Source: an optimization exercise on an open RTL-to-GDS flow (aim: small area). Production flows keep margins and buffers that such runs may drop.
RTL that was checked went through simulation tests only; none was proved equivalent to the original.
Some runs may be left out. An edit can pass the tests and still lose a function that they never use.
Function not checked in runs 5 to 7: the RTL went through the layout flow alone.
Power figures rest on the tool's default switching activity, not on a simulated workload.

**run.sh**
```bash
#!/bin/bash
# synth_recipe.tcl (not shown) runs the flow's synth.tcl, then flattens the netlist and writes it again
# the make line also repeats each setting of config.mk as NAME=value (left out here)
make -C /OpenROAD-flow-scripts/flow DESIGN_CONFIG=/design/flow/config.mk WORK_HOME=/design/flow/orfs CLKGATE_MAP_FILE= SYNTH_SCRIPT=/design/flow/synth_recipe.tcl finish
```
**config.mk**
```make
export PLATFORM = sky130hd
export DESIGN_NAME = all_mod
export DESIGN_NICKNAME = all_mod
export VERILOG_FILES = /design/flow/design.v
export SDC_FILE = /design/flow/constraint.sdc
export NUM_CORES = 4
export LEC_CHECK = 0
export CAP_MARGIN = 20
export CORE_MARGIN = 2
export CORE_UTILIZATION = 40
export CTS_BUF_LIST = sky130_fd_sc_hd__clkbuf_8
export CTS_CLUSTER_DIAMETER = 60
export CTS_CLUSTER_SIZE = 20
export SLEW_MARGIN = 20
```
**constraint.sdc**
```tcl
create_clock -name core_clock -period 10.0 [get_ports {clk}]
set_input_delay 2.0000 -clock core_clock [delete_from_list [all_inputs] [get_ports {clk}]]
set_output_delay 2.0000 -clock core_clock [all_outputs]
set_load 0.01 [all_outputs]
```
**design.v**
```verilog
module fifo_top(
input rst, clk, en, clr, push_in, pop_in,
input [7:0] din,
output [7:0] dout,
output empty,
output reg overrun
);
reg [127:0] mem;
reg [4:0] cm1;
assign empty = cm1[4];
wire full = en ? (cm1 == 5'b01111) : ~cm1[4];    
wire push = push_in & ~full;
wire pop  = pop_in  & ~cm1[4];
always @(posedge clk, posedge rst)
begin
  if (rst)
    cm1 <= 5'b11111;
  else if (clr)
    cm1 <= 5'b11111;
  else if (push & ~pop)
    cm1 <= cm1 + 5'd1;
  else if (pop & ~push)
    cm1 <= cm1 - 5'd1;
end
always @(posedge clk)
begin
  if (push)
    mem <= {mem[119:0], din};
end
wire [3:0] s = cm1[3:0];
wire [63:0] l1 = s[3] ? mem[127:64] : mem[63:0];
wire [31:0] l2 = s[2] ? l1[63:32] : l1[31:0];
wire [15:0] l3 = s[1] ? l2[31:16] : l2[15:0];
assign dout = s[0] ? l3[15:8] : l3[7:0];
always @(posedge clk, posedge rst)
begin
  if (rst)
    overrun <= 1'b0;
  else if (clr)
    overrun <= 1'b0;
  else if (push_in & full)
    overrun <= 1'b1;
end
endmodule
module uart_tx_top(
input clk, rst, baud_pulse, pen, thre, stb, sticky_parity, eps, set_break,
input [7:0] din,
input [1:0] wls,
output reg pop,
output sreg_empty,
output reg tx
);
localparam [1:0] idle = 2'd0, start = 2'd1, send = 2'd2, parity = 2'd3;
reg [1:0] state;
reg [7:0] shft_reg;    
reg d_parity;
reg [2:0] bitcnt;
reg [4:0] count;
reg parity_out;
wire cz = (count == 5'd0);
wire bz = (bitcnt == 3'd0);
wire [4:0] stop_len = (stb == 1'b0) ? 5'd15 : (wls == 2'b00) ? 5'd23 : 5'd31;
wire go = baud_pulse & (state == idle) & ~thre & cz;
always @(posedge clk, posedge rst)
begin
  if (rst)
    begin
    state <= idle;
    count <= 5'd15;
    end
  else if (baud_pulse)
    begin
    case (state)
      idle:
        if (!thre)
          begin
          if (cz)
            begin
            count <= 5'd15;
            state <= start;
            end
          else
            count <= count - 5'd1;
          end
      start:
        if (cz)
          begin
          count <= 5'd15;
          state <= send;
          end
        else
          count <= count - 5'd1;
      send:
        if (cz)
          begin
          if (!bz)
            count <= 5'd15;
          else if (pen)
            begin
            count <= 5'd15;
            state <= parity;
            end
          else
            begin
            count <= stop_len;
            state <= idle;
            end
          end
        else
          count <= count - 5'd1;
      default:  
        if (cz)
          begin
          count <= stop_len;
          state <= idle;
          end
        else
          count <= count - 5'd1;
    endcase
    end
end
always @(posedge clk)
begin
  pop <= go;
  if (go)
    begin
    shft_reg <= din;
    bitcnt   <= {1'b1, wls};
    end
  else if (baud_pulse && state == send && cz && !bz)
    begin
    shft_reg <= shft_reg >> 1;
    bitcnt   <= bitcnt - 3'd1;
    end
  if (baud_pulse && state == start && cz)
    case (wls)
      2'b00: d_parity <= ^shft_reg[4:0];
      2'b01: d_parity <= ^shft_reg[5:0];
      2'b10: d_parity <= ^shft_reg[6:0];
      2'b11: d_parity <= ^shft_reg[7:0];
    endcase
  if (baud_pulse && state == send && !(cz && bz))
    case ({sticky_parity, eps})
      2'b00: parity_out <= ~d_parity;
      2'b01: parity_out <= d_parity;
      2'b10: parity_out <= 1'b1;
      2'b11: parity_out <= 1'b0;
    endcase
end
assign sreg_empty = ~((state == start) | (state == send));
reg tx_data;
always @(*)
begin
  case (state)
    idle:    tx_data = 1'b1;
    start:   tx_data = 1'b0;
    send:    tx_data = shft_reg[0];
    default: tx_data = parity_out;
  endcase
end
always @(posedge clk)
begin
  tx <= tx_data & ~set_break;
end
endmodule
module uart_rx_top(
input clk, rst, baud_pulse, rx, sticky_parity, eps,
input pen,
input [1:0] wls,
output reg push,
output reg pe, fe,
output reg [7:0] dout
);
localparam [2:0] idle = 3'd0, start = 3'd1, read = 3'd2, parity = 3'd3, stop = 3'd4;
reg [2:0] state;
reg rx_reg;
always @(posedge clk)
begin
  rx_reg <= rx;
end
reg [2:0] bitcnt;
reg [3:0] count;
wire c7 = (count == 4'd7);
wire c0 = (count == 4'd0);
wire bz = (bitcnt == 3'd0);
always @(posedge clk, posedge rst)
begin
  if (rst)
    state <= idle;
  else if (baud_pulse)
    case (state)
      idle:   if (!rx_reg) state <= start;
      start:  if (c7 && rx) state <= idle;
              else if (c0) state <= read;
      read:   if (c0 && bz) state <= pen ? parity : stop;
      parity: if (c0) state <= stop;
      stop:   if (c0) state <= idle;
      default: ;
    endcase
end
always @(posedge clk)
begin
  push <= baud_pulse && state == stop && c7;
  if (baud_pulse)
    count <= (state == idle) ? 4'd15 : count - 4'd1;
  if (baud_pulse && state == start && c0)
    bitcnt <= {1'b1, wls};
  else if (baud_pulse && state == read && c0 && !bz)
    bitcnt <= bitcnt - 3'd1;
end
always @(posedge clk, posedge rst)
begin
  if (rst)
    begin
    pe   <= 1'b0;
    fe   <= 1'b0;
    dout <= 8'h00;
    end
  else if (baud_pulse)
    begin
    if (state == read && c7)
      case (wls)
        2'b00: dout <= {3'b000, rx, dout[4:1]};
        2'b01: dout <= {2'b00,  rx, dout[5:1]};
        2'b10: dout <= {1'b0,   rx, dout[6:1]};
        2'b11: dout <= {        rx, dout[7:1]};
      endcase
    if (state == read && c0 && bz && !pen)
      pe <= 1'b0;
    if (state == parity && c7)
      case ({sticky_parity, eps})
        2'b00: pe <= ~^{rx, dout};
        2'b01: pe <=  ^{rx, dout};
        2'b10: pe <= ~rx;
        2'b11: pe <=  rx;
      endcase
    if (state == stop && c7)
      fe <= ~rx;
    end
end
endmodule
module regs_uart(
input clk, rst,
input wr_i, rd_i,
input rx_fifo_empty_i,
input tx_fifo_empty_i, tx_sreg_empty_i,
input rx_oe, rx_pe, rx_fe,
input [2:0] addr_i,
input [7:0] din_i,
input [7:0] rx_fifo_in,
output tx_push_o,
output rx_pop_o,
output reg baud_out,
output reg tx_rst, rx_rst,
output reg fifo_en,
output reg [7:0] lcr,
output reg [7:0] dout_o
);
wire dlab = lcr[7];
wire a0 = (addr_i == 3'd0);
assign tx_push_o = wr_i & a0 & ~dlab;
assign rx_pop_o  = rd_i & a0 & ~dlab;
reg [7:0] rx_data;
always @(posedge clk, posedge rst)
begin
  if (rst)
    rx_data <= 8'h00;
  else if (rx_pop_o && !rx_fifo_empty_i)
    rx_data <= rx_fifo_in;
end
reg [7:0] dlsb, dmsb;
always @(posedge clk, posedge rst)
begin
  if (rst)
    begin
    dlsb <= 8'h00;
    dmsb <= 8'h00;
    end
  else if (wr_i && dlab)
    begin
    if (addr_i == 3'd0) dlsb <= din_i;
    if (addr_i == 3'd1) dmsb <= din_i;
    end
end
wire [15:0] dl = {dmsb, dlsb};
reg update_baud;
reg [15:0] baud_cnt;
always @(posedge clk)
begin
  update_baud <= wr_i & dlab & (addr_i[2:1] == 2'b00);
end
always @(posedge clk, posedge rst)
begin
  if (rst)
    baud_cnt <= 16'h0;
  else if (update_baud || baud_cnt == 16'h0000)
    baud_cnt <= dl;
  else
    baud_cnt <= baud_cnt - 16'd1;
end
always @(posedge clk)
begin
  baud_out <= (|dl) & ~(|baud_cnt);
end
wire wr_fcr = wr_i & (addr_i == 3'd2);
always @(posedge clk, posedge rst)
begin
  if (rst)
    begin
    fifo_en <= 1'b0;
    rx_rst  <= 1'b0;
    tx_rst  <= 1'b0;
    end
  else
    begin
    if (wr_fcr) fifo_en <= din_i[0];
    rx_rst <= wr_fcr & din_i[1];
    tx_rst <= wr_fcr & din_i[2];
    end
end
reg [7:0] lcr_temp;
always @(posedge clk, posedge rst)
begin
  if (rst)
    lcr <= 8'h00;
  else if (wr_i && addr_i == 3'd3)
    lcr <= din_i;
end
always @(posedge clk, posedge rst)
begin
  if (rst)
    lcr_temp <= 8'h00;
  else if (rd_i && addr_i == 3'd3)
    lcr_temp <= lcr;
end
reg lsr_dr, lsr_oe, lsr_pe, lsr_fe, lsr_thre, lsr_temt;
always @(posedge clk)
begin
  lsr_dr   <= ~rx_fifo_empty_i;
  lsr_oe   <= rx_oe;
  lsr_pe   <= rx_pe;
  lsr_fe   <= rx_fe;
  lsr_thre <= tx_fifo_empty_i;
  lsr_temt <= tx_fifo_empty_i & tx_sreg_empty_i;
end
reg [7:0] lsr_temp;
always @(posedge clk, posedge rst)
begin
  if (rst)
    lsr_temp <= 8'h00;
  else if (rd_i && addr_i == 3'd5)
    lsr_temp <= {1'b0, lsr_temt, lsr_thre, 1'b0, lsr_fe, lsr_pe, lsr_oe, lsr_dr};
end
reg [7:0] scr, scr_temp;
always @(posedge clk, posedge rst)
begin
  if (rst)
    scr <= 8'h00;
  else if (wr_i && addr_i == 3'd7)
    scr <= din_i;
end
always @(posedge clk, posedge rst)
begin
  if (rst)
    scr_temp <= 8'h00;
  else if (rd_i && addr_i == 3'd7)
    scr_temp <= scr;
end
always @(posedge clk)
begin
  case (addr_i)
    3'd0: dout_o <= dlab ? dlsb : rx_data;
    3'd1: dout_o <= dlab ? dmsb : 8'h00;
    3'd3: dout_o <= lcr_temp;
    3'd5: dout_o <= lsr_temp;
    3'd7: dout_o <= scr_temp;
    default: dout_o <= 8'h00;
  endcase
end
endmodule
`timescale 1ns / 1ps
module all_mod(
input clk, rst, wr, rd,
input rx,
input [2:0] addr,
input [7:0] din,
output tx,
output [7:0] dout
);
wire [7:0] lcr;
wire fifo_en, tx_rst, rx_rst;
wire baud_pulse;
wire tx_fifo_push, tx_fifo_pop;
wire [7:0] tx_fifo_out;
wire tx_fifo_empty, tx_sreg_empty;
wire rx_fifo_push, rx_fifo_pop;
wire [7:0] rx_out, rx_fifo_out;
wire rx_fifo_empty, rx_fifo_overrun;
wire r_pe, r_fe;
regs_uart uart_regs_inst (
    .clk (clk),
    .rst (rst),
    .wr_i (wr),
    .rd_i (rd),
    .rx_fifo_empty_i (rx_fifo_empty),
    .tx_fifo_empty_i (tx_fifo_empty),
    .tx_sreg_empty_i (tx_sreg_empty),
    .rx_oe (rx_fifo_overrun),
    .rx_pe (r_pe),
    .rx_fe (r_fe),
    .addr_i (addr),
    .din_i (din),
    .rx_fifo_in (rx_fifo_out),
    .tx_push_o (tx_fifo_push),
    .rx_pop_o (rx_fifo_pop),
    .baud_out (baud_pulse),
    .tx_rst (tx_rst),
    .rx_rst (rx_rst),
    .fifo_en (fifo_en),
    .lcr (lcr),
    .dout_o (dout)
);
uart_tx_top uart_tx_inst (
    .clk (clk),
    .rst (rst),
    .baud_pulse (baud_pulse),
    .pen (lcr[3]),
    .thre (tx_fifo_empty),
    .stb (lcr[2]),
    .sticky_parity (lcr[5]),
    .eps (lcr[4]),
    .set_break (lcr[6]),
    .din (tx_fifo_out),
    .wls (lcr[1:0]),
    .pop (tx_fifo_pop),
    .sreg_empty (tx_sreg_empty),
    .tx (tx)
);
fifo_top tx_fifo_inst (
    .rst (rst),
    .clk (clk),
    .en (fifo_en),
    .clr (tx_rst),
    .push_in (tx_fifo_push),
    .pop_in (tx_fifo_pop),
    .din (din),
    .dout (tx_fifo_out),
    .empty (tx_fifo_empty),
    .overrun ()
);
uart_rx_top uart_rx_inst (
    .clk (clk),
    .rst (rst),
    .baud_pulse (baud_pulse),
    .rx (rx),
    .sticky_parity (lcr[5]),
    .eps (lcr[4]),
    .pen (lcr[3]),
    .wls (lcr[1:0]),
    .push (rx_fifo_push),
    .pe (r_pe),
    .fe (r_fe),
    .dout (rx_out)
);
fifo_top rx_fifo_inst (
    .rst (rst),
    .clk (clk),
    .en (fifo_en),
    .clr (rx_rst),
    .push_in (rx_fifo_push),
    .pop_in (rx_fifo_pop),
    .din (rx_out),
    .dout (rx_fifo_out),
    .empty (rx_fifo_empty),
    .overrun (rx_fifo_overrun)
);
endmodule
```
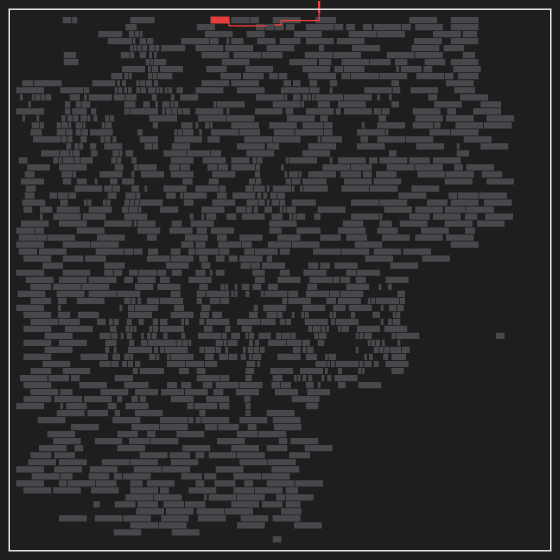
(run_1/io_fan.png)
legend:
  `tx`:
    color: red
    bits: 1
    direction: output
    edge: top
    end_cells: 1
    buffers: 1
    wire: 39.0 um

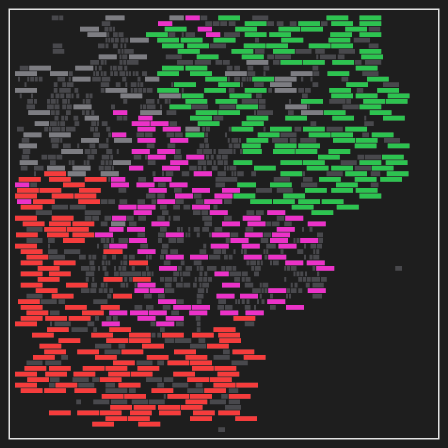
(run_1/by_instance.png)
legend:
  `rx_fifo_inst`:
    color: red
    placed_flops: 134
  `tx_fifo_inst`:
    color: green
    placed_flops: 133
  `uart_regs_inst`:
    color: magenta
    placed_flops: 97
not colored: 44

==> flow_metrics.env, run 1 <==
export IMPL_syn_inst=1037
export IMPL_top_power_group="sequential cells"
export IMPL_yosys_top_cells_count="274 x edfxtp_1, 98 x dfrtp_1, 65 x mux4_2"
export IMPL_p_leak_nw=6.51
export IMPL_cp_slowest_stage_delay_ns=0.82
export IMPL_post_dp_hpwl_um=21900
export IMPL_drive_gt1_share_pct=19.3
export IMPL_path_depth=8
export IMPL_outcome="no timing/DRC/antenna violations"
export IMPL_gr_usage_met1_pct=22.7
export IMPL_wl_met3_um=1390
export IMPL_synth_top_cell_area_share_pct=48.8
export IMPL_synth_area_leader_cell="edfxtp_1"
export IMPL_grt_max_degree=75
export IMPL_clockBufferDepth=3
export IMPL_powerClk_mw=1.01
export IMPL_combPwrFrac_pct=16.4
export IMPL_crit_type="input port to flop"
export IMPL_swShare_pct=28.6
export IMPL_cts_sinks=408
export IMPL_clock_skew_ns=0.0598
export IMPL_design_core_area_mm2=0.0418
export IMPL_num_vias=8785
export IMPL_die_y_um=209
export IMPL_slew_headroom_pct=36.1
export IMPL_final_cell_mix="274 x edfxtp_1, 98 x dfrtp_1, 65 x mux4_2"
export IMPL_ir_drop_mv=0.118
export IMPL_wl_met2_um=15400
export IMPL_ios=25
export IMPL_grt_usage_pct=15.4
export IMPL_grtUsageMet3_pct=2.47
export IMPL_mostFrequentLayoutCell="edfxtp_1"
export IMPL_reg2reg_to="tx_fifo_inst.cm1[0]$_DFFE_PP1P_"
export IMPL_grt_pass1_wl_um=52000
export IMPL_p_sw_mw=1.09
export IMPL_start_util_pct=40.4
export IMPL_pwr_share_clk_pct=26.5
export IMPL_hold_viol=0
export IMPL_reg2reg_depth=7
export IMPL_worstSetupEndpointType="flop"
export IMPL_holdPathStages=0
export IMPL_critical_path_slowest_cell="buf_4"
export IMPL_ant_nets=0
export IMPL_port_buffers=24
export IMPL_seqPwrFrac_pct=57.1
export IMPL_period_share_pct=54.0
export IMPL_grt_antenna_before_repair=2
export IMPL_dr_first_iter_drc_count=736
export IMPL_cts_hold_buf=0
export IMPL_power_mw=3.80
export IMPL_cts_inserted_buffers=31
export IMPL_route_detailed_drc=0
export IMPL_fin_crit_ns=5.40
export IMPL_crit_chain="clkdlybuf4s50_1 -> or3_4 -> or3b_1 -> or2_4 -> inv_4 -> buf_4 -> xnor2_1 -> mux2i_1"
export IMPL_seq_area_frac_synth_pct=68.2
export IMPL_diodes=0
export IMPL_cp_top_family="buffers and inverters"
export IMPL_worstSetupEndpoint="tx_fifo_inst.cm1[0]$_DFFE_PP1P_"
export IMPL_async_flop_share_pct=27.5
export IMPL_gr_usage_met2_pct=23.4
export IMPL_grt_busiest_layer="met2"
export IMPL_top_layer_used="met5"
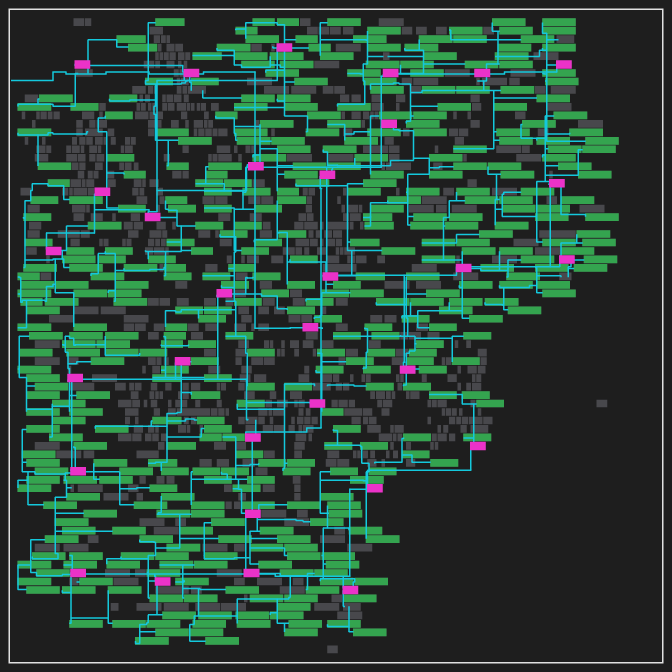
(run_1/clk_routes.png)
legend:
  flip-flops:
    color: green
    count: 408
  clock wires:
    color: cyan
    length: 4780 um
  clock drivers:
    color: magenta
    count: 31
flops lie: spread over the die

run 1: logic make-up (layout without fill, tap and decap cells):
kind of cell	after synthesis	after routing	share of synthesized area [%]
xor gates and xnor gates	34	34	1.77
muxes	180	180	16.0
AOI/OAI and AO/OA	128	128	4.92
adders and majority gates	21	21	1.65
DFF	408	408	68.2
and+or+nand+nor	187	187	5.66
buffers and inverters	79	124	1.86
run 1: through the flow:
| step | util [%] | instance area [um^2] | instances | hold WS [ns] | setup slack, ns |
|---|---|---|---|---|---|
| finish | 44.0 | 18400 | 1621 | 0.379 | 4.60 |
| global route | 44.0 | 18400 | 1621 | 0.389 | 4.35 |
| CTS | 44.0 | 18400 | 1621 | 0.383 | 4.62 |
| detailed placement | 42.3 | 17700 | 1563 | 0.357 | 3.86 |
| global placement | 42.3 | 17600 | 1563 | 0.358 | 4.00 |
| floorplan | - | 16900 | 1037 | 0.347 | 4.71 |
run 1: final cells by class:
class	instances	area [um^2]
tap	539	674
timing repair buffer	31	293
inverter	35	139
clock inverter	27	307
multi-input combinational	550	5060
clock buffer	31	427
fill	3648	23400
sequential	408	11500
==> run_1/logic_types.png <==
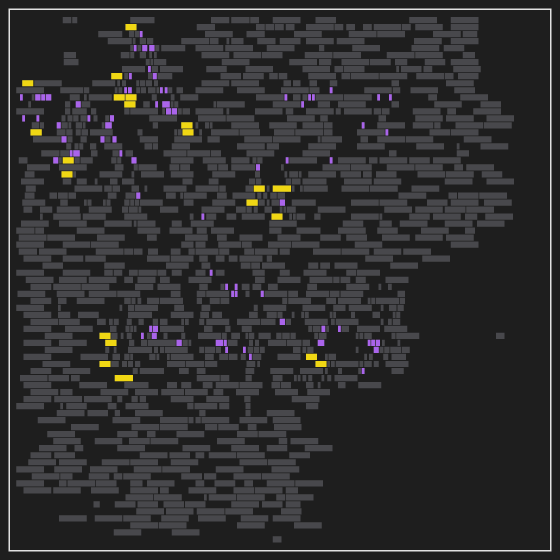

--- run 2 (diff from run 1) ---
--- a/config.mk
+++ b/config.mk
@@ -8,7 +8,5 @@
 export CAP_MARGIN = 20
 export CORE_MARGIN = 2
 export CORE_UTILIZATION = 40
-export CTS_BUF_LIST = sky130_fd_sc_hd__clkbuf_8
-export CTS_CLUSTER_DIAMETER = 60
-export CTS_CLUSTER_SIZE = 20
+export CTS_BUF_LIST = sky130_fd_sc_hd__clkbuf_4
 export SLEW_MARGIN = 20
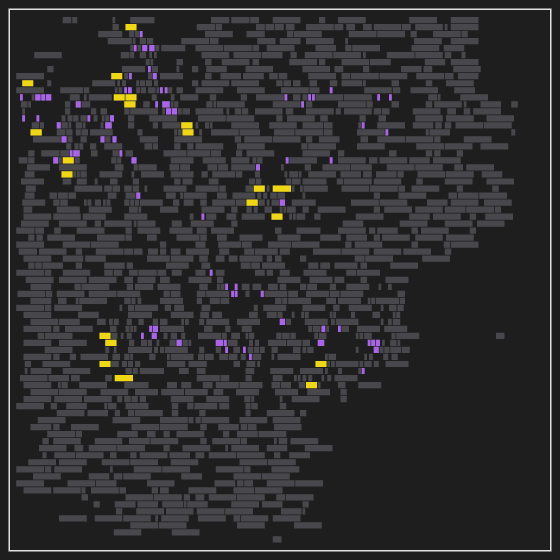
(run_2/logic_types.png)
legend:
  adder and majority cells:
    color: yellow
    cells: 21
    most_used: ha_1
  NAND gates:
    color: purple
    cells: 74
    most_used: nand2_1

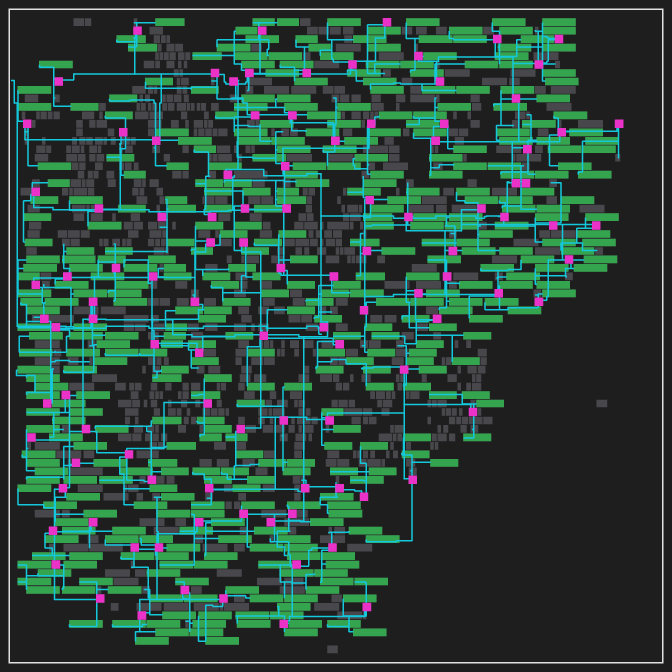
(run_2/clk_routes.png)
clock power share: 35.2%
Worst Skew: 0.0643 ns
Clock Latency Late Sink: 0.83 ns
clk pwr: 1.52 mW

==> run 2 against run 1 <==
  * Hold slack worse by 0.012 ns
  * Via count grew 5.6%
  * Clock skew increased by 0.0045 ns
  * Clock-buffer cell count up 135
  * Sequential share of layout area decreased by 2.4 points
  * Sequential power about the same
  * Global-route usage increased by 0.78 points
  * Maximum frequency grew 1.8%
  * Register-to-register slack is essentially flat
  * Critical path depth did not move
  * Final cell count is 9.1% higher
  * Wire length increased by 2.9%
  * Critical endpoint is now tx_fifo_inst.cm1[1]$_DFFE_PP1P_
==> flow_metrics.env, run 2 <==
export IMPL_fin_crit_ns=5.30
export IMPL_cp_slowest_stage_delay_ns=0.82
export IMPL_final_setup_tns_ns=0
export IMPL_arrival_ns=6.00
export IMPL_clockBufferDepth=3
export IMPL_drive_gt1_share_pct=27.6
export IMPL_synth_edff_count=274
export IMPL_reg_top3="rx_fifo_inst.mem x128, tx_fifo_inst.mem x128, uart_regs_inst.baud_cnt x16"
export IMPL_worstSetupEndpoint="tx_fifo_inst.cm1[1]$_DFFE_PP1P_"
export IMPL_setup_ws_ns=4.70
export IMPL_avgRoutedWirePerCell_um=19.4
export IMPL_place_congestion=0.781
export IMPL_crit_type="input port to flop"
export IMPL_ys_ff_latch=408
export IMPL_grt_antenna_before_repair=2
export IMPL_cp_buffers_inverters=3
export IMPL_cts_max_level=3
export IMPL_required_ns=10.70
export IMPL_path_depth=8
export IMPL_power_mw=4.31
export IMPL_cts_sinks=408
export IMPL_cts_inserted_buffers=106
export IMPL_reg2reg_to="tx_fifo_inst.cm1[1]$_DFFE_PP1P_"
export IMPL_hp_start="uart_rx_inst.fe$_DFFE_PP0P_"
export IMPL_grt_pass1_vias=9575
export IMPL_cts_root_buf="clkbuf_4"
export IMPL_setup_viol_count_final=0
export IMPL_cts_tree="done"
export IMPL_route_detailed_drc=0
export IMPL_cp_max_fo=72
export IMPL_seq_area_frac_synth_pct=68.2
export IMPL_timing_max_transition_violations_final=0
export IMPL_timing_fmax_mhz=189
export IMPL_worstSetupEndpointType="flop"
export IMPL_hold_viol=0
export IMPL_final_cell_mix="274 x edfxtp_1, 166 x clkbuf_4, 98 x dfrtp_1"
export IMPL_ant_nets=0
export IMPL_fillCellCount=3651
export IMPL_utilization_pct=45.8
export IMPL_ios=25
export IMPL_nNetsFinal=1169
export IMPL_crit_chain="clkdlybuf4s50_1 -> or3_4 -> or3b_1 -> or2_4 -> inv_4 -> buf_4 -> xnor2_1 -> mux2i_1"
export IMPL_synth_area_top_cells="edfxtp_1 49%, dfrtp_1 15%, mux4_2 8.7%"
export IMPL_design_core_area_mm2=0.0418
export IMPL_startpoint="addr[1]"
export IMPL_finalNonFillerCells=1768
export IMPL_p_leak_nw=7.01
export IMPL_holdPathStages=0
export IMPL_hold_end="uart_regs_inst.lsr_fe$_DFF_P_"
export IMPL_ys_flop_type="edfxtp_1"
export IMPL_mostFrequentLayoutCell="edfxtp_1"
export IMPL_placedCellCount=1563
export IMPL_synthesis_area_mm2=0.0169
export IMPL_rr_startpoint="uart_regs_inst.lcr[7]$_DFFE_PP0P_"
export IMPL_rows=75
export IMPL_rsz0062_at_grt="no"
export IMPL_die_y_um=209
export IMPL_cts_setup_buffers=0
export IMPL_whs_ns=0.367
export IMPL_ir_drop_mv=0.148
export IMPL_avgSynthCellArea_um2=16.3
export IMPL_clkTransAtPathRegs_ns=0.06
export IMPL_yosys_top_cells_count="274 x edfxtp_1, 98 x dfrtp_1, 65 x mux4_2"
export IMPL_cp_start_kind="input port"
export IMPL_regToRegSetupSlack_ns=6.54
export IMPL_cap_violations=0
export IMPL_syn_inst=1037
export IMPL_start_util_pct=40.4
export IMPL_min_path_type="flop to flop"
export IMPL_design_die_area_mm2=0.0438
export IMPL_port_buffers=24
export IMPL_num_vias=9279
export IMPL_cts_hold_buf=0
export IMPL_post_dp_hpwl_um=21900
export IMPL_synth_most_common_cell="edfxtp_1"
export IMPL_wirelength_um=34300
export IMPL_ys_types=58
export IMPL_slew_headroom_pct=37.4
export IMPL_grt_usage_pct=16.1
export IMPL_avgViaCountPerCell=5.25
export IMPL_placed_area_mm2=0.0177
export IMPL_worstMarginPinSlew_ns=0.940
export IMPL_synth_top_cell_area_share_pct=48.8
export IMPL_stdcell_area_mm2=0.0191
export IMPL_async_flop_share_pct=27.5
export IMPL_period_share_pct=53.0
export IMPL_outcome="no timing/DRC/antenna violations"
export IMPL_power_density_mw_per_mm2=226
export IMPL_die_width_um=209
export IMPL_critical_path_slowest_cell="buf_4"
export IMPL_syn_nets=1074
export IMPL_grt_max_degree=75
export IMPL_overflow=0
export IMPL_grt_pass1_wl_um=53900
export IMPL_dr_pass1_iters=5
export IMPL_cp_top_family="buffers and inverters"
export IMPL_synth_area_leader_cell="edfxtp_1"
export IMPL_syn_to_final_growth_pct=13.5
export IMPL_ctsResizeCount=0
export IMPL_ys_warn_count=4
export IMPL_dr_first_iter_drc_count=713
export IMPL_reg2reg_depth=6
export IMPL_dp_slack_ns=3.86
==> run 2: kinds of logic (layout without fill, tap and decap cells) <==
kind of cell	after synthesis	count (layout)	share of synthesized area, %
fa+ha+maj	21	21	1.65
compound gates	128	128	4.92
flops	408	408	68.2
xor+xnor	34	34	1.77
other cells	0	3	0
buf+inv	79	268	1.86
mux	180	180	16.0
simple gates	187	187	5.66
==> run 2: metal layers <==
metal  track usage (%)  wire length [um]  vias to the layer above
met4              6.70               906                        0
met5                 0                 0                        -
met1              22.4             15800                     4716
met3              4.46              1890                       67
met2              24.0             15800                      206
li1                  -                 -                     4290
==> run 2: power breakdown <==
part	internal, mW	switching, mW
combinational	0.340	0.283
sequential	1.97	0.198
clock	0.833	0.686
==> run 2: layout make-up <==
| cell class | instances | area, um^2 | share of cell area [%] |
|---|---|---|---|
| inverters | 35 | 139 | 0.726 |
| clock buffers | 166 | 1250 | 6.51 |
| clock inverters | 36 | 220 | 1.15 |
| diodes | 3 | 7.51 | 0.0392 |
| multi-input cells | 550 | 5060 | 26.5 |
| repair buffers | 31 | 293 | 1.53 |
| well taps | 539 | 674 | 3.53 |
| flip-flops and latches | 408 | 11500 | 60.1 |
--- run 3 (diff from run 2) ---
--- a/config.mk
+++ b/config.mk
@@ -8,5 +8,6 @@
 export CAP_MARGIN = 20
 export CORE_MARGIN = 2
 export CORE_UTILIZATION = 40
-export CTS_BUF_LIST = sky130_fd_sc_hd__clkbuf_4
+export CTS_BUF_LIST = sky130_fd_sc_hd__clkbuf_2 sky130_fd_sc_hd__clkbuf_4
+export CTS_CLUSTER_SIZE = 20
 export SLEW_MARGIN = 20
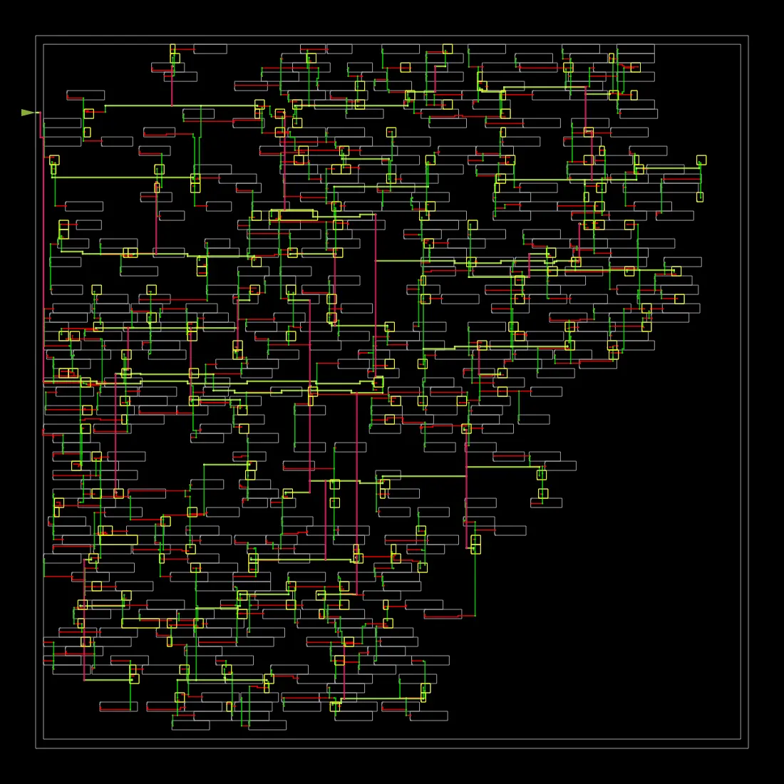
(run_3/clocks.png)
Seq Cell Count: 408
total CTS buffers: 106

==> run 3 against run 2 <==
  * Sequential power hardly changed
  * Clock skew stayed put
  * Worst setup slack stayed put
  * Hold slack stayed put
  * Die area stayed put
  * Final cell count stayed put
  * Clock power hardly changed
  * Design area stayed put
  * Clock-buffer cell count stayed put
  * Wire length stayed put
  * First-iteration DRC count stayed put
==> flow_metrics.env, run 3 <==
export IMPL_cts_root_buf="clkbuf_4"
export IMPL_start_util_pct=40.4
export IMPL_placed_area_mm2=0.0177
export IMPL_ios=25
export IMPL_rr_startpoint="uart_regs_inst.lcr[7]$_DFFE_PP0P_"
export IMPL_cts_max_level=3
export IMPL_ant_nets=0
export IMPL_worstMarginPinSlew_ns=0.940
export IMPL_setup_viol_count_final=0
export IMPL_nNetsFinal=1169
export IMPL_crit_type="input port to flop"
export IMPL_final_cell_mix="274 x edfxtp_1, 166 x clkbuf_4, 98 x dfrtp_1"
export IMPL_ys_warn_count=4
export IMPL_top_power_group="sequential cells"
export IMPL_holdPathStages=0
export IMPL_reg2reg_depth=6
export IMPL_ys_flop_type="edfxtp_1"
export IMPL_avgSynthCellArea_um2=16.3
export IMPL_design_core_area_mm2=0.0418
export IMPL_port_buffers=24
export IMPL_hold_end="uart_regs_inst.lsr_fe$_DFF_P_"
export IMPL_worstSetupEndpointType="flop"
export IMPL_hp_start="uart_rx_inst.fe$_DFFE_PP0P_"
export IMPL_syn_to_final_growth_pct=13.5
export IMPL_reg_top3="rx_fifo_inst.mem x128, tx_fifo_inst.mem x128, uart_regs_inst.baud_cnt x16"
export IMPL_cts_tree="done"
export IMPL_post_dp_hpwl_um=21900
export IMPL_synthesis_area_mm2=0.0169
export IMPL_route_detailed_drc=0
export IMPL_outcome="no timing/DRC/antenna violations"
export IMPL_die_width_um=209
export IMPL_powerComb_mw=0.623
export IMPL_gr_usage_met2_pct=24.0
export IMPL_powerClk_mw=1.52
export IMPL_reg2reg_to="tx_fifo_inst.cm1[1]$_DFFE_PP1P_"
export IMPL_hold_viol=0
export IMPL_grt_busiest_layer="met2"
export IMPL_timing_fmax_mhz=189
export IMPL_rows=75
export IMPL_num_vias=9279
export IMPL_fin_crit_ns=5.30
export IMPL_multi_input_area_mm2=0.00506
export IMPL_synth_top_cell_area_share_pct=48.8
export IMPL_avgViaCountPerCell=5.25
export IMPL_grt_antenna_before_repair=2
export IMPL_cts_hold_buf=0
export IMPL_clockBufferDepth=3
export IMPL_clock_skew_ns=0.0643
export IMPL_stdcell_area_mm2=0.0191
export IMPL_required_ns=10.70
export IMPL_p_leak_nw=7.01
export IMPL_regToRegSetupSlack_ns=6.54
export IMPL_synth_area_leader_cell="edfxtp_1"
export IMPL_dr_first_iter_drc_count=713
export IMPL_arrival_ns=6.00
export IMPL_timing_max_transition_violations_final=0
export IMPL_critical_path_slowest_cell="buf_4"
export IMPL_p_int_mw=3.15
export IMPL_dr_pass1_iters=5
export IMPL_wl_met3_um=1890
export IMPL_grtUsageMet3_pct=4.46
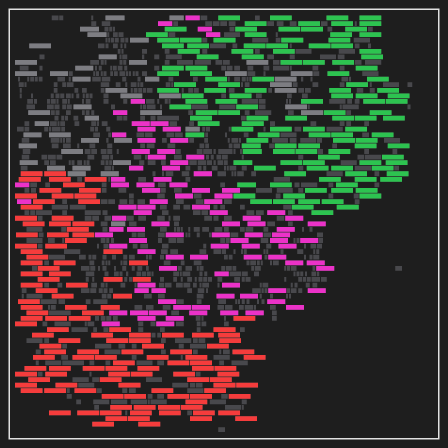
(run_3/by_instance.png)
Non-Filler Instances: 1768
fin util: 45.8%

-- run 3: final cells by class --
class,count,area share [%]
inverters,35,0.726
repair buffers,31,1.53
well taps,539,3.53
clock inverters,36,1.15
multi-input cells,550,26.5
clock buffers,166,6.51
flip-flops and latches,408,60.1
diodes,3,0.0392
-- run 3: worst max-delay path: cells and delay by family --
family                 cells  cell delay (ns)
XOR/XNOR                   1             0.35
buffers and inverters      3             2.03
multiplexers               1             0.26
AND/OR/NAND/NOR            3             1.29
-- run 3: through the flow --
stage / std cells / setup slack, ns / hold WS [ns]
4_1_cts: 1765 / 4.75 / 0.371
6_report: 1768 / 4.70 / 0.367
3_3_place_gp: 1563 / 4.00 / 0.358
3_5_place_dp: 1563 / 3.86 / 0.357
5_1_grt: 1766 / 4.49 / 0.376
2_1_floorplan: 1037 / 4.71 / 0.347
-- run 3: cells by family after synthesis --
logic type,count (synthesis),share of synthesized area [%]
and+or+nand+nor,187,5.66
buffers and inverters,79,1.86
muxes,180,16.0
AOI/OAI and AO/OA,128,4.92
xor gates and xnor gates,34,1.77
adders and majority gates,21,1.65
DFF,408,68.2
==> run_3/worst_path.png <==
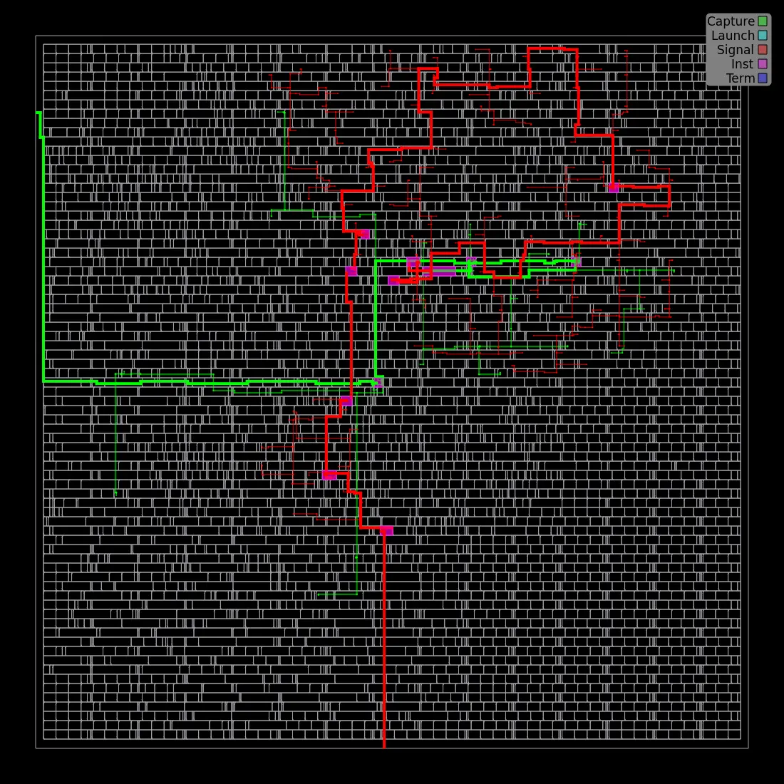

--- run 4 (diff from run 3) ---
==> flow/run.sh (new file) <==
#!/bin/bash
# Standard ORFS layout, except: CTS adds no dummy loads, and the port
# buffers are the smallest buffer cell.
export CTS_ARGS="-sink_clustering_enable -repair_clock_nets -dont_use_dummy_load -sink_clustering_size 20 -sink_clustering_max_diameter 60 -buf_list sky130_fd_sc_hd__clkbuf_8"
export BUFFER_PORTS_ARGS="-buffer_cell sky130_fd_sc_hd__buf_1"
bash standard.sh > standard.log 2>&1
==> standard.sh (new file) <==
#!/bin/bash
# synth_recipe.tcl (not shown) runs the flow's synth.tcl, then flattens the netlist and writes it again
# the make line also repeats each setting of config.mk as NAME=value (left out here)
make -C /OpenROAD-flow-scripts/flow DESIGN_CONFIG=/design/flow/config.mk WORK_HOME=/design/flow/orfs CLKGATE_MAP_FILE= SYNTH_SCRIPT=/design/flow/synth_recipe.tcl "${@:-finish}"
--- a/config.mk
+++ b/config.mk
@@ -8,6 +8,7 @@
 export CAP_MARGIN = 20
 export CORE_MARGIN = 2
 export CORE_UTILIZATION = 40
-export CTS_BUF_LIST = sky130_fd_sc_hd__clkbuf_2 sky130_fd_sc_hd__clkbuf_4
+export CTS_BUF_LIST = sky130_fd_sc_hd__clkbuf_8
+export CTS_CLUSTER_DIAMETER = 60
 export CTS_CLUSTER_SIZE = 20
 export SLEW_MARGIN = 20
removed: run.sh
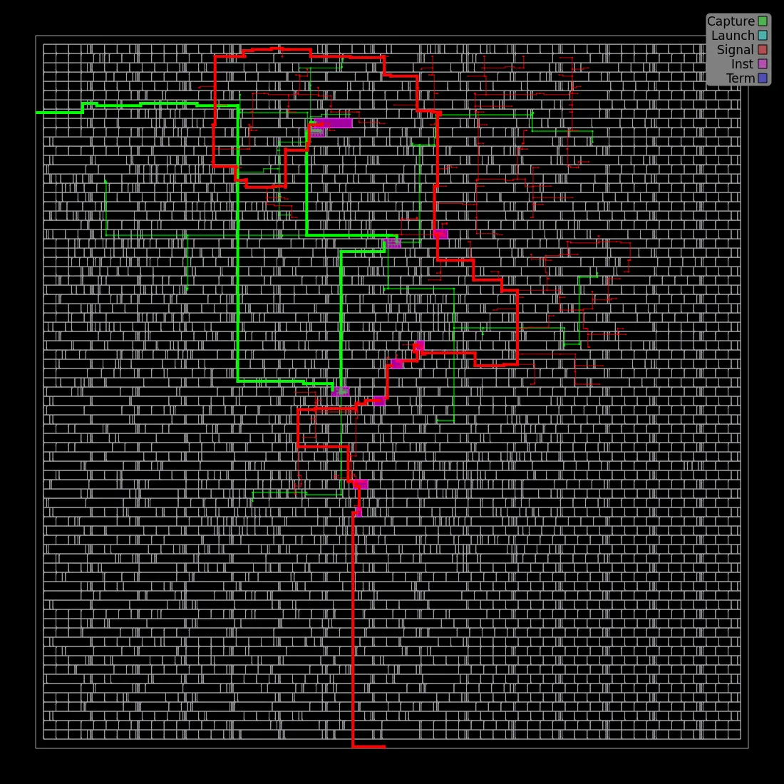
(run_4/worst_path.png)
Final TNS setup: 0 ns
setup ws final: 5.63 ns

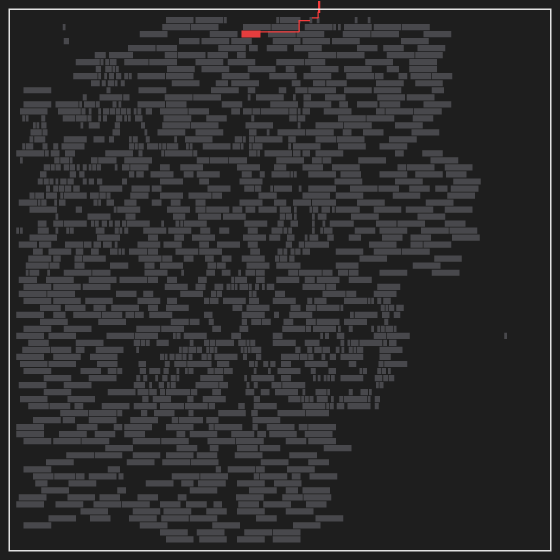
(run_4/io_fan.png)
legend:
  `tx`:
    color: red
    bits: 1
    direction: output
    edge: top
    end_cells: 1
    buffers: 1
    wire: 29.4 um

==> run 4 against run 3 <==
  * Design area down 6.2%
  * Worst setup slack better by 0.93 ns
  * Synthesized cell count unchanged
  * Maximum frequency up 21%
  * Power down 18%
  * Register-to-register slack better by 0.32 ns
  * Global-route usage down 1.1 points
  * Sequential power about the same
  * Die area unchanged
  * Critical path depth down 2
  * Flip-flop and latch count unchanged
==> flow_metrics.env, run 4 <==
export IMPL_synth_mux_area_fraction_pct=16.0
export IMPL_dr_pass1_iters=5
export IMPL_synthesis_area_mm2=0.0169
export IMPL_arrival_ns=4.62
export IMPL_syn_inst=1037
export IMPL_ios=25
export IMPL_rsz0062_at_grt="no"
export IMPL_start_util_pct=40.4
export IMPL_syn_to_final_growth_pct=6.43
export IMPL_timing_fmax_mhz=229
export IMPL_synth_compound_area_share_pct=4.91
export IMPL_cts_inserted_buffers=31
export IMPL_avgViaCountPerCell=5.45
export IMPL_synth_simple_area_share_pct=5.66
export IMPL_grt_pass1_vias=8732
export IMPL_cap_violations=0
export IMPL_cts_hold_buf=0
export IMPL_crit_type="input port to flop"
export IMPL_overflow=0
export IMPL_num_vias=8692
export IMPL_drive_gt1_share_pct=18.1
export IMPL_diodes=0
export IMPL_pwr_share_clk_pct=21.7
export IMPL_combPwrFrac_pct=17.3
export IMPL_ys_flop_type="edfxtp_1"
export IMPL_p_leak_nw=6.29
export IMPL_wl_met2_um=15300
export IMPL_mostFrequentLayoutCell="edfxtp_1"
export IMPL_grt_max_degree=90
export IMPL_period_share_pct=43.7
export IMPL_synthAdderAreaFrac_pct=1.65
export IMPL_synth_top_cell_area_share_pct=48.8
export IMPL_post_dp_hpwl_um=21900
export IMPL_startpoint="addr[1]"
export IMPL_cp_slowest_stage_delay_ns=0.68
export IMPL_clock_skew_ns=0.0548
export IMPL_seqPwrFrac_pct=61.0
export IMPL_worstSetupEndpointType="flop"
export IMPL_synth_area_top_cells="edfxtp_1 49%, dfrtp_1 15%, mux4_2 8.7%"
export IMPL_grt_busiest_layer="met2"
export IMPL_reg2reg_to="uart_tx_inst.shft_reg[1]$_DFFE_PP_"
export IMPL_die_y_um=209
export IMPL_wl_met3_um=1310
export IMPL_cp_start_kind="input port"
export IMPL_cp_max_fo=89
export IMPL_crit_chain="buf_1 -> or3_4 -> or3b_1 -> or2_4 -> inv_4 -> buf_6"
export IMPL_cts_sinks=408
export IMPL_wl_met1_um=15500
export IMPL_hold_end="uart_regs_inst.lsr_oe$_DFF_P_"
export IMPL_rows=75
export IMPL_design_die_area_mm2=0.0438
export IMPL_seq_area_frac_synth_pct=68.2
export IMPL_required_ns=10.25
export IMPL_clockBufferDepth=3
export IMPL_port_buffers=24
export IMPL_grt_pass1_wl_um=50900
export IMPL_timing_max_transition_violations_final=0
export IMPL_ys_warn_count=4
export IMPL_design_core_area_mm2=0.0418
export IMPL_cts_root_buf="clkbuf_8"
export IMPL_worstSetupEndpoint="tx_fifo_inst.mem[29]$_DFFE_PP_"
export IMPL_yosys_top_cells_count="274 x edfxtp_1, 98 x dfrtp_1, 65 x mux4_2"
export IMPL_power_density_mw_per_mm2=198
export IMPL_outcome="no timing/DRC/antenna violations"
export IMPL_grt_usage_pct=15.1
export IMPL_reg2reg_depth=8
export IMPL_worstMarginPinSlew_ns=0.987
export IMPL_synth_xor_area_share_pct=1.77
export IMPL_placedCellCount=1563
export IMPL_ys_types=58
export IMPL_syn_nets=1074
export IMPL_critical_path_slowest_cell="buf_6"
export IMPL_nNetsFinal=1094
export IMPL_fin_crit_ns=4.37
export IMPL_min_path_type="flop to flop"
export IMPL_clk_latency_ns=0.65
export IMPL_grt_antenna_before_repair=2
export IMPL_place_congestion=0.800
export IMPL_hold_viol=0
export IMPL_regToRegSetupSlack_ns=6.86
export IMPL_ys_ff_latch=408
export IMPL_finalNonFillerCells=1594
export IMPL_async_flop_share_pct=27.5
export IMPL_cts_tree="done"
export IMPL_route_detailed_drc=0
export IMPL_synth_most_common_cell="edfxtp_1"
export IMPL_final_cell_mix="274 x edfxtp_1, 98 x dfrtp_1, 65 x mux4_2"
export IMPL_slew_headroom_pct=34.2
export IMPL_wirelength_um=32700
export IMPL_rr_startpoint="uart_tx_inst.count[0]$_DFFE_PP1P_"
export IMPL_hp_start="rx_fifo_inst.overrun$_DFFE_PP0P_"
export IMPL_synth_area_leader_cell="edfxtp_1"
export IMPL_cts_setup_buffers=0
export IMPL_ctsResizeCount=0
export IMPL_synth_edff_count=274
export IMPL_p_sw_mw=0.978
export IMPL_setup_viol_count_final=0
export IMPL_avgSynthCellArea_um2=16.3
export IMPL_avgRoutedWirePerCell_um=20.5
export IMPL_cts_max_level=1
export IMPL_ir_drop_mv=0.129
export IMPL_holdPathStages=0
export IMPL_dr_first_iter_drc_count=724
export IMPL_swShare_pct=27.5
export IMPL_p_int_mw=2.57
export IMPL_grtUsageMet3_pct=2.18
export IMPL_gr_usage_met1_pct=22.3
export IMPL_die_width_um=209
export IMPL_top_layer_used="met5"
export IMPL_ant_nets=0
export IMPL_synth_top_family_by_area="multiplexers"
export IMPL_clkTransAtPathRegs_ns=0.08
export IMPL_reg_top3="rx_fifo_inst.mem x128, tx_fifo_inst.mem x128, uart_regs_inst.baud_cnt x16"
export IMPL_gr_usage_met2_pct=23.6
run 4: cell counts after synthesis:
No cell type changed its count.
run 4: power groups by stage:
stage                     registers (mW)  clock network, mW  logic, mW
after floorplan                     2.09                  0      0.530
after global placement              2.20                  0      0.618
after detailed placement            2.20                  0      0.625
after CTS                           2.17              0.804      0.628
after global routing                2.19              0.854      0.685
final                               2.17              0.770      0.615
run 4: metrics by stage:
step	hold WS (ns)	util (%)	setup WS (ns)	instance area, um^2	total power, mW
2_1_floorplan	0.347	-	4.71	16900	2.63
6_report	0.379	43.0	5.63	17900	3.55
3_3_place_gp	0.354	41.9	4.78	17500	2.82
3_5_place_dp	0.361	41.9	4.74	17500	2.83
5_1_grt	0.385	43.0	5.49	17900	3.73
4_1_cts	0.380	42.9	5.40	17900	3.60
run 4: layout make-up:
class                      count  area (um^2)
fill                        3715        23800
sequential                   408        11500
multi-input combinational    550         5060
tap                          539          674
clock buffer                  31          427
timing repair buffer          31          146
inverter                      35          139
run 4: critical path: cells and delay by family:
kind / cells / cell delay (ns)
AND/OR/NAND/NOR: 3 / 1.22
buffers and inverters: 3 / 1.33
==> run_4/clocks.png <==
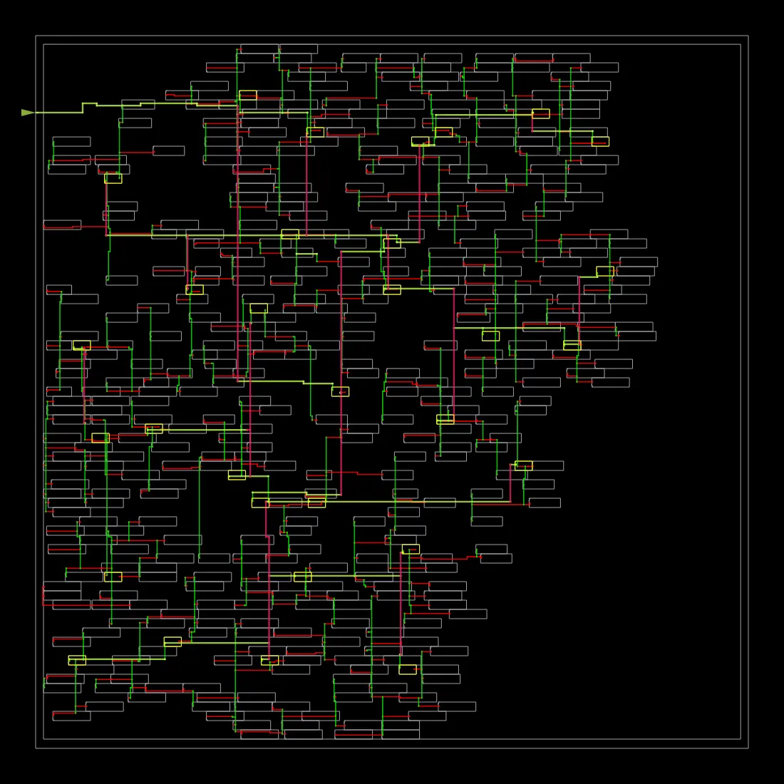

--- run 5 (diff from run 4) ---
--- a/design.v
+++ b/design.v
@@ -27,11 +27,29 @@
   if (push)
     mem <= {mem[119:0], din};
 end
-wire [3:0] s = cm1[3:0];
-wire [63:0] l1 = s[3] ? mem[127:64] : mem[63:0];
-wire [31:0] l2 = s[2] ? l1[63:32] : l1[31:0];
-wire [15:0] l3 = s[1] ? l2[31:16] : l2[15:0];
-assign dout = s[0] ? l3[15:8] : l3[7:0];
+reg [7:0] head;
+always @(*)
+begin
+  case (cm1[3:0])
+    4'd0:  head = mem[7:0];
+    4'd1:  head = mem[15:8];
+    4'd2:  head = mem[23:16];
+    4'd3:  head = mem[31:24];
+    4'd4:  head = mem[39:32];
+    4'd5:  head = mem[47:40];
+    4'd6:  head = mem[55:48];
+    4'd7:  head = mem[63:56];
+    4'd8:  head = mem[71:64];
+    4'd9:  head = mem[79:72];
+    4'd10: head = mem[87:80];
+    4'd11: head = mem[95:88];
+    4'd12: head = mem[103:96];
+    4'd13: head = mem[111:104];
+    4'd14: head = mem[119:112];
+    default: head = mem[127:120];
+  endcase
+end
+assign dout = head;
 always @(posedge clk, posedge rst)
 begin
   if (rst)
==> run.sh (new file) <==
#!/bin/bash
# synth_recipe.tcl (not shown) runs the flow's synth.tcl, then flattens the netlist and writes it again
# the make line also repeats each setting of config.mk as NAME=value (left out here)
make -C /OpenROAD-flow-scripts/flow DESIGN_CONFIG=/design/flow/config.mk WORK_HOME=/design/flow/orfs CLKGATE_MAP_FILE= SYNTH_SCRIPT=/design/flow/synth_recipe.tcl finish
==> config.mk (replaced) <==
export PLATFORM = sky130hd
export DESIGN_NAME = all_mod
export DESIGN_NICKNAME = all_mod
export VERILOG_FILES = /design/flow/design.v
export SDC_FILE = /design/flow/constraint.sdc
export NUM_CORES = 4
export LEC_CHECK = 0
export ABC_AREA = 1
export CAP_MARGIN = 20
export CORE_MARGIN = 2
export CORE_UTILIZATION = 40
export SLEW_MARGIN = 20
removed: flow/run.sh
removed: standard.sh
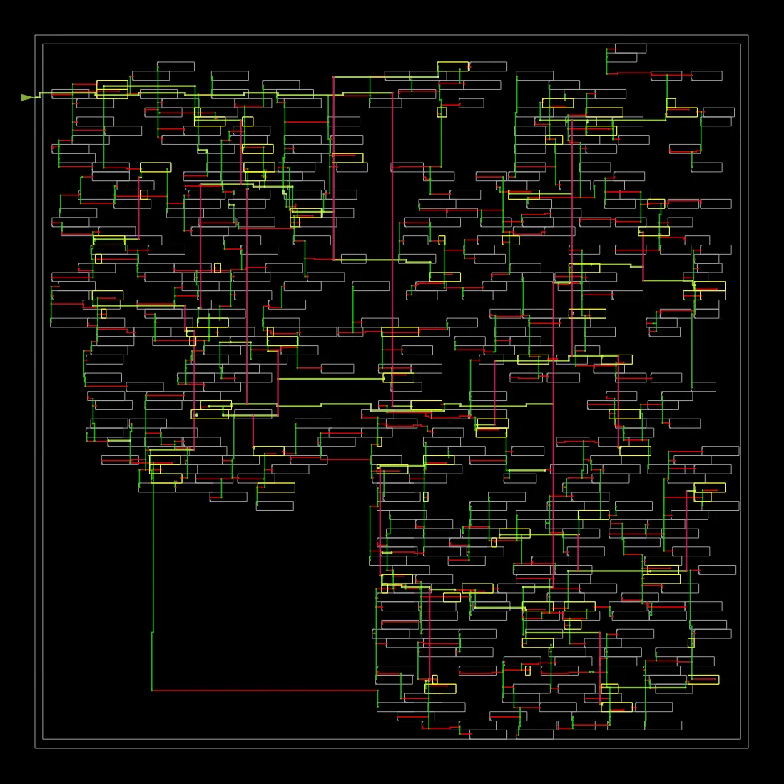
(run_5/clocks.png)
Worst Skew: 0.0363 ns
clk pwr: 1.76 mW
CTS Sinks: 408

==> run 5 against run 4 <==
  * Via count up 34%
  * Clock-buffer cell count up 31
  * Worst setup slack worse by 0.26 ns
  * Still clean
  * Sequential power down 4%
  * Largest power group unchanged
  * Synthesized area up 2.7%
  * Critical path depth up 1
  * Highest routed layer is now met4
==> flow_metrics.env, run 5 <==
export IMPL_outcome="no timing/DRC/antenna violations"
export IMPL_cts_root_buf="clkbuf_16"
export IMPL_synth_area_leader_cell="edfxtp_1"
export IMPL_setup_viol_count_final=0
export IMPL_avgViaCountPerCell=4.95
export IMPL_path_depth=7
export IMPL_syn_inst=1674
export IMPL_top_layer_used="met4"
export IMPL_cts_inserted_buffers=45
export IMPL_avgSynthCellArea_um2=10.3
export IMPL_rsz0062_at_grt="no"
export IMPL_cap_violations=0
export IMPL_die_y_um=212
export IMPL_final_setup_tns_ns=0
export IMPL_placed_area_mm2=0.0182
export IMPL_placedCellCount=2272
export IMPL_ys_ff_latch=408
export IMPL_utilization_pct=46.3
export IMPL_critical_path_slowest_cell="buf_4"
export IMPL_synth_most_common_cell="nand2_1"
export IMPL_ir_drop_mv=0.141
export IMPL_cp_start_kind="input port"
export IMPL_synthesis_area_mm2=0.0173
export IMPL_final_cell_mix="633 x nand2_1, 274 x edfxtp_1, 149 x nor2_1"
export IMPL_cts_hold_buf=0
export IMPL_dr_pass1_iters=5
export IMPL_hold_viol=0
export IMPL_rr_startpoint="uart_regs_inst.lcr[7]$_DFFE_PP0P_"
export IMPL_diodes=0
export IMPL_cts_tree="done"
export IMPL_route_detailed_drc=0
export IMPL_seq_area_frac_synth_pct=66.4
export IMPL_ys_flop_type="edfxtp_1"
export IMPL_overflow=0
export IMPL_timing_max_transition_violations_final=0
export IMPL_ys_types=44
export IMPL_gr_usage_met1_pct=24.4
export IMPL_worstMarginPinSlew_ns=0.994
export IMPL_hold_end="uart_regs_inst.lsr_oe$_DFF_P_"
export IMPL_grtUsageMet3_pct=3.03
export IMPL_syn_nets=1711
export IMPL_synth_edff_count=274
export IMPL_cp_top_family="buffers and inverters"
export IMPL_startpoint="addr[1]"
export IMPL_ant_nets=0
export IMPL_clk_latency_ns=0.59
export IMPL_wl_met2_um=19000
export IMPL_avgRoutedWirePerCell_um=17.0
export IMPL_wl_met1_um=17900
export IMPL_crit_chain="clkdlybuf4s50_1 -> nor2_1 -> nand2_1 -> nor2_1 -> nand2_1 -> inv_4 -> buf_4"
export IMPL_cp_slowest_stage_delay_ns=0.84
export IMPL_p_sw_mw=1.47
export IMPL_cp_max_fo=80
export IMPL_ctsResizeCount=0
export IMPL_place_congestion=0.873
export IMPL_pwr_share_clk_pct=36.7
export IMPL_setup_ws_ns=5.37
export IMPL_die_width_um=212
export IMPL_period_share_pct=46.3
export IMPL_wirelength_um=40000
export IMPL_start_util_pct=40.4
export IMPL_post_dp_hpwl_um=26500
export IMPL_gr_usage_met2_pct=30.2
export IMPL_grt_pass1_wl_um=63200
export IMPL_swShare_pct=30.7
export IMPL_syn_to_final_growth_pct=14.7
export IMPL_finalNonFillerCells=2356
export IMPL_dp_slack_ns=4.79
export IMPL_reg2reg_depth=6
export IMPL_design_core_area_mm2=0.0429
export IMPL_regToRegSetupSlack_ns=6.66
export IMPL_reg2reg_to="tx_fifo_inst.mem[19]$_DFFE_PP_"
export IMPL_grt_busiest_layer="met2"
export IMPL_worstSetupEndpointType="flop"
export IMPL_min_path_type="flop to flop"
export IMPL_port_buffers=24
export IMPL_power_mw=4.80
export IMPL_fillCellCount=3954
export IMPL_ios=25
export IMPL_async_flop_share_pct=27.5
export IMPL_worstSetupEndpoint="tx_fifo_inst.mem[19]$_DFFE_PP_"
export IMPL_grt_antenna_before_repair=0
export IMPL_power_density_mw_per_mm2=242
export IMPL_cts_setup_buffers=0
export IMPL_dr_first_iter_drc_count=1096
export IMPL_clkTransAtPathRegs_ns=0.06
export IMPL_yosys_top_cells_count="633 x nand2_1, 274 x edfxtp_1, 150 x nor2_1"
export IMPL_cp_buffers_inverters=3
export IMPL_grt_usage_pct=18.3
export IMPL_seqPwrFrac_pct=43.4
export IMPL_p_leak_nw=8.19
export IMPL_ys_warn_count=4
export IMPL_num_vias=11700
export IMPL_arrival_ns=4.84
export IMPL_hp_start="rx_fifo_inst.overrun$_DFFE_PP0P_"
export IMPL_combPwrFrac_pct=19.9
export IMPL_grt_pass1_vias=11400
export IMPL_required_ns=10.21
export IMPL_mostFrequentLayoutCell="nand2_1"
export IMPL_p_int_mw=3.33
export IMPL_cts_max_level=2
export IMPL_design_die_area_mm2=0.0450
export IMPL_fin_crit_ns=4.63
export IMPL_slew_headroom_pct=33.7
export IMPL_wl_met3_um=1970
export IMPL_synth_top_cell_area_share_pct=47.5
export IMPL_drive_gt1_share_pct=9.66
export IMPL_crit_type="input port to flop"
export IMPL_whs_ns=0.372
export IMPL_clockBufferDepth=3
export IMPL_nNetsFinal=1771
export IMPL_stdcell_area_mm2=0.0199
export IMPL_holdPathStages=0
export IMPL_rows=76
export IMPL_grt_max_degree=81
export IMPL_timing_fmax_mhz=216
export IMPL_reg_top3="rx_fifo_inst.mem x128, tx_fifo_inst.mem x128, uart_regs_inst.baud_cnt x16"
export IMPL_synth_area_top_cells="edfxtp_1 48%, dfrtp_1 14%, nand2_1 14%"
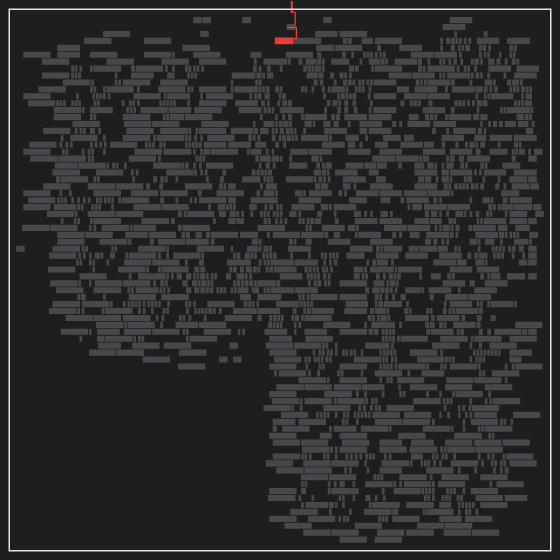
(run_5/io_fan.png)
legend:
  `tx`:
    color: red
    bits: 1
    direction: output
    edge: top
    end_cells: 1
    buffers: 1
    wire: 16.5 um

[run 5: kinds of logic (layout without fill, tap and decap cells)]
family,Yosys count,after routing,synth area share [%]
DFF,408,408,66.4
adders and majority gates,21,21,1.60
buffers and inverters,146,243,3.43
and+or+nand+nor,892,892,20.9
muxes,17,17,1.14
xor gates and xnor gates,18,18,0.911
AOI/OAI and AO/OA,172,172,5.69
[run 5: worst register-to-register path: stages (launching register included)]
cell     delay, ns
dfrtp_1       0.54
inv_1         0.30
nand2_1       0.10
nor2_1        0.39
nand2_1       0.22
inv_4         0.49
buf_4         0.85
[run 5: power groups by stage]
stage	Combinational [mW]	Clock (mW)	Sequential [mW]
finish	0.954	1.76	2.08
global route	1.09	1.87	2.10
CTS	0.963	1.81	2.08
detailed placement	0.958	0	2.11
global placement	0.939	0	2.11
floorplan	0.672	0	2.07
[run 5: final cells by class]
type                       instances  area (um^2)  area share [%]
clock inverter                    22          273            1.37
sequential                       408        11500            57.9
timing repair buffer              29          282            1.42
multi-input combinational       1120         5240            26.4
inverter                         130          493            2.48
clock buffer                      62         1340            6.77
tap                              585          732            3.69
==> run_5/clk_routes.png <==
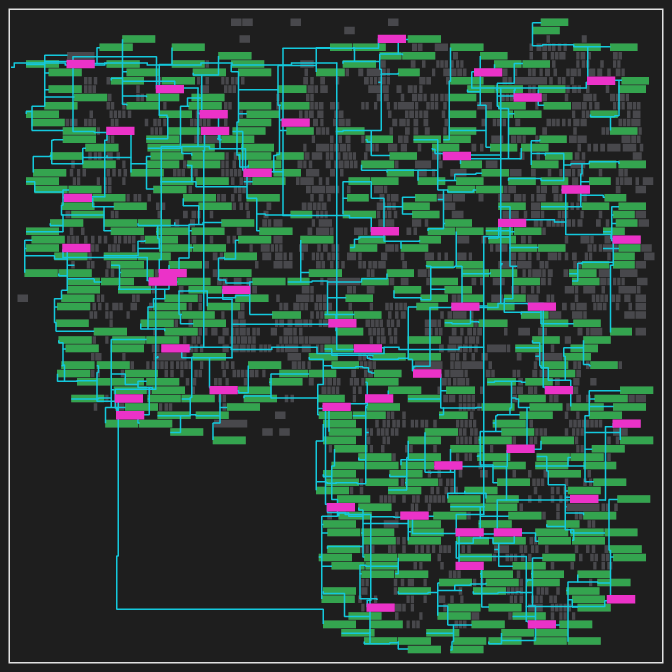

--- run 6 (diff from run 5) ---
--- a/config.mk
+++ b/config.mk
@@ -5,7 +5,6 @@
 export SDC_FILE = /design/flow/constraint.sdc
 export NUM_CORES = 4
 export LEC_CHECK = 0
-export ABC_AREA = 1
 export CAP_MARGIN = 20
 export CORE_MARGIN = 2
 export CORE_UTILIZATION = 40
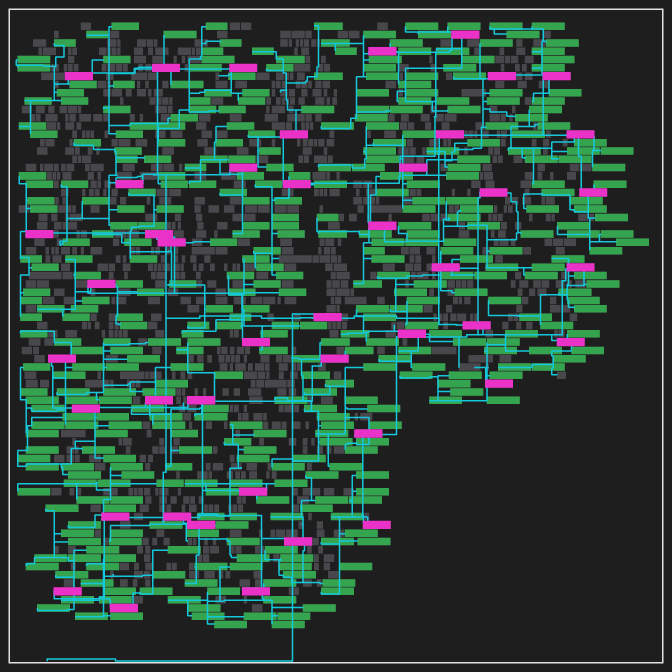
(run_6/clk_routes.png)
legend:
  flip-flops:
    color: green
    count: 408
  clock wires:
    color: cyan
    length: 5270 um
  clock drivers:
    color: magenta
    count: 44
flops lie: spread over the die

==> run 6 against run 5 <==
  * Synthesized cell count down 21%
  * Global-route usage down 0.42 points
  * Clock-buffer cell count down 5
  * Worst setup slack worse by 0.47 ns
  * Non-clock buffer count up 5
  * Via count down 5.5%
  * Critical path type unchanged
  * Sequential power up 5%
  * Die area up 1.3%
  * Power up 1.1%
  * Highest routed layer unchanged
  * Clock skew down 0.018 ns
==> flow_metrics.env, run 6 <==
export IMPL_area_sequential_mm2=0.0115
export IMPL_avgViaCountPerCell=5.65
export IMPL_multi_input_area_mm2=0.00560
export IMPL_cp_slowest_stage_delay_ns=0.88
export IMPL_cts_root_buf="clkbuf_16"
export IMPL_crit_type="input port to flop"
export IMPL_cp_start_kind="input port"
export IMPL_nNetsFinal=1367
export IMPL_outcome="no timing/DRC/antenna violations"
export IMPL_synthAdderAreaFrac_pct=1.58
export IMPL_wl_met3_um=2140
export IMPL_port_buffers=24
export IMPL_grtUsageMet3_pct=2.78
export IMPL_reg2reg_to="tx_fifo_inst.cm1[4]$_DFFE_PP1P_"
export IMPL_dp_slack_ns=4.32
export IMPL_setup_viol_count_final=0
export IMPL_synth_xor_area_share_pct=1.80
export IMPL_regToRegSetupSlack_ns=6.25
export IMPL_final_setup_tns_ns=0
export IMPL_ctsResizeCount=0
export IMPL_gr_usage_met1_pct=26.7
export IMPL_diodes=0
export IMPL_cts_setup_buffers=0
export IMPL_slew_headroom_pct=32.6
export IMPL_grt_usage_pct=17.9
export IMPL_ys_flop_type="edfxtp_1"
export IMPL_clockBufferDepth=3
export IMPL_avgSynthCellArea_um2=13.3
export IMPL_top_layer_used="met4"
export IMPL_ys_types=82
export IMPL_place_congestion=0.811
export IMPL_arrival_ns=5.29
export IMPL_cts_hold_buf=0
export IMPL_rows=76
export IMPL_min_path_type="flop to flop"
export IMPL_wl_met1_um=18900
export IMPL_synth_top_cell_area_share_pct=46.9
export IMPL_syn_to_final_growth_pct=12.5
export IMPL_ant_nets=0
export IMPL_cts_max_level=2
export IMPL_hold_viol=0
export IMPL_cts_tree="done"
export IMPL_utilization_pct=45.7
export IMPL_ios=25
export IMPL_design_die_area_mm2=0.0455
export IMPL_whs_ns=0.373
export IMPL_die_y_um=213
export IMPL_synth_area_leader_cell="edfxtp_1"
export IMPL_clock_skew_ns=0.0185
export IMPL_route_detailed_drc=0
export IMPL_cp_buffers_inverters=3
export IMPL_grt_pass1_vias=10900
export IMPL_timing_max_transition_violations_final=0
export IMPL_mostFrequentLayoutCell="edfxtp_1"
export IMPL_die_width_um=213
export IMPL_p_leak_nw=7.09
export IMPL_cp_top_family="buffers and inverters"
export IMPL_finalNonFillerCells=1951
export IMPL_clkTransAtPathRegs_ns=0.06
export IMPL_grt_busiest_layer="met2"
export IMPL_num_vias=11000
export IMPL_start_util_pct=40.6
export IMPL_drive_gt1_share_pct=14.9
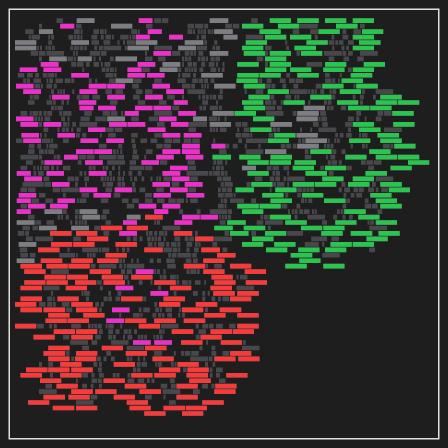
(run_6/by_instance.png)
legend:
  `uart_regs_inst`:
    color: magenta
    placed_flops: 97
  `rx_fifo_inst`:
    color: red
    placed_flops: 134
  `tx_fifo_inst`:
    color: green
    placed_flops: 133
not colored: 44

## run 6: area by class of cell
class | count | share of cell area [%]
inverters | 45 | 0.881
flip-flops and latches | 408 | 58.2
well taps | 585 | 3.71
clock buffers | 57 | 6.03
multi-input cells | 797 | 28.4
repair buffers | 34 | 1.60
clock inverters | 25 | 1.21
## run 6: where the power goes
part,leakage (nW),switching [mW],internal [mW]
sequential,3.99,0.219,1.97
combinational,2.40,0.611,0.433
clock,0.704,0.691,0.927
total,7.09,1.52,3.33
## run 6: worst min path at each step
stage | depth (start not counted) | endpoint | slack, ns
after floorplan | 0 | uart_regs_inst.lsr_pe$_DFF_P_ | 0.34
after global placement | 0 | uart_regs_inst.lsr_fe$_DFF_P_ | 0.35
after detailed placement | 0 | uart_regs_inst.lsr_fe$_DFF_P_ | 0.35
after CTS | 0 | uart_regs_inst.lsr_fe$_DFF_P_ | 0.37
after global routing | 0 | uart_regs_inst.lsr_fe$_DFF_P_ | 0.39
final | 0 | uart_regs_inst.lsr_fe$_DFF_P_ | 0.37
==> run_6/io_fan.png <==
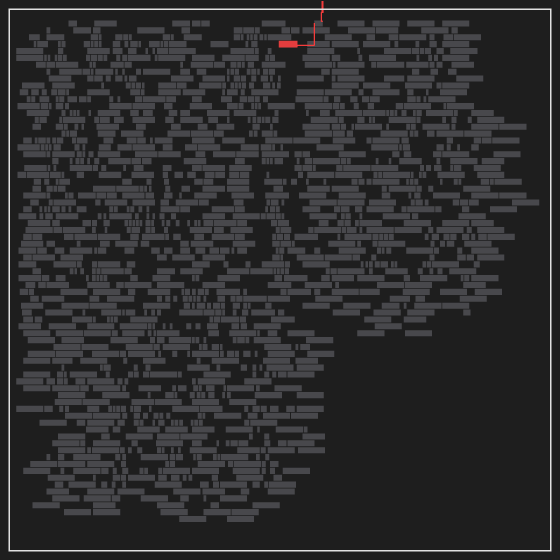

--- run 7 (changed files replaced; the others as in run 6) ---
==> design.v <==
module fifo_top(
input rst, clk, en, clr, push_in, pop_in,
input [7:0] din,
output [7:0] dout,
output empty, full, overrun, underrun,
input [3:0] threshold,
output thre_trigger
);
reg [7:0] mem [0:15];
reg [4:0] waddr;              
wire push, pop;
wire empty_t = (waddr == 5'd0);
wire full_t  = en ? waddr[4] : (waddr != 5'd0);    
assign push = push_in & ~full_t;
assign pop  = pop_in  & ~empty_t;
assign dout = mem[0];
always @(posedge clk, posedge rst)
begin
  if (rst)
    waddr <= 5'd0;
  else if (clr)
    waddr <= 5'd0;
  else
    case ({push, pop})
      2'b10: waddr <= waddr + 5'd1;
      2'b01: waddr <= waddr - 5'd1;
      default: ;
    endcase
end
wire [3:0] wptr = waddr[3:0];
integer i;
always @(posedge clk)
begin
  case ({push, pop})
    2'b01: begin  
      for (i = 0; i < 15; i = i + 1)
        mem[i] <= mem[i+1];
      mem[15] <= 8'h00;
    end
    2'b10: begin
      mem[wptr] <= din;
    end
    2'b11: begin
      for (i = 0; i < 15; i = i + 1)
        mem[i] <= mem[i+1];
      mem[15] <= 8'h00;
      mem[wptr - 4'd1] <= din;
    end
    default: ;
  endcase
end
reg underrun_t;
always @(posedge clk, posedge rst)
begin
  if (rst)
    underrun_t <= 1'b0;
  else if (pop_in == 1'b1 && empty_t == 1'b1)
    underrun_t <= 1'b1;
  else
    underrun_t <= 1'b0;
end
reg overrun_t;
always @(posedge clk, posedge rst)
begin
  if (rst)
    overrun_t <= 1'b0;
  else if (clr)
    overrun_t <= 1'b0;
  else if (push_in == 1'b1 && full_t == 1'b1)
    overrun_t <= 1'b1;
end
reg thre_t;
always @(posedge clk, posedge rst)
begin
  if (rst)
    thre_t <= 1'b0;
  else if (push ^ pop)
    thre_t <= (waddr >= {1'b0, threshold}) ? 1'b1 : 1'b0;
end
assign empty = empty_t;
assign full = full_t;
assign overrun = overrun_t;
assign underrun = underrun_t;
assign thre_trigger = thre_t;
endmodule
module uart_tx_top(
input clk, rst, baud_pulse, pen, thre, stb, sticky_parity, eps, set_break,
input [7:0] din,
input [1:0] wls,
output reg pop, sreg_empty, tx
);
localparam [1:0] idle = 2'd0, start = 2'd1, send = 2'd2, parity = 2'd3;
reg [1:0] state;
reg [7:0] shft_reg;
reg tx_data;
reg d_parity;
reg [2:0] bitcnt;
reg [4:0] count;
reg parity_out;
always @(posedge clk, posedge rst)
begin
  if (rst)
    begin
    state      <= idle;
    count      <= 5'd15;
    bitcnt     <= 3'd0;
    shft_reg   <= 8'h00;
    d_parity   <= 1'b0;
    parity_out <= 1'b0;
    pop        <= 1'b0;
    sreg_empty <= 1'b1;
    tx_data    <= 1'b1;  
    end
  else
    begin
    pop <= 1'b0;                
    if (baud_pulse)
      begin
      case (state)
        idle:
          begin
          if (thre == 1'b0)  
            begin
            if (count != 0)
              begin
              count <= count - 1;
              state <= idle;
              end
            else
              begin
              count      <= 5'd15;
              state      <= start;
              bitcnt     <= {1'b1, wls};
              pop        <= 1'b1;   
              shft_reg   <= din;    
              sreg_empty <= 1'b0;
              tx_data    <= 1'b0;   
              end
            end
          end
        start:
          begin
          if (count != 0)
            begin
            count <= count - 1;
            state <= start;
            end
          else
            begin
            count <= 5'd15;
            state <= send;
            case (wls)
              2'b00: d_parity <= ^shft_reg[4:0];
              2'b01: d_parity <= ^shft_reg[5:0];
              2'b10: d_parity <= ^shft_reg[6:0];
              2'b11: d_parity <= ^shft_reg[7:0];
            endcase
            tx_data  <= shft_reg[0];
            shft_reg <= shft_reg >> 1;
            end
          end
        send:
          begin
          case ({sticky_parity, eps})
            2'b00: parity_out <= ~d_parity;
            2'b01: parity_out <= d_parity;
            2'b10: parity_out <= 1'b1;
            2'b11: parity_out <= 1'b0;
          endcase
          if (bitcnt != 0)
            begin
            if (count != 0)
              begin
              count <= count - 1;
              state <= send;
              end
            else
              begin
              count    <= 5'd15;
              bitcnt   <= bitcnt - 1;
              tx_data  <= shft_reg[0];
              shft_reg <= shft_reg >> 1;
              state    <= send;
              end
            end
          else
            begin
            if (count != 0)
              begin
              count <= count - 1;
              state <= send;
              end
            else
              begin
              count      <= 5'd15;
              sreg_empty <= 1'b1;
              if (pen == 1'b1)
                begin
                state   <= parity;
                count   <= 5'd15;
                tx_data <= parity_out;
                end
              else
                begin
                tx_data <= 1'b1;
                count   <= (stb == 1'b0) ? 5'd15 : (wls == 2'b00) ? 5'd23 : 5'd31;
                state   <= idle;
                end
              end
            end
          end
        parity:
          begin
          if (count != 0)
            begin
            count <= count - 1;
            state <= parity;
            end
          else
            begin
            tx_data <= 1'b1;
            count   <= (stb == 1'b0) ? 5'd15 : (wls == 2'b00) ? 5'd23 : 5'd31;
            state   <= idle;
            end
          end
        default: ;
      endcase
      end
    end
end
always @(posedge clk, posedge rst)
begin
  if (rst)
    tx <= 1'b1;
  else
    tx <= tx_data & ~set_break;
end
endmodule
module uart_rx_top(
input clk, rst, baud_pulse, rx, sticky_parity, eps,
input pen,
input [1:0] wls,
output reg push,
output reg pe, fe, bi,
output reg [7:0] dout
);
localparam [2:0] idle = 3'd0, start = 3'd1, read = 3'd2, parity = 3'd3, stop = 3'd4;
reg [2:0] state;
reg rx_reg;
wire fall_edge;
always @(posedge clk)
begin
  rx_reg <= rx;
end
assign fall_edge = rx_reg;
reg [2:0] bitcnt;
reg [3:0] count;
always @(posedge clk, posedge rst)
begin
  if (rst)
    begin
    state  <= idle;
    push   <= 1'b0;
    pe     <= 1'b0;
    fe     <= 1'b0;
    bi     <= 1'b0;
    bitcnt <= 3'd0;
    dout   <= 8'h00;
    end
  else
    begin
    push <= 1'b0;
    if (baud_pulse)
      begin
      case (state)
        idle:
          begin
          if (!fall_edge)
            begin
            state <= start;
            count <= 4'd15;
            end
          else
            state <= idle;
          end
        start:
          begin
          count <= count - 1;
          if (count == 4'd7)
            begin
            if (rx == 1'b1)
              begin
              state <= idle;
              count <= 4'd15;
              end
            else
              state <= start;
            end
          else if (count == 0)
            begin
            state  <= read;
            count  <= 4'd15;
            bitcnt <= {1'b1, wls};
            end
          end
        read:
          begin
          count <= count - 1;
          if (count == 4'd7)
            begin
            case (wls)
              2'b00: dout <= {3'b000, rx, dout[4:1]};
              2'b01: dout <= {2'b00,  rx, dout[5:1]};
              2'b10: dout <= {1'b0,   rx, dout[6:1]};
              2'b11: dout <= {        rx, dout[7:1]};
            endcase
            state <= read;
            end
          else if (count == 0)
            begin
            if (bitcnt == 0)
              begin
              count <= 4'd15;
              if (pen == 1'b1)
                state <= parity;
              else
                begin
                pe    <= 1'b0;
                state <= stop;
                end
              end
            else
              begin
              bitcnt <= bitcnt - 1;
              state  <= read;
              count  <= 4'd15;
              end
            end
          end
        parity:
          begin
          count <= count - 1;
          if (count == 4'd7)
            begin
            case ({sticky_parity, eps})
              2'b00: pe <= ~^{rx, dout};  
              2'b01: pe <=  ^{rx, dout};  
              2'b10: pe <= ~rx;           
              2'b11: pe <=  rx;           
            endcase
            state <= parity;
            end
          else if (count == 0)
            begin
            state <= stop;
            count <= 4'd15;
            end
          end
        stop:
          begin
          count <= count - 1;
          if (count == 4'd7)
            begin
            fe    <= ~rx;
            push  <= 1'b1;
            state <= stop;
            end
          else if (count == 0)
            begin
            state <= idle;
            count <= 4'd15;
            end
          end
        default: ;
      endcase
      end
    end
end
endmodule
module regs_uart(
input clk, rst,
input wr_i, rd_i,
input rx_fifo_empty_i,
input tx_fifo_empty_i, tx_sreg_empty_i,
input rx_oe, rx_pe, rx_fe, rx_bi,
input [2:0] addr_i,
input [7:0] din_i,
output tx_push_o,  
output rx_pop_o,   
output baud_out,   
output tx_rst, rx_rst,
output [3:0] rx_fifo_threshold,
output reg [7:0] dout_o,
output [7:0] fcr_o,
output [7:0] lcr_o,
input [7:0] rx_fifo_in
);
reg [7:0] fcr;
reg [7:0] lcr;
reg [7:0] lsr;
reg [7:0] scr;
wire dlab = lcr[7];
wire tx_fifo_wr;
assign tx_fifo_wr = wr_i & (addr_i == 3'b000) & (dlab == 1'b0);
assign tx_push_o = tx_fifo_wr;
wire rx_fifo_rd;
assign rx_fifo_rd = rd_i & (addr_i == 3'b000) & (dlab == 1'b0);
assign rx_pop_o = rx_fifo_rd;
reg [7:0] rx_data;
always @(posedge clk, posedge rst)
begin
  if (rst)
    rx_data <= 8'h00;
  else if (rx_pop_o && !rx_fifo_empty_i)
    rx_data <= rx_fifo_in;
end
reg [7:0] dlsb, dmsb;
wire [15:0] dl = {dmsb, dlsb};
always @(posedge clk, posedge rst)
begin
  if (rst)
    dlsb <= 8'h00;
  else if (wr_i && addr_i == 3'b000 && dlab == 1'b1)
    dlsb <= din_i;
end
always @(posedge clk, posedge rst)
begin
  if (rst)
    dmsb <= 8'h00;
  else if (wr_i && addr_i == 3'b001 && dlab == 1'b1)
    dmsb <= din_i;
end
reg update_baud;
reg [15:0] baud_cnt;
reg baud_pulse;
always @(posedge clk)
begin
  update_baud <= wr_i & (dlab == 1'b1) & ((addr_i == 3'b000) | (addr_i == 3'b001));
end
always @(posedge clk, posedge rst)
begin
  if (rst)
    baud_cnt <= 16'h0;
  else if (update_baud || baud_cnt == 16'h0000)
    baud_cnt <= dl;
  else
    baud_cnt <= baud_cnt - 1;
end
always @(posedge clk)
begin
  baud_pulse <= |dl & ~|baud_cnt;
end
assign baud_out = baud_pulse;
always @(posedge clk, posedge rst)
begin
  if (rst)
    fcr <= 8'h00;
  else if (wr_i == 1'b1 && addr_i == 3'h2)
    begin
    fcr[7:6] <= din_i[7:6];
    fcr[3]   <= din_i[3];
    fcr[2]   <= din_i[2];
    fcr[1]   <= din_i[1];
    fcr[0]   <= din_i[0];
    end
  else
    begin
    fcr[2] <= 1'b0;
    fcr[1] <= 1'b0;
    end
end
assign tx_rst = fcr[2];
assign rx_rst = fcr[1];
reg [3:0] rx_fifo_th_count;
always @(*)
begin
  if (fcr[0] == 1'b0)
    rx_fifo_th_count = 4'd0;
  else
    case (fcr[7:6])
      2'b00: rx_fifo_th_count = 4'd1;
      2'b01: rx_fifo_th_count = 4'd4;
      2'b10: rx_fifo_th_count = 4'd8;
      2'b11: rx_fifo_th_count = 4'd14;
    endcase
end
assign rx_fifo_threshold = rx_fifo_th_count;
reg [7:0] lcr_temp;
always @(posedge clk, posedge rst)
begin
  if (rst)
    lcr <= 8'h00;
  else if (wr_i == 1'b1 && addr_i == 3'h3)
    lcr <= din_i;
end
wire read_lcr;
assign read_lcr = ((rd_i == 1) && (addr_i == 3'h3));
always @(posedge clk, posedge rst)
begin
  if (rst)
    lcr_temp <= 8'h00;
  else if (read_lcr)
    lcr_temp <= lcr;
end
always @(posedge clk, posedge rst)
begin
  if (rst)
    lsr <= 8'h60;
  else
    begin
    lsr[0] <= ~rx_fifo_empty_i;
    lsr[1] <= rx_oe;
    lsr[2] <= rx_pe;
    lsr[3] <= rx_fe;
    lsr[4] <= rx_bi;
    lsr[5] <= tx_fifo_empty_i;
    lsr[6] <= tx_fifo_empty_i & tx_sreg_empty_i;
    end
end
reg [7:0] lsr_temp;
wire read_lsr;
assign read_lsr = (rd_i == 1) & (addr_i == 3'h5);
always @(posedge clk, posedge rst)
begin
  if (rst)
    lsr_temp <= 8'h00;
  else if (read_lsr)
    lsr_temp <= lsr;
end
always @(posedge clk, posedge rst)
begin
  if (rst)
    scr <= 8'h00;
  else if (wr_i == 1'b1 && addr_i == 3'h7)
    scr <= din_i;
end
reg [7:0] scr_temp;
wire read_scr;
assign read_scr = (rd_i == 1) & (addr_i == 3'h7);
always @(posedge clk, posedge rst)
begin
  if (rst)
    scr_temp <= 8'h00;
  else if (read_scr)
    scr_temp <= scr;
end
always @(posedge clk)
begin
  case (addr_i)
    3'd0: dout_o <= dlab ? dlsb : rx_data;
    3'd1: dout_o <= dlab ? dmsb : 8'h00;  
    3'd2: dout_o <= 8'h00;      
    3'd3: dout_o <= lcr_temp;   
    3'd4: dout_o <= 8'h00;      
    3'd5: dout_o <= lsr_temp;   
    3'd6: dout_o <= 8'h00;      
    3'd7: dout_o <= scr_temp;   
    default: ;
  endcase
end
assign fcr_o = fcr;
assign lcr_o = lcr;
endmodule
`timescale 1ns / 1ps
module all_mod(
input clk, rst, wr, rd,
input rx,
input [2:0] addr,
input [7:0] din,
output tx,
output [7:0] dout
);
wire [7:0] fcr, lcr;
wire baud_pulse;
wire tx_rst, rx_rst;
wire tx_fifo_pop;
wire [7:0] tx_fifo_out, rx_fifo_out, rx_out;
wire [3:0] rx_fifo_threshold;
wire tx_fifo_push;
wire tx_fifo_empty, tx_sreg_empty;
wire rx_fifo_empty, rx_fifo_overrun;
wire r_pe, r_fe, r_bi;
wire rx_fifo_push, rx_fifo_pop;
wire lcr_set_break    = lcr[6];
wire lcr_stick_parity = lcr[5];
wire lcr_eps          = lcr[4];
wire lcr_pen          = lcr[3];
wire lcr_stb          = lcr[2];
wire [1:0] lcr_wls    = lcr[1:0];
regs_uart uart_regs_inst (
    .clk (clk),
    .rst (rst),
    .wr_i (wr),
    .rd_i (rd),
    .rx_fifo_empty_i (rx_fifo_empty),
    .tx_fifo_empty_i (tx_fifo_empty),
    .tx_sreg_empty_i (tx_sreg_empty),
    .rx_oe (rx_fifo_overrun),
    .rx_pe (r_pe),
    .rx_fe (r_fe),
    .rx_bi (r_bi),
    .addr_i (addr),
    .din_i (din),
    .tx_push_o (tx_fifo_push),
    .rx_pop_o (rx_fifo_pop),
    .baud_out (baud_pulse),
    .tx_rst (tx_rst),
    .rx_rst (rx_rst),
    .rx_fifo_threshold (rx_fifo_threshold),
    .dout_o (dout),
    .fcr_o (fcr),
    .lcr_o (lcr),
    .rx_fifo_in (rx_fifo_out)
);
uart_tx_top uart_tx_inst (
    .clk (clk),
    .rst (rst),
    .baud_pulse (baud_pulse),
    .pen (lcr_pen),
    .thre (tx_fifo_empty),
    .stb (lcr_stb),
    .sticky_parity (lcr_stick_parity),
    .eps (lcr_eps),
    .set_break (lcr_set_break),
    .din (tx_fifo_out),
    .wls (lcr_wls),
    .pop (tx_fifo_pop),
    .sreg_empty (tx_sreg_empty),
    .tx (tx)
);
fifo_top tx_fifo_inst (
    .rst (rst),
    .clk (clk),
    .en (fcr[0]),
    .clr (tx_rst),
    .push_in (tx_fifo_push),
    .pop_in (tx_fifo_pop),
    .din (din),
    .dout (tx_fifo_out),
    .empty (tx_fifo_empty),
    .full (),
    .overrun (),
    .underrun (),
    .threshold (4'h0),
    .thre_trigger ()
);
uart_rx_top uart_rx_inst (
    .clk (clk),
    .rst (rst),
    .baud_pulse (baud_pulse),
    .rx (rx),
    .sticky_parity (lcr_stick_parity),
    .eps (lcr_eps),
    .pen (lcr_pen),
    .wls (lcr_wls),
    .push (rx_fifo_push),
    .pe (r_pe),
    .fe (r_fe),
    .bi (r_bi),
    .dout (rx_out)
);
fifo_top rx_fifo_inst (
    .rst (rst),
    .clk (clk),
    .en (fcr[0]),
    .clr (rx_rst),
    .push_in (rx_fifo_push),
    .pop_in (rx_fifo_pop),
    .din (rx_out),
    .dout (rx_fifo_out),
    .empty (rx_fifo_empty),
    .full (),
    .overrun (rx_fifo_overrun),
    .underrun (),
    .threshold (rx_fifo_threshold),
    .thre_trigger ()
);
endmodule
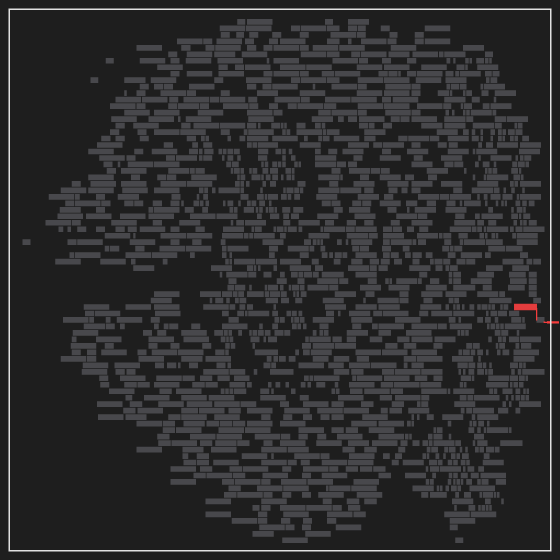
(run_7/io_fan.png)
legend:
  `tx`:
    color: red
    bits: 1
    direction: output
    edge: right
    end_cells: 1
    buffers: 1
    wire: 7.30 um

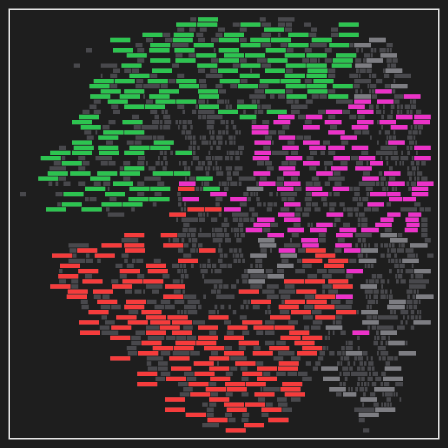
(run_7/by_instance.png)
legend:
  `rx_fifo_inst`:
    color: red
    placed_flops: 134
  `uart_regs_inst`:
    color: magenta
    placed_flops: 97
    where: right middle
  `tx_fifo_inst`:
    color: green
    placed_flops: 133

==> run 7 against run 6 <==
  * Still clean
  * Clock skew grew 0.0017 ns
  * Flip-flop and latch count grew 2
  * Non-clock buffer count grew 4
  * First-iteration DRC count shrank 35%
  * Maximum frequency grew 0.33%
==> flow_metrics.env, run 7 <==
export IMPL_outcome="no timing/DRC/antenna violations"
export IMPL_p_leak_nw=7.89
export IMPL_seq_area_frac_synth_pct=58.1
export IMPL_hp_start="uart_rx_inst.fe$_DFFE_PP0P_"
export IMPL_cts_max_level=2
export IMPL_rows=81
export IMPL_nNetsFinal=1481
export IMPL_yosys_top_cells_count="260 x edfxtp_1, 248 x mux2_2, 130 x dfrtp_1"
export IMPL_final_setup_tns_ns=0
export IMPL_ys_types=80
export IMPL_clkTransAtPathRegs_ns=0.06
export IMPL_drive_gt1_share_pct=30.9
export IMPL_ys_ff_latch=410
export IMPL_timing_max_transition_violations_final=0
export IMPL_slew_headroom_pct=26.6
export IMPL_die_y_um=227
export IMPL_synth_compound_area_share_pct=7.65
export IMPL_cap_violations=0
export IMPL_hold_end="uart_regs_inst.lsr[3]$_DFF_PP0_"
export IMPL_period_share_pct=50.9
export IMPL_design_die_area_mm2=0.0514
export IMPL_post_dp_hpwl_um=27100
export IMPL_dr_pass1_iters=4
export IMPL_crit_chain="clkdlybuf4s50_1 -> nor3_2 -> buf_4 -> o2111a_1 -> o21ai_1 -> nor4b_4 -> mux2_4"
export IMPL_start_util_pct=40.5
export IMPL_ant_nets=0
export IMPL_min_path_type="flop to flop"
export IMPL_place_congestion=0.840
export IMPL_crit_type="input port to flop"
export IMPL_ys_flop_type="edfxtp_1"
export IMPL_ctsResizeCount=0
export IMPL_cts_root_buf="clkbuf_16"
export IMPL_synthesis_area_mm2=0.0198
export IMPL_hold_viol=0
export IMPL_cp_top_family="simple AND/OR/NAND/NOR gates"
export IMPL_overflow=0
export IMPL_avgViaCountPerCell=5.33
export IMPL_synth_xor_area_share_pct=1.59
export IMPL_avgRoutedWirePerCell_um=18.8
export IMPL_synth_edff_count=260
export IMPL_clk_latency_ns=0.59
export IMPL_route_detailed_drc=0
export IMPL_mostFrequentLayoutCell="edfxtp_1"
export IMPL_grt_max_degree=73
export IMPL_clockBufferDepth=3
export IMPL_cp_max_fo=22
export IMPL_synth_simple_area_share_pct=8.11
export IMPL_reg2reg_to="rx_fifo_inst.waddr[4]$_DFFE_PP0P_"
export IMPL_area_sequential_mm2=0.0115
export IMPL_syn_inst=1437
export IMPL_timing_fmax_mhz=197
export IMPL_arrival_ns=5.43
export IMPL_clock_skew_ns=0.0203
export IMPL_synth_mux_area_fraction_pct=20.7
export IMPL_reg_top3="rx_fifo_inst.mem x128, tx_fifo_inst.mem x128, uart_regs_inst.baud_cnt x16"
export IMPL_synth_most_common_cell="edfxtp_1"
export IMPL_synth_area_leader_cell="edfxtp_1"
export IMPL_grt_pass1_wl_um=65100
export IMPL_wirelength_um=40400
export IMPL_synth_top_family_by_area="multiplexers"
export IMPL_cts_inserted_buffers=46
export IMPL_final_cell_mix="260 x edfxtp_1, 248 x mux2_2, 130 x dfrtp_1"
export IMPL_multi_input_area_mm2=0.00786
export IMPL_synth_area_top_cells="edfxtp_1 39%, dfrtp_1 16%, mux2_2 14%"
export IMPL_holdPathStages=0
-- run 7: stage by stage --
stage / worst slack [ns] / cells / cell area [um^2] / util, % / total power [mW]
after floorplan: 4.29 / 1437 / 19800 / - / 2.32
after global placement: 4.14 / 2058 / 20700 / 42.3 / 2.44
after detailed placement: 4.07 / 2058 / 20700 / 42.3 / 2.46
after CTS: 4.68 / 2144 / 22200 / 45.4 / 4.19
after global routing: 4.67 / 2144 / 22200 / 45.5 / 4.32
final: 4.91 / 2144 / 22200 / 45.5 / 4.15
-- run 7: area by class of cell --
| type | instances | area share (%) |
|---|---|---|
| multi-input cells | 910 | 35.3 |
| repair buffers | 38 | 1.55 |
| well taps | 664 | 3.73 |
| inverters | 36 | 0.630 |
| flip-flops and latches | 410 | 51.8 |
| clock buffers | 60 | 5.83 |
| clock inverters | 26 | 1.18 |
-- run 7: per-layer routing --
layer	vias up	wire length, um	GRT usage (%)
met1	5795	18000	21.0
met3	63	1620	3.30
met5	-	8	0
met4	2	893	4.73
met2	176	19800	27.3
li1	5393	-	-
-- run 7: power breakdown --
group	switching [mW]	internal, mW	total [mW]
Sequential	0.124	1.90	2.03
Clock	0.699	1.02	1.72
Combinational	0.216	0.183	0.399
Total	1.04	3.11	4.15

## Gallery

The worst timing path.
(a)
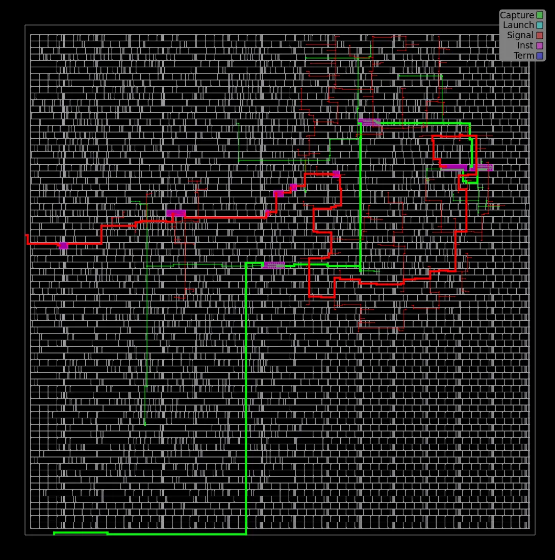
(b)
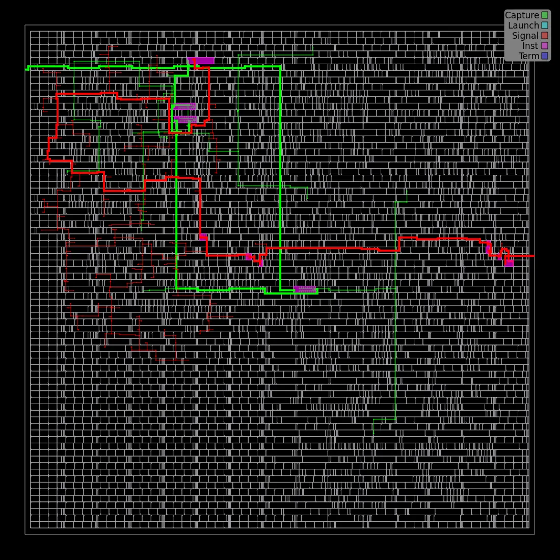
run 5 -> (b)
run 6 -> (a)


## Gallery

Clock nets.
image #1
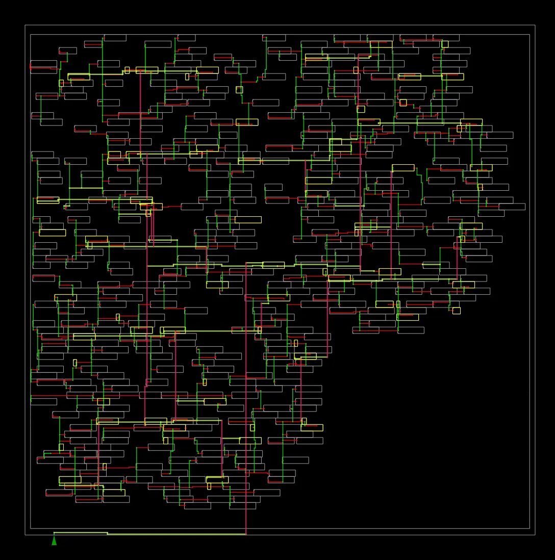
image #2
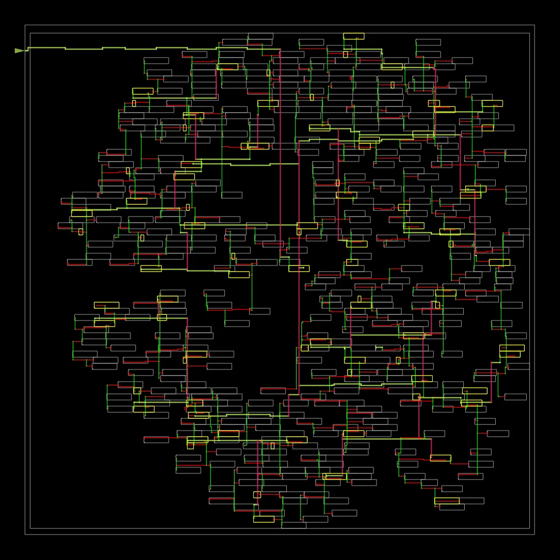
run 7 -> image #2
run 6 -> image #1

-- static timing again, ports no longer ideal --
No port has a modelled driver above. Below, the same layouts with a new extraction and two added sets of constraints. Step 1: set_driving_cell puts a clkbuf_16 on clk and a buf_2 on each other input, an assumption about the parent block. Step 2 also shifts input and output timing later by t, the mid clock arrival at the registers, as if the neighbouring blocks saw the same clock. Three values: no drivers, after step 1, after step 2; two values: the first two.
run | shift t [ns] | slack for setup (ns) | latest minus earliest clock arrival (ns) | pins driven straight from the clock port
run 1 | 0.687 | 4.603 / 4.599 / 3.912 | 0.065 / 0.064 | 1
run 2 | 0.849 | 4.699 / 4.701 / 3.852 | 0.068 / 0.068 | 1
run 3 | 0.849 | 4.699 / 4.701 / 3.852 | 0.068 / 0.068 | 1
run 4 | 0.670 | 5.626 / 5.620 / 4.950 | 0.060 / 0.060 | 1
run 5 | 0.626 | 5.369 / 5.396 / 4.770 | 0.037 / 0.036 | 1
run 6 | 0.617 | 4.895 / 4.914 / 4.296 | 0.024 / 0.025 | 1
run 7 | 0.635 | 4.911 / 4.912 / 4.277 | 0.024 / 0.024 | 1
After both steps every run listed still meets setup and hold.
